Background: an optimization exercise with open tools, aiming at small area and a short achievable clock period. Do not read the settings as production practice. RTL that was checked went through simulation tests only; none was proved equivalent to the original. The series may have gaps, and a smaller design here may also do less where the tests do not look. No functional check of the RTL was part of runs 3 to 7.

==> run_1/worst_path.png <==
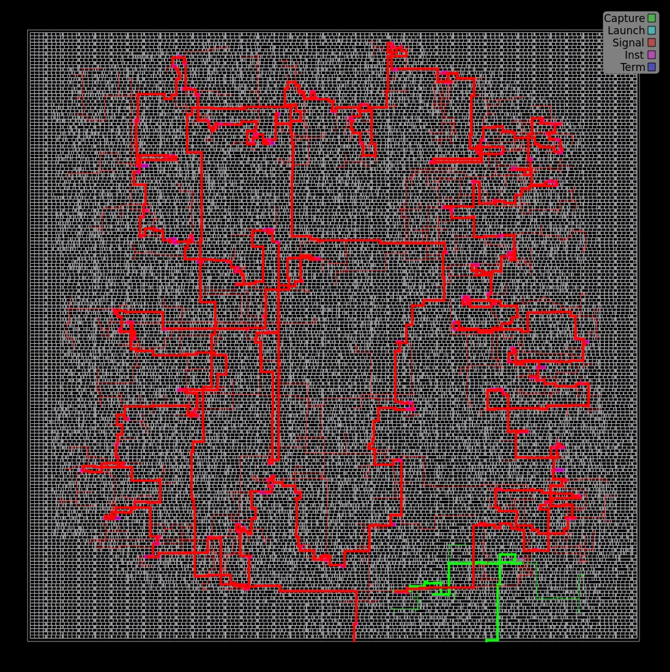
==> run_1/detail.png <==
The bar under the picture is 5 um long. Window x 120 to 140, y 379 to 399 um. Cells in grey, sequential cells in the stronger grey; small squares are vias.
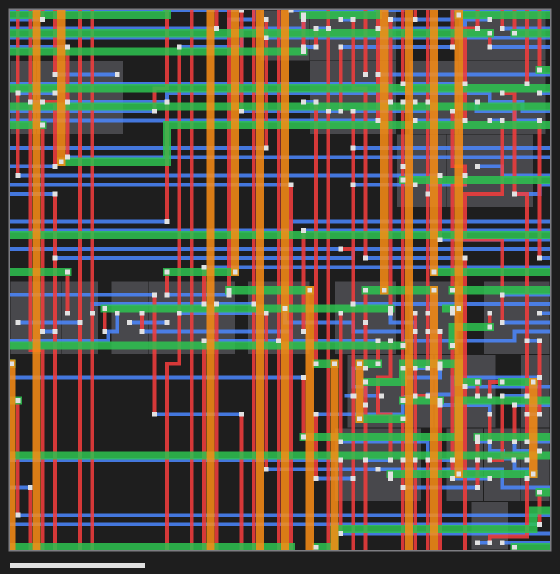
==> run_1/layer_met3.png <==
The bar under the picture is 200 um long.
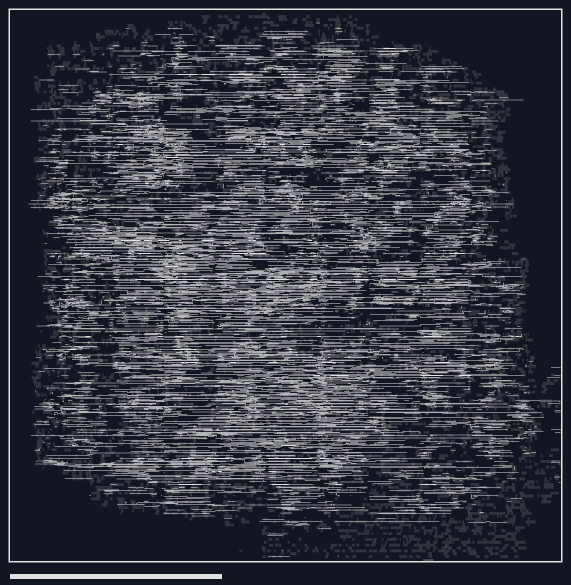
===== design/flow/config.mk =====
export PLATFORM = sky130hd
export DESIGN_NAME = crc
export DESIGN_NICKNAME = crc
export VERILOG_FILES = /design/flow/design.v
export SDC_FILE = /design/flow/constraint.sdc
export NUM_CORES = 4
export LEC_CHECK = 0
export CAP_MARGIN = 20
export CORE_MARGIN = 2
export CORE_UTILIZATION = 25
export GPL_ROUTABILITY_DRIVEN = 1
export PLACE_DENSITY = 0.35
export SLEW_MARGIN = 20

===== design/flow/constraint.sdc =====
create_clock -name core_clock -period 120.0 [get_ports {clk}]
set_input_delay 24.0000 -clock core_clock [delete_from_list [all_inputs] [get_ports {clk}]]
set_output_delay 24.0000 -clock core_clock [all_outputs]
set_load 0.01 [all_outputs]

===== design/flow/design.v =====
`timescale 1ns / 1ps
module crc #(
	parameter DATA_WIDTH = 32,				 
	parameter CRC_WIDTH = 32				   
)
(
	input wire clk,							           
	input wire resetn,						         
	input wire clear,						           
	input wire [CRC_WIDTH-1:0]init_in,	   
	input wire [CRC_WIDTH:0]poly_in,		   
	input wire data_reverse,				       
	input wire crc_reverse,					       
	input wire [CRC_WIDTH-1:0]xorout_in,	 
	input wire [DATA_WIDTH-1:0]data_in,		 
	input wire data_in_valid,				       
	output wire [CRC_WIDTH-1:0]crc_out		 
);
reg [CRC_WIDTH-1:0]state;
reg [CRC_WIDTH-1:0]crc, crc_next;
wire [CRC_WIDTH-1:0]state_out;
reg [DATA_WIDTH-1:0]data;
integer i;
assign crc_out = crc;
always @(posedge clk or negedge resetn) begin
	if (resetn == 1'b0) begin
		state <= 'd0;
		crc <= 'd0;
	end else begin
		if (clear == 1'b1) begin
			state <= init_in;
			crc <= 'd0;
		end else begin
			if (data_in_valid) begin
				state <= state_out;
				crc <= crc_next;
			end
		end
	end
end
always @(*) begin
	data = data_in;
	if (data_reverse == 1'b1) begin
		for (i = 0; i < DATA_WIDTH; i = i + 1) begin
			data[i] = data_in[DATA_WIDTH-1-i];
		end
	end
end
always @(*) begin
	crc_next = state_out;
	if (crc_reverse == 1'b1) begin
		for (i = 0; i < CRC_WIDTH; i = i + 1) begin
			crc_next[i] = state_out[CRC_WIDTH-1-i];
		end
	end
	crc_next = crc_next ^ xorout_in;
end
crc_lfsr #(
	.DATA_WIDTH(DATA_WIDTH),
	.POLY_WIDTH(CRC_WIDTH)
) crc_lfsr_inst (
	.state_in(state),
	.data_in(data),
	.poly_in(poly_in),
	.state_out(state_out)
);
endmodule
module crc_lfsr #(
	parameter DATA_WIDTH = 4,		 
	parameter POLY_WIDTH = 4		 
)
(
	input wire [POLY_WIDTH-1:0]state_in,	 
	input wire [DATA_WIDTH-1:0]data_in,		 
	input wire [POLY_WIDTH  :0]poly_in,		 
	output wire [POLY_WIDTH-1:0]state_out	 
);
reg [POLY_WIDTH-1:0]c_state[DATA_WIDTH  :0];
reg [POLY_WIDTH-1:0]r_state[DATA_WIDTH-1:0];
reg [POLY_WIDTH  :0]t_state[DATA_WIDTH-1:0];
reg [$clog2(POLY_WIDTH+1)-1:0]deg_p;
reg [POLY_WIDTH-1:0]r_mask;
integer i, j;
assign state_out = c_state[DATA_WIDTH] & r_mask;
always @(*) begin
	deg_p = 'd0;
	for (i = 0; i < POLY_WIDTH+1; i = i + 1)begin
		if (poly_in[i] & 1'b1) begin
			deg_p = i;
		end	 
	end
	for (i = 0; i < POLY_WIDTH; i = i + 1) begin
		r_mask[i] = 1'b0;
		if (i < deg_p) begin
			r_mask[i] = 1'b1;
		end
	end
end
always @(*) begin
	c_state[0] = state_in;
	for (i = 0; i < DATA_WIDTH; i = i + 1) begin
		t_state[i][0] = 1'b0; 
		for (j = 1; j < POLY_WIDTH+1; j = j + 1) begin
			t_state[i][j] = c_state[i][j-1];
		end
		for (j = 0; j < POLY_WIDTH; j = j + 1) begin
			r_state[i][j] = t_state[i][j] ^ (poly_in[j] & (t_state[i][deg_p] ^ data_in[DATA_WIDTH-1-i]));
		end
		c_state[i+1] = r_state[i];
	end
end
endmodule

===== design/flow/run.sh =====
#!/bin/bash
# synth_recipe.tcl (not shown) runs the flow's synth.tcl, then flattens the netlist and writes it again
# the make line also repeats each setting of config.mk as NAME=value (left out here)
make -C /OpenROAD-flow-scripts/flow DESIGN_CONFIG=/design/flow/config.mk WORK_HOME=/design/flow/orfs CLKGATE_MAP_FILE= SYNTH_SCRIPT=/design/flow/synth_recipe.tcl finish

==> impl_metrics.tcl, run 1 <==
set metrics [dict create \
    yosysMostFrequentCell "nand2_1" \
    synthSimpleGateAreaFrac_pct 30.2 \
    cts_max_path_buffers 2 \
    overflow 0 \
    cts_root_buffer "clkbuf_16" \
    synthAdderAreaFrac_pct 0 \
    place_inst 12682 \
    grt_first_pass_wirelength_mm 820 \
    yosysTopAreaCell "xnor2_1" \
    synth_compound_area_share_pct 36.8 \
    cp.required_ns 120.27 \
    async_reset_ff_share_pct 100 \
    drtIter0Drc 18768 \
    cts_tree "built" \
    clkTransAtPathRegs_ns 0.06 \
    layout.nets 9298 \
    path_max_fanout 46 \
    synth_area_um2 66300 \
    synthFlopType "dfrtp_1" \
    cp.arrival_ns 101.04 \
    maxSlewHeadroom_pct 7.09 \
    timing.hold.ws_ns 0.529 \
    cts-buffers-inserted 9 \
    hold_path_class "reg2reg" \
    ys_seq_area_share_pct 2.41 \
    clock_sinks 64 \
    critical_path.endpoint_type "flop" \
    fmax_mhz 9.92 \
    fp.dieArea_um2 269000 \
    final_common_cell "nand2_1" \
    first_pass_iters 10 \
    highest_layer "met5" \
    outcome "timing/DRC/antenna clean" \
    ios 167 \
    seq_share_pct 2.30 \
    postCtsSetupBuffers 0 \
    core_area_um2 265000 \
    synth-edff-count 0 \
    path_buf_inv 14 \
    drv_slew 0 \
    critPathKind "in2reg" \
    slowest_delay_ns 1.07 \
    clock_area_share_pct 0.425 \
    wl_met3_mm 86.8 \
    nClkBuffers 9 \
    multi_input_area_share_pct 81.9 \
    critPathSlowestCell "a21oi_4" \
    synthCells 9447 \
    clk_latency_ns 0.35 \
    diodes 148 \
    grt_usage_pct 44.4 \
    ys_ff_latch 64 \
    avgViaCountPerCell 7.42 \
    antenna_left 0 \
    rsz0062_at_grt "false" \
    synth.top_cells.by_area "xnor2_1 7.6%, nand2_1 6.4%, nor2_1 4.4%, a21oi_1 3.6%, mux2i_1 3.6%" \
    fillers 29640 \
    setup_viol 0 \
    routed_wirelength_mm 636 \
    hold_violations 0 \
    synth_nets 9582 \
    synth_xor_area_share_pct 12.6 \
    gp_congestion 1.11 \
    seq_cells 64 \
    met1_usage_pct 53.4 \
    mostFrequentLayoutCells "1106 x nand2_1, 737 x nor2_1, 560 x xnor2_1" \
    tap_cells 3533 \
    yosys_warnings 5 \
    multiInputGateArea_um2 57200 \
    ctsHoldBuffers 0 \
    pre_cts_slack_ns 22.24 \
    cts_max_level 3 \
    placed_area_um2 69000 \
    max_cap_viol_count 0 \
    area_growth_pct 5.17 \
    synth.distinct_cells 189 \
    groute.layer.met3.usage_pct 18.6 \
    grt_pass1_vias 82534 \
    synthMuxAreaShare_pct 5.20 \
    die_h_um 519 \
    cts.repair.resized 0 \
    antenna_found_initial 132 \
    synth_top_area_share_pct 7.55 \
    synth_common_cells "1129 x nand2_1, 774 x nor2_1, 572 x xnor2_1" \
    finClkSkew_ns 0.0105 \
    final_cell_area_um2 69800 \
    drive_above_1_share_pct 16.7 \
    drt-met1-wl_mm 238 \
    die_w_um 519 \
    wl_per_cell_um 49.5 \
    cpLargestDelayFamily "compound AO/OA/AOI/OAI gates" \
    finalCritPeriodShare_pct 84.0 \
]
## Picture notes: worst_path.png
Final Instance Count excl. Fillers: 12849
Util after Layout: 26.4%
Setup TNS: 0 ns
min Tclk post-route: 100.77 ns
final worst setup slack: 19.23 ns

## Picture notes: detail.png
green -> metal 3
orange -> metal 4
red -> metal 2
blue -> metal 1
cells with their middle in the window = 26
most frequent = xnor2_1 (5), nor3_1 (4), nand2_1 (4)
sequential cells in the window = 0

## Picture notes: layer_met3.png
share of all routed wire = 14%
nets with wire on the layer = 1855

[run 1: cells by family after synthesis]
| family | count (synthesis) |
|---|---|
| AO/OA/AOI/OAI | 3214 |
| XOR/XNOR | 895 |
| buffers and inverters | 1063 |
| flip-flops | 64 |
| multiplexers | 327 |
| AND/OR/NAND/NOR | 3884 |
[run 1: final timing paths]
check | from | end | slack, ns | cells past startpoint
setup / recovery | poly_in[20] | state[23] | 19.23 | 179
hold / removal | crc[13] | crc[13] | 0.53 | 2
setup reg to reg | state[25] | state[23] | 45.38 | 172
hold reg to reg | crc[13] | crc[13] | 0.53 | 2
max in group asynchronous | resetn | state[6] | 95.54 | 2
min in group asynchronous | resetn | crc[28] | 23.87 | 2
[run 1: sequential cells by signal, summed over array words and instances, names as in the netlist]
register and cells:
state 32, crc 32
==> inputs of run 2 (changes only) <==
==> design/flow/design.v (replaced) <==
`timescale 1ns / 1ps
module crc #(
	parameter DATA_WIDTH = 32,
	parameter CRC_WIDTH = 32
)
(
	input wire clk,
	input wire resetn,
	input wire clear,
	input wire [CRC_WIDTH-1:0]init_in,
	input wire [CRC_WIDTH:0]poly_in,
	input wire data_reverse,
	input wire crc_reverse,
	input wire [CRC_WIDTH-1:0]xorout_in,
	input wire [DATA_WIDTH-1:0]data_in,
	input wire data_in_valid,
	output wire [CRC_WIDTH-1:0]crc_out
);
reg [31:0] state;
reg [31:0] crc;
assign crc_out = crc;
integer i;
wire s4 = ~|poly_in[32:17];
wire [32:0] p4 = s4 ? {poly_in[16:0], 16'd0} : poly_in;
wire s3 = ~|p4[32:25];
wire [32:0] p3 = s3 ? {p4[24:0], 8'd0} : p4;
wire s2 = ~|p3[32:29];
wire [32:0] p2 = s2 ? {p3[28:0], 4'd0} : p3;
wire s1 = ~|p2[32:31];
wire [32:0] p1 = s1 ? {p2[30:0], 2'd0} : p2;
wire s0 = ~p1[32];
wire [31:0] pn = s0 ? {p1[30:0], 1'b0} : p1[31:0];
wire [31:0] t4 = s4 ? {state[15:0], 16'd0} : state;
wire [31:0] t3 = s3 ? {t4[23:0], 8'd0} : t4;
wire [31:0] t2 = s2 ? {t3[27:0], 4'd0} : t3;
wire [31:0] t1 = s1 ? {t2[29:0], 2'd0} : t2;
wire [31:0] sl = s0 ? {t1[30:0], 1'b0} : t1;
reg [31:0] mask;
always @(*) begin
	for (i = 0; i < 32; i = i + 1)
		mask[i] = |(poly_in >> (i + 1));
end
reg [31:0] data;
always @(*) begin
	for (i = 0; i < 32; i = i + 1)
		data[i] = data_reverse ? data_in[31-i] : data_in[i];
end
reg [31:0] e;
reg [31:0] q;
always @(*) begin
	e = sl ^ data;
	for (i = 0; i < 32; i = i + 1) begin
		q[i] = e[31];
		e = {e[30:0], 1'b0} ^ (pn & {32{q[i]}});
	end
end
reg [31:0] prod;
always @(*) begin
	prod = 32'd0;
	for (i = 0; i < 32; i = i + 1)
		prod = prod ^ ((poly_in[31:0] << (31 - i)) & {32{q[i]}});
end
wire [31:0] n = prod & mask;
reg [31:0] nr;
always @(*) begin
	for (i = 0; i < 32; i = i + 1)
		nr[i] = crc_reverse ? n[31-i] : n[i];
end
always @(posedge clk) begin
	if (clear)
		state <= init_in;
	else if (data_in_valid)
		state <= n;
end
always @(posedge clk or negedge resetn) begin
	if (!resetn)
		crc <= 32'd0;
	else if (clear)
		crc <= 32'd0;
	else if (data_in_valid)
		crc <= nr ^ xorout_in;
end
endmodule
==> impl_metrics.tcl, run 2 <==
set metrics [dict create \
    synth_compound_area_share_pct 23.8 \
    wl_per_cell_um 25.2 \
    synthSimpleGateAreaFrac_pct 28.3 \
    yosys_warnings 1 \
    yosysTopAreaCell "xnor2_1" \
    clock_sinks 64 \
    grt_first_pass_wirelength_mm 211 \
    initial_core_util_pct 25.2 \
    final_cell_area_um2 31400 \
    cp.required_ns 120.24 \
    gp_congestion 0.863 \
    ys_ff_latch 64 \
    yosysMostFrequentCell "nand2_1" \
    setup_viol 0 \
    cts_max_path_buffers 2 \
    clkTransAtPathRegs_ns 0.06 \
    postCtsSetupBuffers 0 \
    overflow 0 \
    synth.distinct_cells 125 \
    ys_seq_area_share_pct 6.32 \
    finClkSkew_ns 0.0104 \
    drive_above_1_share_pct 7.54 \
    synthFlopType "edfxtp_1" \
    cts_tree "built" \
    maxSlewHeadroom_pct 25.9 \
    final_cells 5721 \
    timing.hold.ws_ns 0.486 \
    cts-buffers-inserted 9 \
    remaining_drc_errors 0 \
    synth-edff-count 32 \
    critPathSlowestCell "or2_1" \
    drv_slew 0 \
    fmax_mhz 21.4 \
    dp.final_hpwl_mm 105 \
    mostFrequentLayoutCells "1055 x nand2_1, 784 x xnor2_1, 254 x a21oi_1" \
    synthMuxAreaShare_pct 6.91 \
    drtIter0Drc 2629 \
    synth.top_cells.by_area "xnor2_1 25%, nand2_1 14%, mux2i_1 6.4%, a21oi_1 4.6%, o21ai_0 4.2%" \
    cts_root_buffer "clkbuf_16" \
    hold_depth 2 \
    cpMostUsedCell "buf_4" \
    fillers 12212 \
    die_w_um 338 \
    antenna_left 0 \
    rows 122 \
    startpoint_type "input port" \
    die_h_um 338 \
    synthAdderAreaFrac_pct 0 \
    grt_usage_pct 24.5 \
    hold_violations 0 \
    pre_cts_slack_ns 73.06 \
    port_buffers 166 \
    max_cap_viol_count 0 \
    top_regs "crc (32), state (32)" \
    synth_nets 4440 \
    min_period_ns 46.73 \
    critical_path.endpoint_type "flop" \
    path_max_fanout 46 \
    async_reset_ff_share_pct 50.0 \
    slowest_delay_ns 0.83 \
    synth_common_cells "1056 x nand2_1, 793 x xnor2_1, 256 x a21oi_1, 256 x clkbuf_1, 232 x o21ai_0" \
    cts.repair.resized 0 \
    core_area_um2 111000 \
    ctsHoldBuffers 0 \
    final_common_cell "nand2_1" \
    area_growth_pct 12.5 \
    critPathKind "in2reg" \
    cts_max_level 3 \
    synth_xor_area_share_pct 28.4 \
    finish.utilization_pct 28.3 \
    finalCritPeriodShare_pct 38.9 \
    synthCells 4305 \
    outcome "timing/DRC/antenna clean" \
    hold_path_class "reg2reg" \
    fp.dieArea_um2 114000 \
    synth_top_family_by_area "XOR/XNOR gates" \
    grt_max_degree 81 \
    synth_area_um2 27900 \
    grt_pass1_vias 29187 \
    place_inst 5705 \
    placed_area_um2 31100 \
    tightest_slew_ns 1.11 \
    diodes 0 \
    rsz0062_at_grt "false" \
    clk_latency_ns 0.36 \
    layout.nets 4363 \
    setup_tns_ns 0 \
    antenna_found_initial 2 \
    first_pass_iters 5 \
    syn_avg_cell_area_um2 6.48 \
    setup_slack_ns 73.27 \
    ios 167 \
    worstRegToRegCells 55 \
    cp.arrival_ns 46.97 \
    synth_top_area_share_pct 24.9 \
    avgViaCountPerCell 5.34 \
]
[run 2: metal layers]
layer  global-route usage, %  routed length (um)  vias to the layer above
li1                        -                   -                    14769
met3                    1.61                5200                      146
met1                    33.1               66100                    14741
met4                    6.51                4180                        0
met5                       0                   0                        -
met2                    41.9               68600                      915
[run 2: critical path, delay by kind of cell]
kind	cells	cell delay (ns)
and+or+nand+nor	21	8.94
AOI/OAI and AO/OA	20	5.44
buffers and inverters	10	4.39
xor gates and xnor gates	9	2.85
muxes	3	1.18
[run 2: cell type report]
cell class	instances	area, um2	share of cell area (%)
inverters	35	131	0.419
clock buffers	9	225	0.718
repair buffers	309	2700	8.60
multi-input cells	3809	24600	78.6
clock inverters	7	46.3	0.148
flip-flops and latches	64	1760	5.62
well taps	1488	1860	5.93
[run 2: worst paths after layout]
path	start	endpoint	slack (ns)
min in group asynchronous	resetn	crc[12]	23.74
max	poly_in[29]	crc[30]	73.27
min reg2reg	crc[0]	crc[0]	0.49
min	crc[0]	crc[0]	0.49
max reg2reg	state[4]	crc[30]	100.01
max in group asynchronous	resetn	crc[17]	95.71
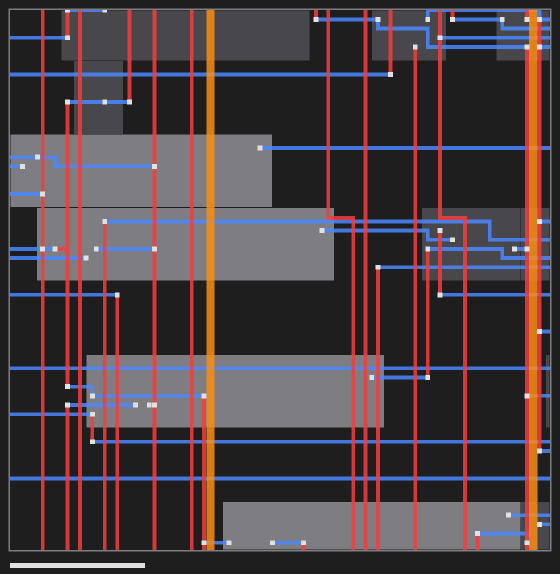
(run_2/detail.png)
The bar under the picture is 5 um long. Window x 74 to 94, y 243 to 263 um. Cells in grey, sequential cells in the stronger grey; small squares are vias.
red -> metal 2
orange -> metal 4
blue -> metal 1
cells with their middle in the window = 10
sequential cells in the window = 4
most frequent = edfxtp_1 (4), nand2_1 (2)
netlist names of flops here include = state (4)

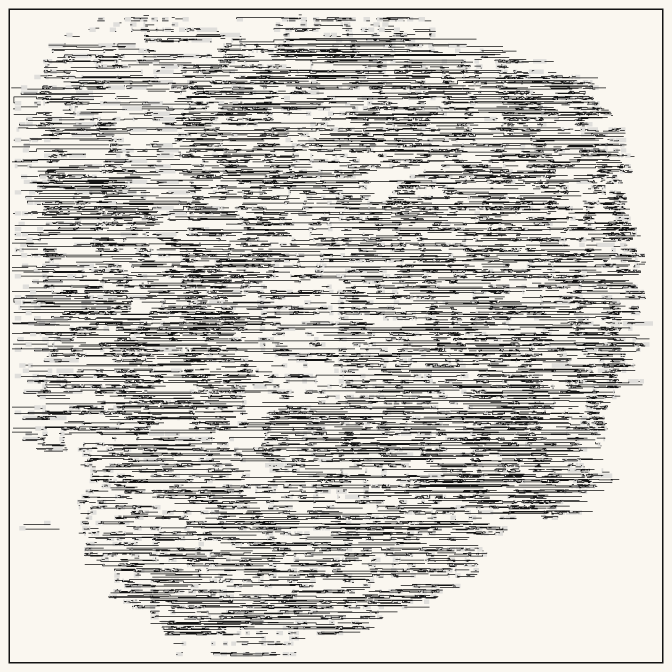
(run_2/layer_met1.png)
main direction = horizontal
share of all routed wire = 46%
nets with wire on the layer = 4021
Routed Wire Length: 144 mm
routed vias: 30571
met1 Use GR: 33.1%

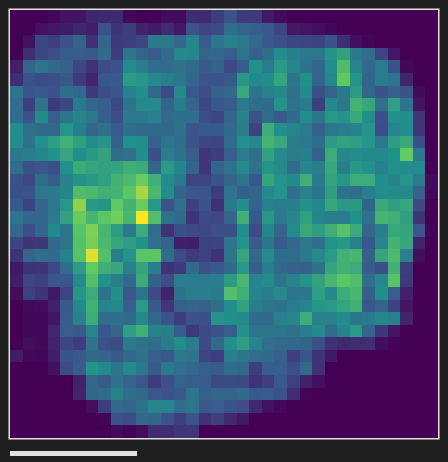
(run_2/metal_density.png)
The bar under the picture is 100 um long. 34 x 34 tiles, from dark purple (low) to yellow (high), scaled to the fullest tile. Values are wire area over tile area, all layers added.
mean over tiles = 0.20
tiles over half the peak = 16%
nearly empty tiles = 17%
emptiest ninth of the die = south-east
densest ninth of the die = west
fullest tile = 0.65

==> inputs of run 3 (changes only) <==
==> design/flow/design.v (replaced) <==
`timescale 1ns / 1ps
module crc #(
	parameter DATA_WIDTH = 32,
	parameter CRC_WIDTH = 32
)
(
	input wire clk,
	input wire resetn,
	input wire clear,
	input wire [CRC_WIDTH-1:0]init_in,
	input wire [CRC_WIDTH:0]poly_in,
	input wire data_reverse,
	input wire crc_reverse,
	input wire [CRC_WIDTH-1:0]xorout_in,
	input wire [DATA_WIDTH-1:0]data_in,
	input wire data_in_valid,
	output wire [CRC_WIDTH-1:0]crc_out
);
localparam M = 19;
reg [31:0] r;        
reg raw;             
reg [32:0] pl;       
reg [31:0] xo;
reg rv;
integer i;
wire a4 = ~|poly_in[32:17];
wire [32:0] b4 = a4 ? {poly_in[16:0], 16'd0} : poly_in;
wire a3 = ~|b4[32:25];
wire [32:0] b3 = a3 ? {b4[24:0], 8'd0} : b4;
wire a2 = ~|b3[32:29];
wire [32:0] b2 = a2 ? {b3[28:0], 4'd0} : b3;
wire a1 = ~|b2[32:31];
wire [32:0] b1 = a1 ? {b2[30:0], 2'd0} : b2;
wire a0 = ~b1[32];
wire [31:0] bn = a0 ? {b1[30:0], 1'b0} : b1[31:0];
reg s4, s3, s2, s1, s0;
reg [31:0] pn;
reg [31:0] mask;
always @(*) begin
	for (i = 0; i < 32; i = i + 1)
		mask[i] = |(pl >> (i + 1));
end
wire [31:0] q;
wire [31:0] e2 [M:32];
assign e2[M] = {r[31:M], {M{1'b0}}};
genvar gi, gj;
generate
	for (gi = 0; gi < M; gi = gi + 1) begin : g_qlo
		assign q[gi] = r[M-1-gi];
	end
	for (gi = M; gi < 32; gi = gi + 1) begin : g_q2
		assign q[gi] = e2[gi][31];
		for (gj = 0; gj <= gi; gj = gj + 1) begin : g_lo
			assign e2[gi+1][gj] = 1'b0;
		end
		for (gj = gi + 1; gj < 32; gj = gj + 1) begin : g_hi
			crc_axo u (.a(e2[gi][gj-1]), .b(pn[gj]), .c(q[gi]), .y(e2[gi+1][gj]));
		end
	end
	for (gj = 0; gj < 32; gj = gj + 1) begin : g_prod
		wire [31:0] acc;
		assign acc[31-gj] = q[31-gj] & pl[0];
		for (gi = 32 - gj; gi < 32; gi = gi + 1) begin : g_t
			crc_axo u (.a(acc[gi-1]), .b(pl[gj-31+gi]), .c(q[gi]), .y(acc[gi]));
		end
	end
endgenerate
wire [31:0] prod;
generate
	for (gj = 0; gj < 32; gj = gj + 1) begin : g_pb
		assign prod[gj] = g_prod[gj].acc[31];
	end
endgenerate
wire [31:0] n = prod & mask;
reg [31:0] nr;
always @(*) begin
	for (i = 0; i < 32; i = i + 1)
		nr[i] = rv ? n[31-i] : n[i];
end
assign crc_out = (nr ^ xo) & {32{~raw}};
wire [31:0] s = raw ? r : n;
wire [31:0] t4 = s4 ? {s[15:0], 16'd0} : s;
wire [31:0] t3 = s3 ? {t4[23:0], 8'd0} : t4;
wire [31:0] t2 = s2 ? {t3[27:0], 4'd0} : t3;
wire [31:0] t1 = s1 ? {t2[29:0], 2'd0} : t2;
wire [31:0] sl = s0 ? {t1[30:0], 1'b0} : t1;
reg [31:0] data;
always @(*) begin
	for (i = 0; i < 32; i = i + 1)
		data[i] = data_reverse ? data_in[31-i] : data_in[i];
end
wire [31:0] e1 [0:M];
assign e1[0] = sl ^ data;
wire [31:0] r_next;
generate
	for (gi = 0; gi < M; gi = gi + 1) begin : g_q1
		assign r_next[M-1-gi] = e1[gi][31];
		for (gj = 0; gj <= gi; gj = gj + 1) begin : g_lo
			assign e1[gi+1][gj] = 1'b0;
		end
		for (gj = gi + 1; gj < 32; gj = gj + 1) begin : g_hi
			crc_axo u (.a(e1[gi][gj-1]), .b(pn[gj]), .c(e1[gi][31]), .y(e1[gi+1][gj]));
		end
	end
endgenerate
assign r_next[31:M] = e1[M][31:M];
always @(posedge clk) begin
	pl <= poly_in;
	pn <= bn;
	{s4, s3, s2, s1, s0} <= {a4, a3, a2, a1, a0};
	xo <= xorout_in;
	rv <= crc_reverse;
	if (clear)
		r <= init_in;
	else if (data_in_valid)
		r <= r_next;
end
always @(posedge clk or negedge resetn) begin
	if (!resetn)
		raw <= 1'b1;
	else if (clear)
		raw <= 1'b1;
	else if (data_in_valid)
		raw <= 1'b0;
end
endmodule
module crc_axo (
	input wire a,
	input wire b,
	input wire c,
	output wire y
);
assign y = a ^ (b & c);
endmodule
--- a/design/flow/config.mk
+++ b/design/flow/config.mk
@@ -7,7 +7,8 @@
 export LEC_CHECK = 0
 export CAP_MARGIN = 20
 export CORE_MARGIN = 2
-export CORE_UTILIZATION = 25
+export CORE_UTILIZATION = 55
 export GPL_ROUTABILITY_DRIVEN = 1
-export PLACE_DENSITY = 0.35
+export PLACE_DENSITY = 0.65
 export SLEW_MARGIN = 20
+export SYNTH_HIERARCHICAL = 1
==> impl_metrics.tcl, run 3 <==
set metrics [dict create \
    fp.dieArea_um2 42600 \
    rsz0062_at_grt "false" \
    tightest_slew_ns 1.11 \
    syn_avg_cell_area_um2 7.15 \
    slowest_delay_ns 0.88 \
    clk_latency_ns 0.44 \
    core_area_um2 40600 \
    synth_common_cells "1091 x nand2_1, 1032 x xnor2_1, 116 x mux2i_1" \
    drv_slew 0 \
    ctsHoldBuffers 0 \
    setup_slack_ns 83.36 \
    final_common_cell "nand2_1" \
    diodes 2 \
    hold_violations 0 \
    cp.required_ns 120.19 \
    hold_path_class "reg2reg" \
    finalCritPeriodShare_pct 30.5 \
    path_buf_inv 14 \
    first_pass_iters 5 \
    path_max_fanout 32 \
    synth-edff-count 32 \
    clock_area_share_pct 2.12 \
    synth_area_um2 22500 \
    critPathSlowestCell "xnor2_1" \
    n_all_buffers 240 \
    cts-buffers-inserted 17 \
    cpLargestDelayFamily "XOR/XNOR gates" \
    cts_root_buffer "clkbuf_16" \
    top_regs "pl (33), r (32), xo (32)" \
    nMultiInputCombCells 2911 \
    cpMostUsedCell "nand2_1" \
    dominant-cell-class "multi-input combinational cells" \
    crit_cells 56 \
    max_cap_viol_count 0 \
    postCtsSetupBuffers 0 \
    antenna_found_initial 2 \
    cts_max_path_buffers 2 \
    remaining_drc_errors 0 \
    detailroute.via_count 23021 \
    avgViaCountPerCell 5.95 \
    seq_share_pct 11.7 \
    num-nonclk-inverters 22 \
    cts.repair.resized 0 \
    maxSlewHeadroom_pct 25.7 \
    yosysMostFrequentCell "nand2_1" \
    ys_seq_area_share_pct 13.4 \
    multi_input_area_share_pct 74.6 \
    outcome "timing/DRC/antenna clean" \
    seq_cells 135 \
    synth.top_cells.by_area "xnor2_1 40%, nand2_1 18%, dfxtp_1 9.1%, mux2i_1 5.2%, edfxtp_1 4.3%" \
    synth_top_area_share_pct 40.1 \
    hold_depth 4 \
    grt_first_pass_wirelength_mm 127 \
    worstRegToRegCells 98 \
    yosysTopAreaCell "xnor2_1" \
    area_growth_pct 14.5 \
    routed_wirelength_mm 83.5 \
    grt_max_degree 55 \
    initial_core_util_pct 55.5 \
    final-nonclk-buf-share_pct 8.57 \
    timing.hold.ws_ns 1.00 \
    grt_usage_pct 38.8 \
    synth_nets 3286 \
    dp.final_hpwl_mm 62.0 \
    gp_congestion 1.05 \
]
## run 3: cell families after synthesis
| group | after synthesis | synth area share (%) |
|---|---|---|
| XOR/XNOR | 1055 | 41.0 |
| AO/OA/AOI/OAI | 334 | 10.5 |
| flip-flops | 135 | 13.4 |
| AND/OR/NAND/NOR | 1343 | 24.3 |
| buffers and inverters | 105 | 1.90 |
| multiplexers | 179 | 8.85 |
## run 3: worst paths after layout
path,startpoint,to,slack [ns]
setup / recovery,data_reverse,r[29],83.36
hold / removal,pn[20],r[20],1.00
setup reg to reg,r[31],r[29],96.89
hold reg to reg,pn[20],r[20],1.00
max in group asynchronous,resetn,raw,96.03
min in group asynchronous,resetn,raw,23.95
## run 3: routing by layer
metal / GRT usage (%) / part of all wire, % / up-vias
li1: - / - / 10760
met1: 50.9 / 42 / 10887
met2: 62.7 / 46 / 1134
met3: 5.91 / 8.2 / 240
met4: 17.4 / 4.6 / 0
met5: 0 / 0 / -
## run 3: metrics by stage
| stage | instances |
|---|---|
| finish | 3872 |
| global route | 3871 |
| CTS | 3870 |
| detailed placement | 3840 |
| global placement | 3840 |
| floorplan | 3151 |
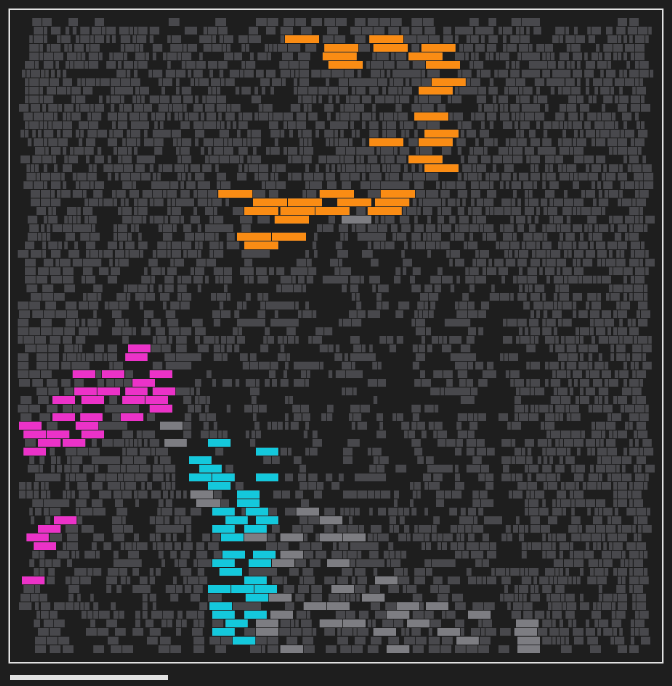
(run_3/flops_by_reg.png)
The bar under the picture is 50 um long.
cyan -> pl  # flops 33
orange -> r  # flops 32, where north
magenta -> pn  # flops 31
Sequential Area: 3030 um2
Util after Layout: 63.5%

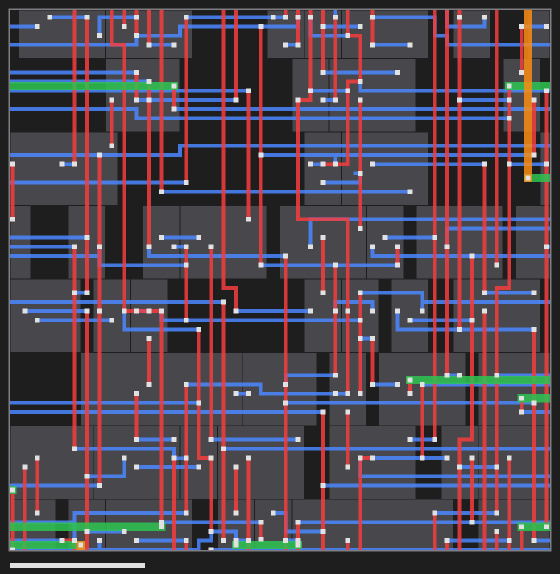
(run_3/detail.png)
The bar under the picture is 5 um long. Window x 42 to 62, y 145 to 165 um. Cells in grey, sequential cells in the stronger grey; small squares are vias.
orange -> metal 4
blue -> metal 1
red -> metal 2
green -> metal 3
sequential cells in the window = 0
most frequent = nand2_1 (20), xnor2_1 (19), xnor2_2 (3)
cells with their middle in the window = 45

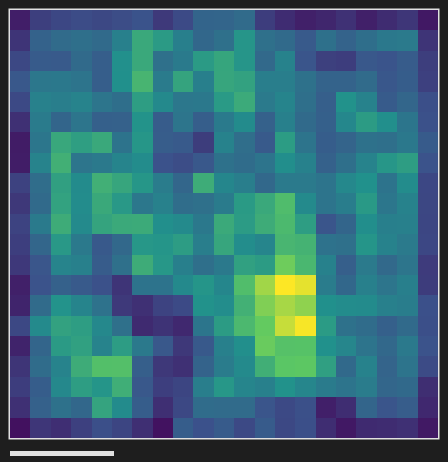
(run_3/metal_density.png)
The bar under the picture is 50 um long. 21 x 21 tiles, from dark purple (low) to yellow (high), scaled to the fullest tile. Values are wire area over tile area, all layers added.
densest ninth of the die = centre
mean over tiles = 0.33
fullest tile = 0.84
emptiest ninth of the die = north-east
tiles over half the peak = 22%

==> inputs of run 4 (changes only) <==
--- a/design/flow/config.mk
+++ b/design/flow/config.mk
@@ -7,8 +7,8 @@
 export LEC_CHECK = 0
 export CAP_MARGIN = 20
 export CORE_MARGIN = 2
-export CORE_UTILIZATION = 55
+export CORE_UTILIZATION = 25
 export GPL_ROUTABILITY_DRIVEN = 1
-export PLACE_DENSITY = 0.65
+export PLACE_DENSITY = 0.35
 export SLEW_MARGIN = 20
 export SYNTH_HIERARCHICAL = 1
==> impl_metrics.tcl, run 4 <==
set metrics [dict create \
    clock_sinks 135 \
    timing.rr.start "r[31]" \
    antenna_left 0 \
    area_growth_pct 18.5 \
    cts.repair.resized 0 \
    synthMuxAreaShare_pct 8.85 \
    startpoint "data_reverse" \
    rr_endpoint "r[21]" \
    yosysTopAreaCell "xnor2_1" \
    synth-edff-count 32 \
    cts_root_buffer "clkbuf_16" \
    grt_max_degree 60 \
    outcome "timing/DRC/antenna clean" \
    clkTransAtPathRegs_ns 0.07 \
    setup_slack_ns 82.75 \
    cts_max_level 4 \
    syn_avg_cell_area_um2 7.15 \
    drive_above_1_share_pct 6.97 \
    cts_max_path_buffers 2 \
    postCtsSetupBuffers 0 \
    worstRegToRegCells 97 \
    path_max_fanout 32 \
    rows 110 \
    grt_pass1_vias 22067 \
    grt_usage_pct 21.6 \
    core_area_um2 89700 \
    cpMostUsedCell "nand2_1" \
    detailroute.via_count 22008 \
    max_cap_viol_count 0 \
    clk_latency_ns 0.47 \
    cts-buffers-inserted 17 \
    async_reset_ff_share_pct 0.741 \
    synthSimpleGateAreaFrac_pct 24.3 \
    worstSetupEndpoint "r[21]" \
    remaining_drc_errors 0 \
    critPathKind "in2reg" \
    synth_nets 3286 \
    grt_first_pass_wirelength_mm 153 \
    critical_path.endpoint_type "flop" \
    initial_core_util_pct 25.1 \
    synth_top_family_by_area "XOR/XNOR gates" \
    maxSlewHeadroom_pct 26.7 \
    synthAdderAreaFrac_pct 0 \
    yosys_warnings 7 \
    die_h_um 304 \
    diodes 0 \
    hold_path_end "r[20]" \
    cp.required_ns 120.21 \
    yosysMostFrequentCell "nand2_1" \
    cp.arrival_ns 37.46 \
    synth.top_cells.by_area "xnor2_1 40%, nand2_1 18%, dfxtp_1 9.1%, mux2i_1 5.2%, edfxtp_1 4.3%" \
    synth_common_cells "1091 x nand2_1, 1032 x xnor2_1, 116 x mux2i_1" \
    cts_tree "built" \
    ys_seq_area_share_pct 13.4 \
    largest_reg_flops 33 \
    routed_wirelength_mm 102 \
    antenna_found_initial 1 \
    finClkSkew_ns 0.0138 \
    first_pass_iters 5 \
    rsz0062_at_grt "false" \
    fillers 9679 \
    top_regs "pl (33), r (32), xo (32)" \
    hold_path_class "reg2reg" \
    avgViaCountPerCell 4.87 \
    gp_congestion 0.894 \
    synth_xor_area_share_pct 41.0 \
    synth_area_um2 22500 \
    hold_violations 0 \
    ctsHoldBuffers 0 \
    critPathSlowestCell "xnor2_2" \
    place_inst 4486 \
    finalCritPeriodShare_pct 31.0 \
    pre_cts_slack_ns 81.51 \
    hold_depth 4 \
    timing.hold.ws_ns 1.03 \
    r2r_setup_slack_ns 95.88 \
    layout.nets 3465 \
    dp.final_hpwl_mm 75.9 \
    hold_start "pn[20]" \
    setup_viol 0 \
    synth_compound_area_share_pct 10.5 \
    overflow 0 \
    slowest_delay_ns 0.83 \
    synth_top_area_share_pct 40.1 \
    drv_slew 0 \
    drtIter0Drc 1676 \
    tightest_slew_ns 1.10 \
    final_common_cell "nand2_1" \
    fp.dieArea_um2 92600 \
]
==> run 4: cell counts after synthesis <==
Identical to the previous run, type by type.
==> run 4: through the flow <==
| step | util (%) | cell area [um2] |
|---|---|---|
| after detailed placement | 29.1 | 26100 |
| final | 29.8 | 26700 |
| after CTS | 29.7 | 26700 |
| after global placement | 29.0 | 26100 |
| after floorplan | - | 22500 |
| after global routing | 29.8 | 26700 |
==> run 4: metal layers <==
metal | wire length [um] | global-route usage, % | up-vias
met1 | 46800 | 29.2 | 10579
met2 | 48600 | 36.8 | 552
met4 | 2580 | 5.98 | 0
li1 | - | - | 10767
met3 | 3610 | 1.72 | 110
met5 | 0 | 0 | -
==> run 4: area by class of cell <==
| type | instances | area (um2) | share of cell area [%] |
|---|---|---|---|
| sequential | 135 | 3040 | 11.4 |
| timing repair buffer | 243 | 2240 | 8.40 |
| clock buffer | 18 | 429 | 1.61 |
| multi-input combinational | 2911 | 19300 | 72.2 |
| inverter | 22 | 82.6 | 0.309 |
| tap | 1176 | 1470 | 5.51 |
| clock inverter | 14 | 153 | 0.572 |
==> run 4: worst max-delay path, delay by kind of cell <==
kind,cells,cell delay (ns)
simple gates,21,3.19
mux,2,0.48
xor+xnor,19,5.67
buf+inv,13,4.09
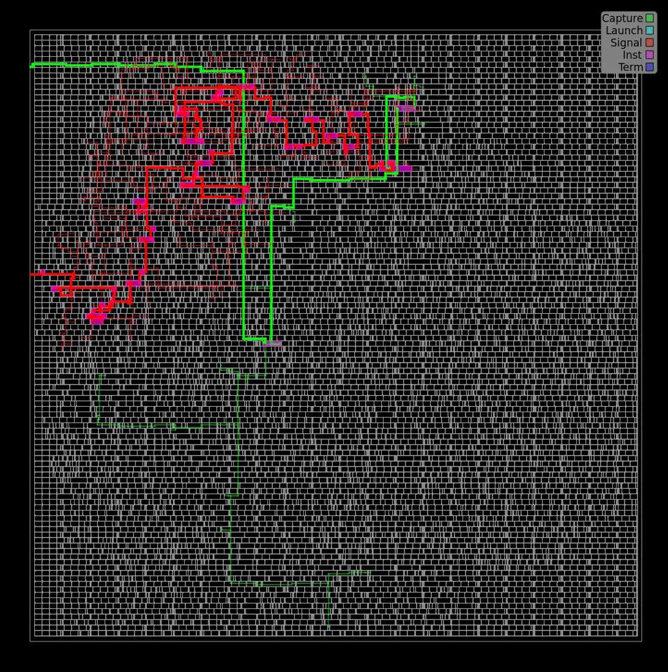
(run_4/worst_path.png)
min Tclk post-route: 37.25 ns
Util after Layout: 29.8%
Final Instance Count excl. Fillers: 4519

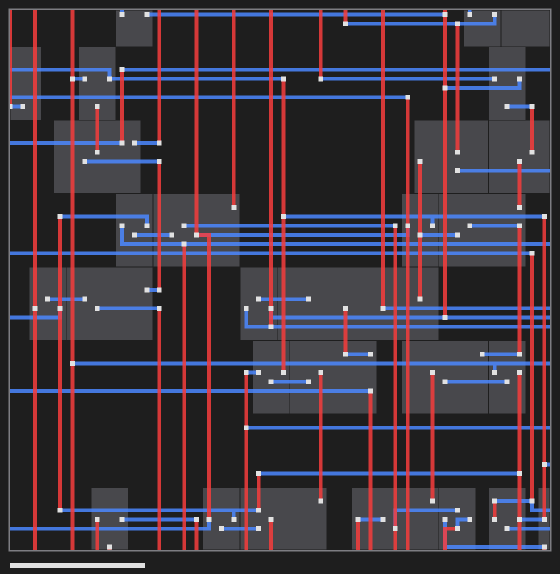
(run_4/detail.png)
The bar under the picture is 5 um long. Window x 66 to 86, y 218 to 238 um. Cells in grey, sequential cells in the stronger grey; small squares are vias.
red -> metal 2
blue -> metal 1
sequential cells in the window = 0
most frequent = nand2_1 (12), xnor2_1 (9)
cells with their middle in the window = 23

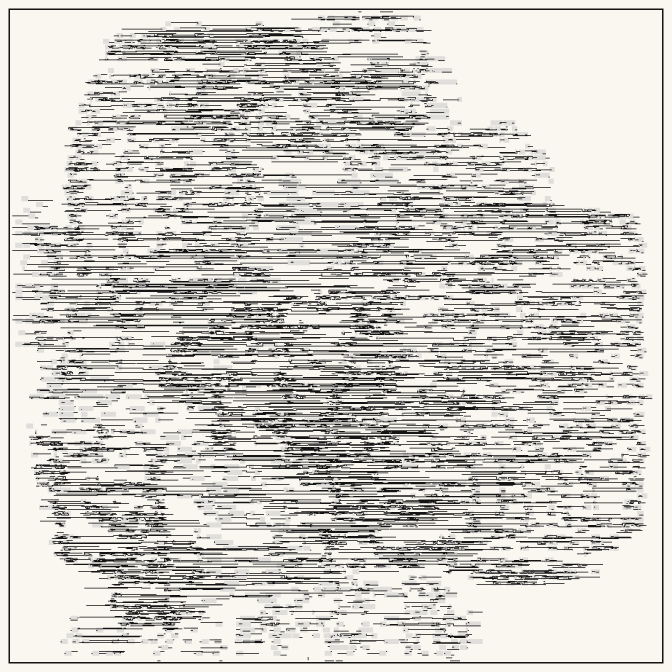
(run_4/layer_met1.png)
main direction = horizontal
share of all routed wire = 46%
wire length on this layer = 46.8 mm
nets with wire on the layer = 3161

--- run 5: outline of the changes from run 4 ---
design/flow/design.v: 134 -> 2891 lines; modules unchanged: 1
  crc: edited, 125 -> 2856 lines
  crc_ax2: new, 9 lines
  crc_ob: new, 10 lines
  crc_x2: new, 7 lines
==> module crc_ax2 as of run 5 <==
module crc_ax2 (
	input wire a,
	input wire b,
	input wire c,
	input wire d,
	output wire y
);
assign y = (a & b) ^ (c & d);
endmodule
==> module crc_x2 as of run 5 <==
module crc_x2 (
	input wire a,
	input wire b,
	output wire y
);
assign y = a ^ b;
endmodule
==> module crc_ob as of run 5 <==
module crc_ob (
	input wire a,
	input wire b,
	input wire c,
	input wire d,
	input wire e,
	output wire y
);
assign y = ((a & b) | (c & d)) ^ e;
endmodule
==> design/flow/flow/run.sh (new file) <==
#!/bin/bash
# The standard layout, with two changes: timing repair aims for a larger
# setup slack than the 120 ns clock needs (so that it shortens the paths
# that set the achieved period), and the port buffers are buf_1 cells.
set -euo pipefail
bash standard.sh synth > synth.log 2>&1
bash standard.sh SETUP_SLACK_MARGIN=88 \
  BUFFER_PORTS_ARGS="-buffer_cell sky130_fd_sc_hd__buf_1" finish > layout.log 2>&1
==> design/flow/standard.sh (new file) <==
#!/bin/bash
# synth_recipe.tcl (not shown) runs the flow's synth.tcl, then flattens the netlist and writes it again
# the make line also repeats each setting of config.mk as NAME=value (left out here)
make -C /OpenROAD-flow-scripts/flow DESIGN_CONFIG=/design/flow/config.mk WORK_HOME=/design/flow/orfs CLKGATE_MAP_FILE= SYNTH_SCRIPT=/design/flow/synth_recipe.tcl "${@:-finish}"
==> design/flow/config.mk (replaced) <==
export PLATFORM = sky130hd
export DESIGN_NAME = crc
export DESIGN_NICKNAME = crc
export VERILOG_FILES = /design/flow/design.v
export SDC_FILE = /design/flow/constraint.sdc
export NUM_CORES = 4
export LEC_CHECK = 0
export CAP_MARGIN = 50
export CORE_MARGIN = 2
export CORE_UTILIZATION = 55
export GPL_ROUTABILITY_DRIVEN = 1
export PLACE_DENSITY = 0.65
export SLEW_MARGIN = 50
export SYNTH_HIERARCHICAL = 1
removed: design/flow/run.sh
==> impl_metrics.tcl, run 5 <==
set metrics [dict create \
    wl_met3_mm 7.61 \
    clock_area_share_pct 2.39 \
    cts_max_level 4 \
    diodes 0 \
    critPathSlowestCell "buf_4" \
    cpMostUsedCell "xor2_1" \
    busiest_layer "met2" \
    overflow 0 \
    multiInputGateArea_um2 20000 \
    final_cell_area_um2 25800 \
    critPathKind "reg2out" \
    grt_pass1_vias 21641 \
    top_regs "pl (33), r (32), xo (32)" \
    cpLargestDelayFamily "XOR/XNOR gates" \
    final-nonclk-buf-share_pct 5.19 \
    hold_violations 0 \
    grt_max_degree 75 \
    remaining_drc_errors 0 \
    highest_layer "met4" \
    yosys_warnings 7 \
    layout.nets 3547 \
    grt_usage_pct 39.2 \
    rsz0062_at_grt "false" \
    cp.arrival_ns 7.29 \
    wl_met2_mm 38.2 \
    n_all_buffers 257 \
    drive_above_1_share_pct 9.84 \
    outcome "timing/DRC/antenna clean" \
    synth_common_cells "1156 x nand2_1, 954 x xor2_1, 189 x xnor2_1" \
    placed_area_um2 25100 \
    drtIter0Drc 2626 \
    cts_max_path_buffers 2 \
    syn_avg_cell_area_um2 7.21 \
    area_growth_pct 11.7 \
    finClkSkew_ns 0.0230 \
    first_pass_iters 6 \
    num-nonclk-inverters 13 \
    tightest_slew_ns 0.779 \
    drv_slew 0 \
    ys_seq_area_share_pct 13.2 \
    largest_reg_flops 33 \
]
-- run 5: cells by family (layout without fill, tap and decap cells) --
kind of cell | after synthesis | count (layout) | synth area share [%]
flip-flops | 136 | 136 | 13.2
buffers and inverters | 78 | 302 | 1.58
AND/OR/NAND/NOR | 1412 | 1412 | 24.5
AO/OA/AOI/OAI | 223 | 223 | 7.31
multiplexers | 209 | 209 | 10.0
XOR/XNOR | 1143 | 1143 | 43.4
-- run 5: per-stage QoR --
stage / hold WS (ns) / setup slack (ns)
2_1_floorplan: 0.887 / 88.07
3_3_place_gp: 1.02 / 89.01
3_5_place_dp: 0.949 / 89.33
4_1_cts: 0.958 / 88.78
5_1_grt: 1.02 / 88.24
6_report: 0.998 / 88.71
-- run 5: worst paths after layout --
kind / start / to / slack (ns) / cells after the start
setup reg to reg: pn[31] / r[0] / 106.06 / 55
min in group asynchronous: resetn / raw / 23.47 / 1
hold / removal: raw / raw / 1.0 / 2
hold reg to reg: raw / raw / 1.0 / 2
setup / recovery: pn[31] / crc_out[29] / 88.71 / 26
max in group asynchronous: resetn / raw / 96.51 / 1
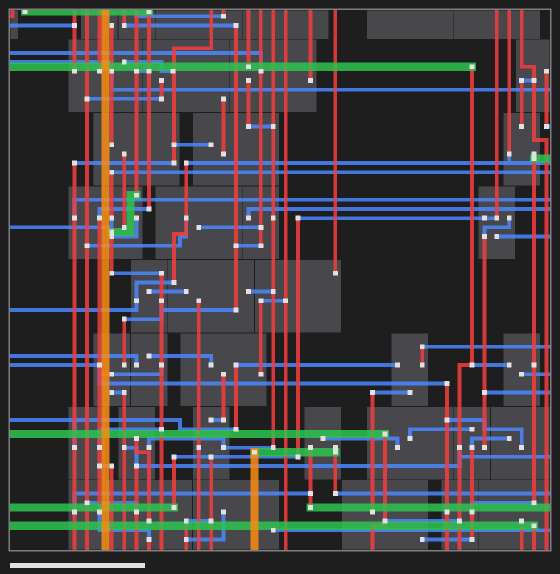
(run_5/detail.png)
The bar under the picture is 5 um long. Window x 42 to 62, y 147 to 167 um. Cells in grey, sequential cells in the stronger grey; small squares are vias.
orange -> metal 4
green -> metal 3
blue -> metal 1
red -> metal 2
cells with their middle in the window = 32
most frequent = nand2_1 (19), xor2_1 (13)
sequential cells in the window = 0

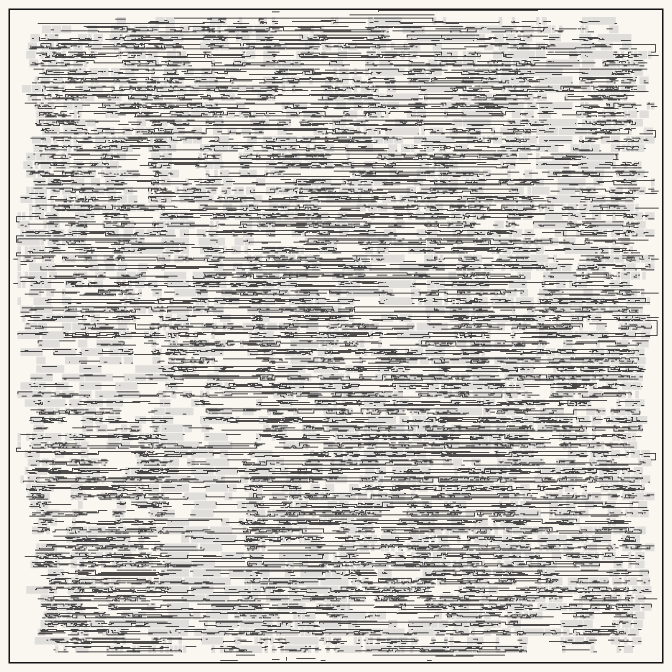
(run_5/layer_met1.png)
wire length on this layer = 36.5 mm
nets with wire on the layer = 3170
main direction = horizontal
share of all routed wire = 42%
longest straight run = 75.4 um
met1 Use GR: 53.3%
Routed Wire Length: 87.1 mm
routed vias: 23100

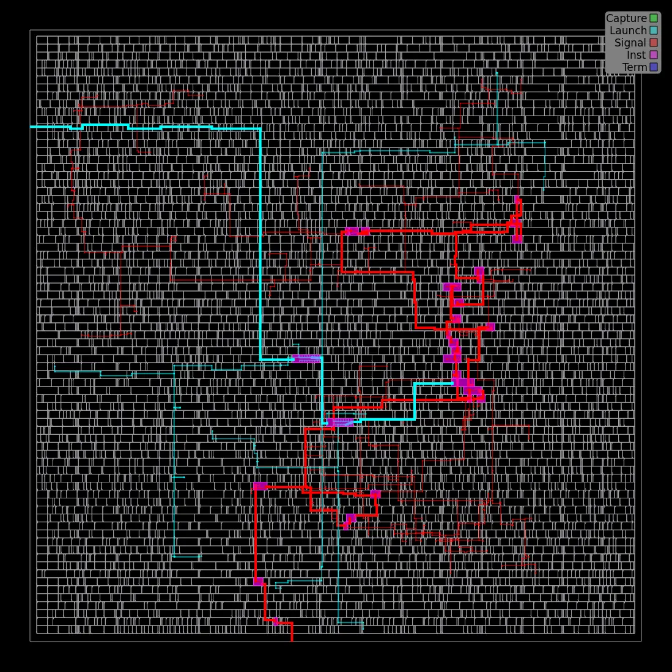
(run_5/worst_path.png)
min Tclk post-route: 31.29 ns
Util after Layout: 61.9%
Final Instance Count excl. Fillers: 3964
final worst setup slack: 88.71 ns

--- run 6: outline of the changes from run 5 ---
design/flow/design.v: 2891 -> 2942 lines; modules unchanged: 4
  crc: edited, 2856 -> 2907 lines
==> impl_metrics.tcl, run 6 <==
set metrics [dict create \
    ctsHoldBuffers 0 \
    avgViaCountPerCell 5.80 \
    drtIter0Drc 2283 \
    synth_top_area_share_pct 29.2 \
    final_common_cell "nand2_1" \
    synth_nets 3280 \
    hold_violations 0 \
    place_inst 3865 \
    worstSetupEndpoint "crc_out[5]" \
    grt_pass1_vias 21120 \
    hold_path_end "r[30]" \
    maxSlewHeadroom_pct 44.8 \
    critical_path.endpoint_type "output pin" \
    finClkSkew_ns 0.0116 \
    met2_usage_pct 61.1 \
    multiInputGateArea_um2 19700 \
    wl_met3_mm 7.98 \
    cpMostUsedCell "nand2_1" \
    grt_usage_pct 38.7 \
    critPathKind "reg2out" \
    hold_depth 4 \
    yosys_warnings 7 \
    layout.nets 3491 \
    startpoint "pn[31]" \
    final-nonclk-buf-share_pct 5.47 \
    fillers 3793 \
    clock_area_share_pct 2.36 \
    highest_layer "met5" \
    n_all_buffers 257 \
    top_regs "pl (33), r (32), xo (32)" \
    num-nonclk-inverters 14 \
    tightest_slew_ns 0.827 \
    met1_usage_pct 52.6 \
    synth_common_cells "1116 x nand2_1, 755 x xor2_1, 360 x xnor2_1" \
    yosysMostFrequentCell "nand2_1" \
    pre_cts_slack_ns 88.83 \
    final_cell_area_um2 25500 \
    remaining_drc_errors 0 \
    timing.rr.start "pn[31]" \
    overflow 0 \
    async_reset_ff_share_pct 0.735 \
    finalCritPeriodShare_pct 26.2 \
    detailroute.via_count 22634 \
    critPathSlowestCell "xor2_1" \
    gp_congestion 0.986 \
    area_growth_pct 12.3 \
    largest_reg_flops 33 \
    cts_max_level 4 \
    cts_max_path_buffers 2 \
    grt_max_degree 64 \
    diodes 0 \
    first_pass_iters 5 \
    clkTransAtPathRegs_ns 0.07 \
    timing.hold.ws_ns 1.04 \
    cp.arrival_ns 7.43 \
    rsz0062_at_grt "false" \
    cts_root_buffer "clkbuf_16" \
    drive_above_1_share_pct 9.80 \
    clk_latency_ns 0.47 \
    placed_area_um2 24800 \
    r2r_setup_slack_ns 105.23 \
    routed_wirelength_mm 85.6 \
    hold_start "pn[30]" \
    ys_seq_area_share_pct 13.4 \
    antenna_found_initial 6 \
    core_area_um2 40700 \
    syn_avg_cell_area_um2 7.21 \
    busiest_layer "met2" \
    wl_met2_mm 38.9 \
    rr_endpoint "r[29]" \
    ios 167 \
    yosysTopAreaCell "xor2_1" \
    drv_slew 0 \
    worstRegToRegCells 57 \
    dominant-cell-class "multi-input combinational cells" \
    outcome "timing/DRC/antenna clean" \
]
run 6: cell types whose count changed after synthesis, moves of 10 or more:
cell | before | now
mux2_2 | 96 | 86
mux2i_1 | 101 | 115
nand2_1 | 1156 | 1116
o21ai_0 | 30 | 42
xnor2_1 | 189 | 360
xor2_1 | 954 | 755
run 6: worst max-delay path: cells and delay by family, from the launching register on:
kind            cells  cell delay (ns)
xor+xnor           13             3.37
buf+inv             7             1.96
simple gates        7             0.88
flops               1             0.51
compound gates      1             0.16
run 6: Yosys stat by module (local to each module, per instance):
module	flops+latches	times used
crc_axo	0	328
crc	136	1
crc_ob	0	32
crc_ax2	0	374
crc_x2	0	381
run 6: logic make-up after synthesis:
family          after synthesis  share of synthesized area, %
xor+xnor                   1115                          43.1
mux                         213                          10.3
compound gates              222                          7.12
flops                       136                          13.4
simple gates               1380                          24.6
buf+inv                      79                          1.53
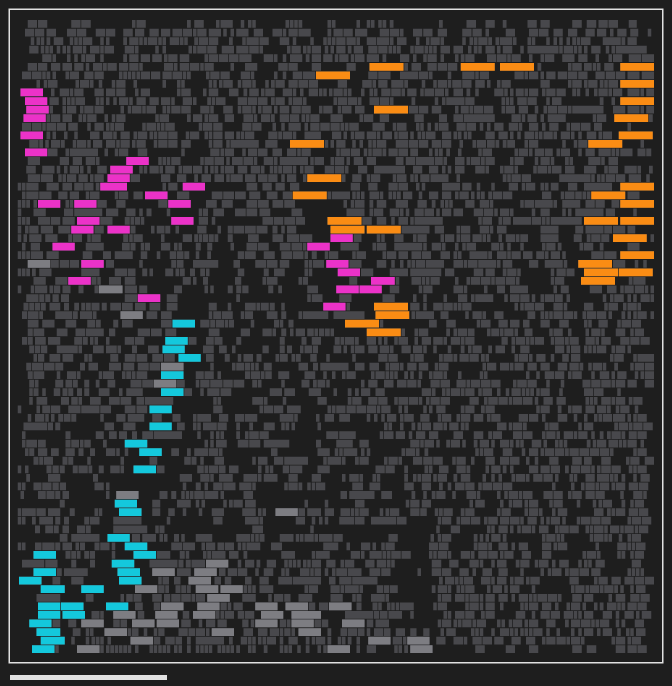
(run_6/flops_by_reg.png)
The bar under the picture is 50 um long.
orange -> r  # flops 32
cyan -> pl  # flops 33, where south-west
magenta -> pn  # flops 31
Seq area share: 12.0%
Util after Layout: 62.5%
Sequential Area: 3060 um2

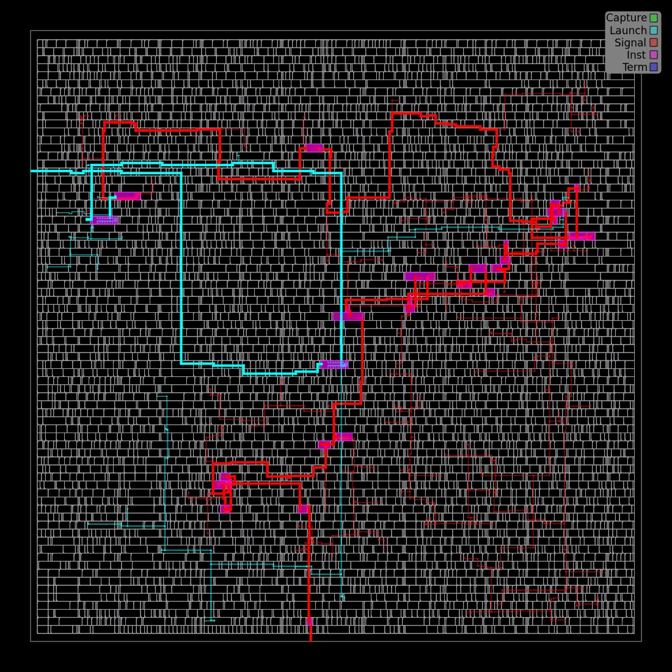
(run_6/worst_path.png)
final worst setup slack: 88.57 ns
Final Instance Count excl. Fillers: 3901
min Tclk post-route: 31.43 ns

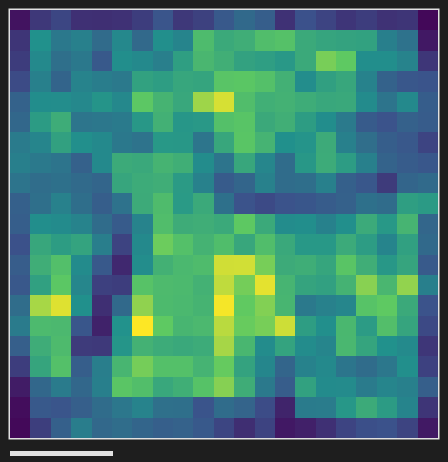
(run_6/metal_density.png)
The bar under the picture is 50 um long. 21 x 21 tiles, from dark purple (low) to yellow (high), scaled to the fullest tile. Values are wire area over tile area, all layers added.
fullest tile = 0.71
tiles over half the peak = 44%
mean over tiles = 0.34

==> run 7: too many edits to list; what changed since run 6 <==
design/flow/design.v: 2942 -> 2922 lines; modules unchanged: 4
  crc: edited, 2907 -> 2887 lines
==> impl_metrics.tcl, run 7 <==
set metrics [dict create \
    yosysMostFrequentCell "nand2_1" \
    met1_usage_pct 50.2 \
    outcome "timing/DRC/antenna clean" \
    avgViaCountPerCell 5.81 \
    remaining_drc_errors 0 \
    cts_max_path_buffers 2 \
    cpLargestDelayFamily "XOR/XNOR gates" \
    final_common_cell "nand2_1" \
    largest_reg_flops 33 \
    clock_area_share_pct 2.28 \
    crit_cells 25 \
    grt_max_degree 73 \
    synth_nets 3312 \
    tightest_slew_ns 0.747 \
    cp.arrival_ns 7.31 \
    ys_seq_area_share_pct 13.3 \
    synth_top_area_share_pct 30.0 \
    n_all_buffers 259 \
    async_reset_ff_share_pct 0.735 \
    yosysTopAreaCell "xor2_1" \
    hold_violations 0 \
    min_period_ns 31.31 \
    grt_usage_pct 38.3 \
    detailroute.via_count 22877 \
    drive_above_1_share_pct 10.1 \
    clkTransAtPathRegs_ns 0.06 \
    drtIter0Drc 2188 \
    multiInputGateArea_um2 19900 \
    finClkSkew_ns 0.0130 \
    final-nonclk-buf-share_pct 5.23 \
    top_regs "pl (33), r (32), xo (32)" \
    ios 167 \
    rsz0062_at_grt "false" \
    cpMostUsedCell "nand2_1" \
    fillers 3842 \
    gp_congestion 0.968 \
    area_growth_pct 11.6 \
    highest_layer "met5" \
    path_buf_inv 6 \
    wl_met2_mm 38.7 \
    met2_usage_pct 61.5 \
    maxSlewHeadroom_pct 50.1 \
    busiest_layer "met2" \
    ctsHoldBuffers 0 \
    drv_slew 0 \
    wl_met3_mm 6.97 \
    clk_latency_ns 0.46 \
]
[run 7: final timing paths]
path | from | endpoint | slack, ns
max | pn[31] | crc_out[21] | 88.69
min | raw | raw | 0.93
max reg2reg | pn[31] | r[31] | 105.50
min reg2reg | raw | raw | 0.93
max in group asynchronous | resetn | raw | 96.52
min in group asynchronous | resetn | raw | 23.46
[run 7: per-stage QoR]
step                util (%)  instances  instance area, um2  worst slack, ns
floorplan                  -       3177               23100            88.15
detailed placement      60.7       3902               24900            88.87
CTS                     62.1       3934               25500            88.67
global placement        60.3       3895               24700            88.35
global route            62.4       3936               25600            88.21
finish                  62.4       3937               25600            88.69
[run 7: kinds of logic (layout without fill, tap and decap cells)]
kind of cell	count (synthesis)	after routing	synth area share, %
simple gates	1400	1400	24.5
xor+xnor	1131	1131	43.2
compound gates	223	223	7.36
mux	209	209	10.1
flops	136	136	13.3
buf+inv	78	304	1.59
other cells	0	2	0
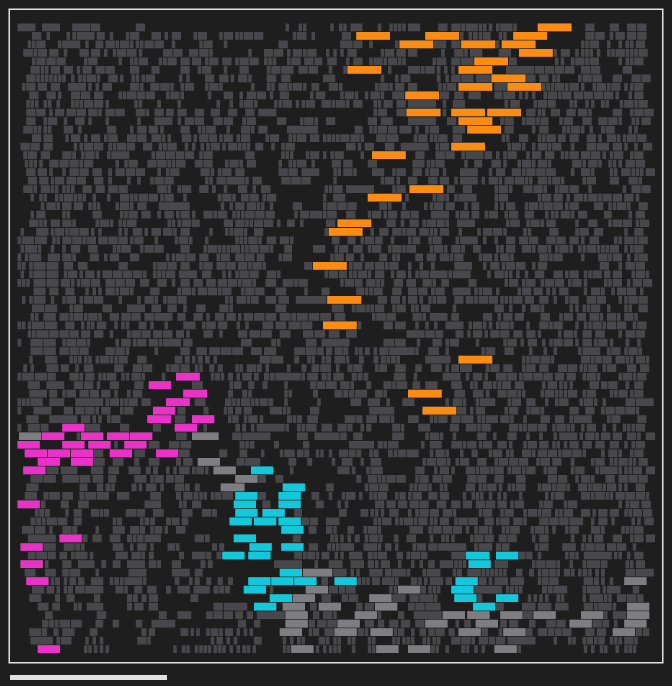
(run_7/flops_by_reg.png)
The bar under the picture is 50 um long.
magenta -> pn  # flops 31
cyan -> pl  # flops 33
orange -> r  # flops 32
not coloured = 40
Sequential Area: 3060 um2
Seq area share: 12.0%

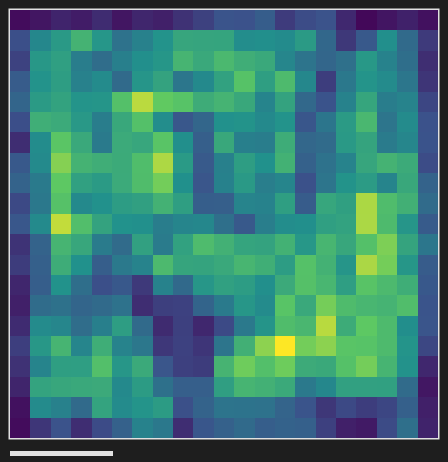
(run_7/metal_density.png)
The bar under the picture is 50 um long. 21 x 21 tiles, from dark purple (low) to yellow (high), scaled to the fullest tile. Values are wire area over tile area, all layers added.
mean over tiles = 0.33
fullest tile = 0.72
emptiest ninth of the die = north-east
tiles over half the peak = 46%
Routed Wire Length: 84.6 mm
WL/cell: 21.5 um

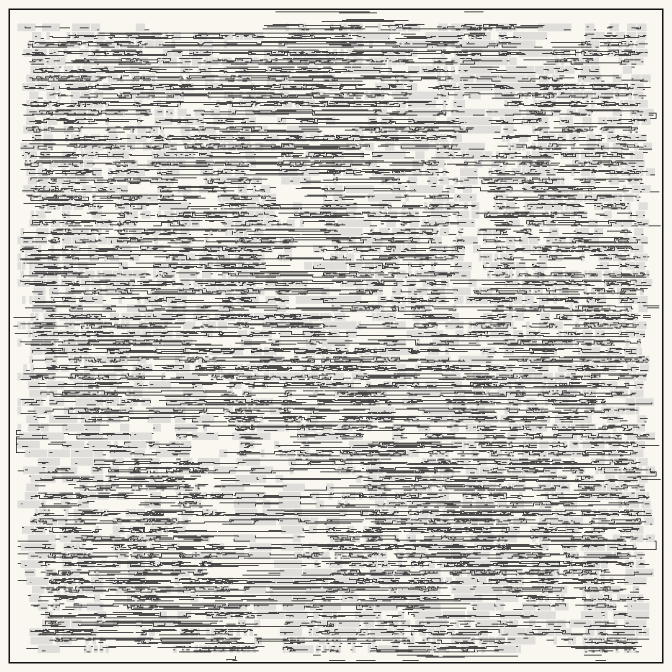
(run_7/layer_met1.png)
nets with wire on the layer = 3182
wire length on this layer = 35.2 mm
longest straight run = 96.1 um
share of all routed wire = 42%
main direction = horizontal


## Gallery

The metal 1 layer.
image #1
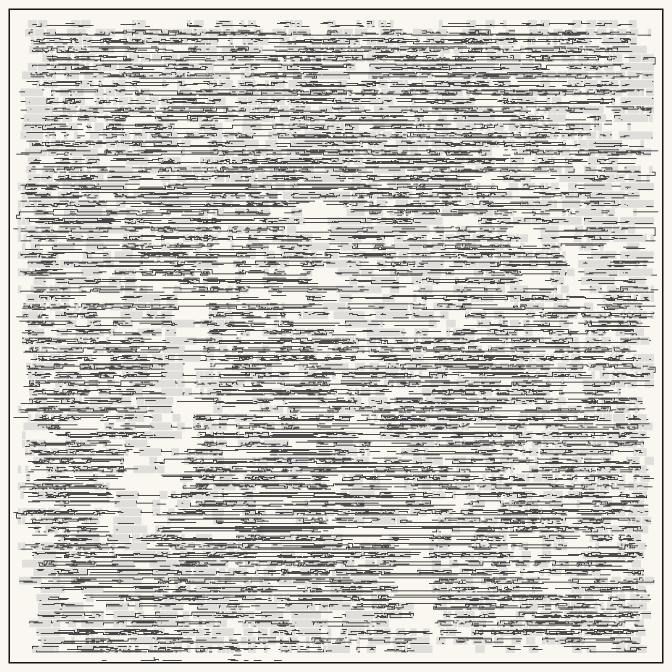
image #2
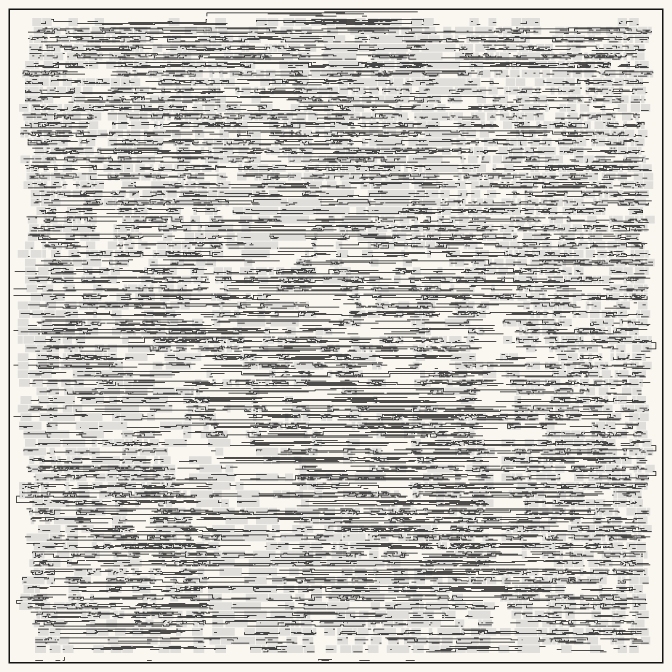
image #3
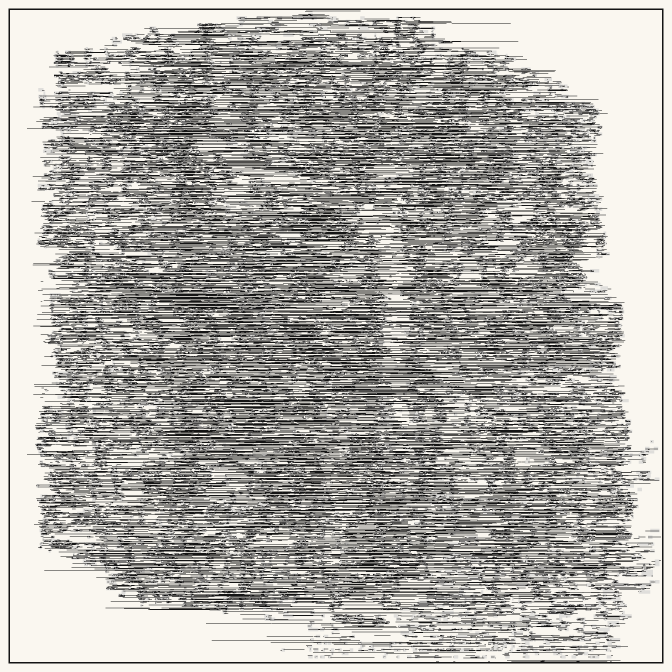
Image #2 is run 3.
Image #1 is run 6.
Image #3 is run 1.

Key to image #2:
longest straight run = 69.5 um
nets with wire on the layer = 3075
main direction = horizontal


==> notes/layouts.md <==
Pictures saved along the way, in no particular order.

Critical path on the layout.
(a)
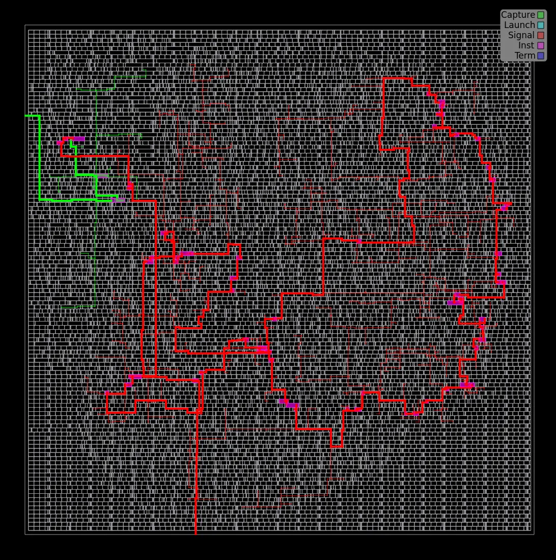
(b)
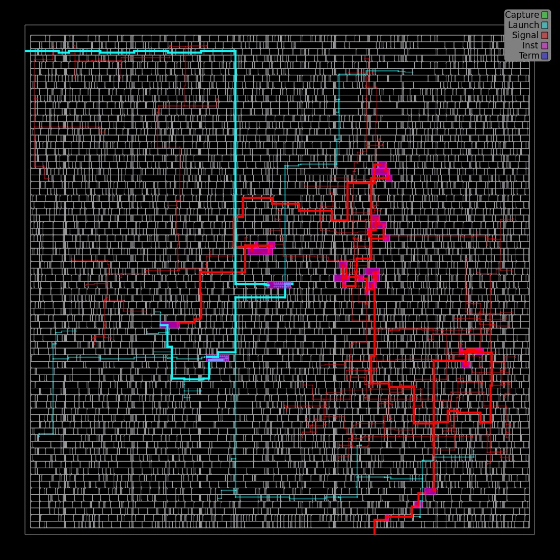
(c)
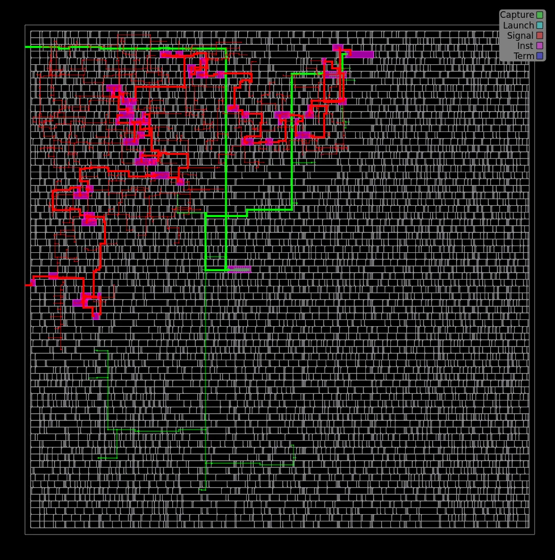
For run 7, see (b).
For run 2, see (a).
For run 3, see (c).

-- port drivers added, routing unchanged --
The results above use ideal ports. As a check the final layouts listed here were re-extracted and re-timed, cells and wires unchanged. Step 1 assumes that a clkbuf_16 drives the clock port and a buf_2 every other input. Step 2, shift: input delay + t, output delay - t, t = (earliest + latest rising clock arrival at the registers) / 2. This alone moves slack from input paths to output paths. Slacks: no drivers / after step 1 / after step 2; pairs: no drivers / after step 1.
run	t, ns	setup slack, ns	worst slew at a driven data input, ns
run 1	0.391	19.232 / 19.248 / 18.858	0.10
run 2	0.398	73.271 / 73.248 / 72.851	0.09
run 3	0.496	83.358 / 83.391 / 82.895	0.10
run 4	0.527	82.754 / 82.796 / 82.269	0.06
run 5	0.514	88.715 / 88.660 / 89.174	0.06
run 6	0.516	88.567 / 88.512 / 88.777	0.05
run 7	0.516	88.694 / 88.633 / 88.881	0.08
After both steps setup and hold are still met in every run listed. The setup slack of run 4, which loses most, moves by +0.042 ns with the drivers and by -0.485 ns with both steps.
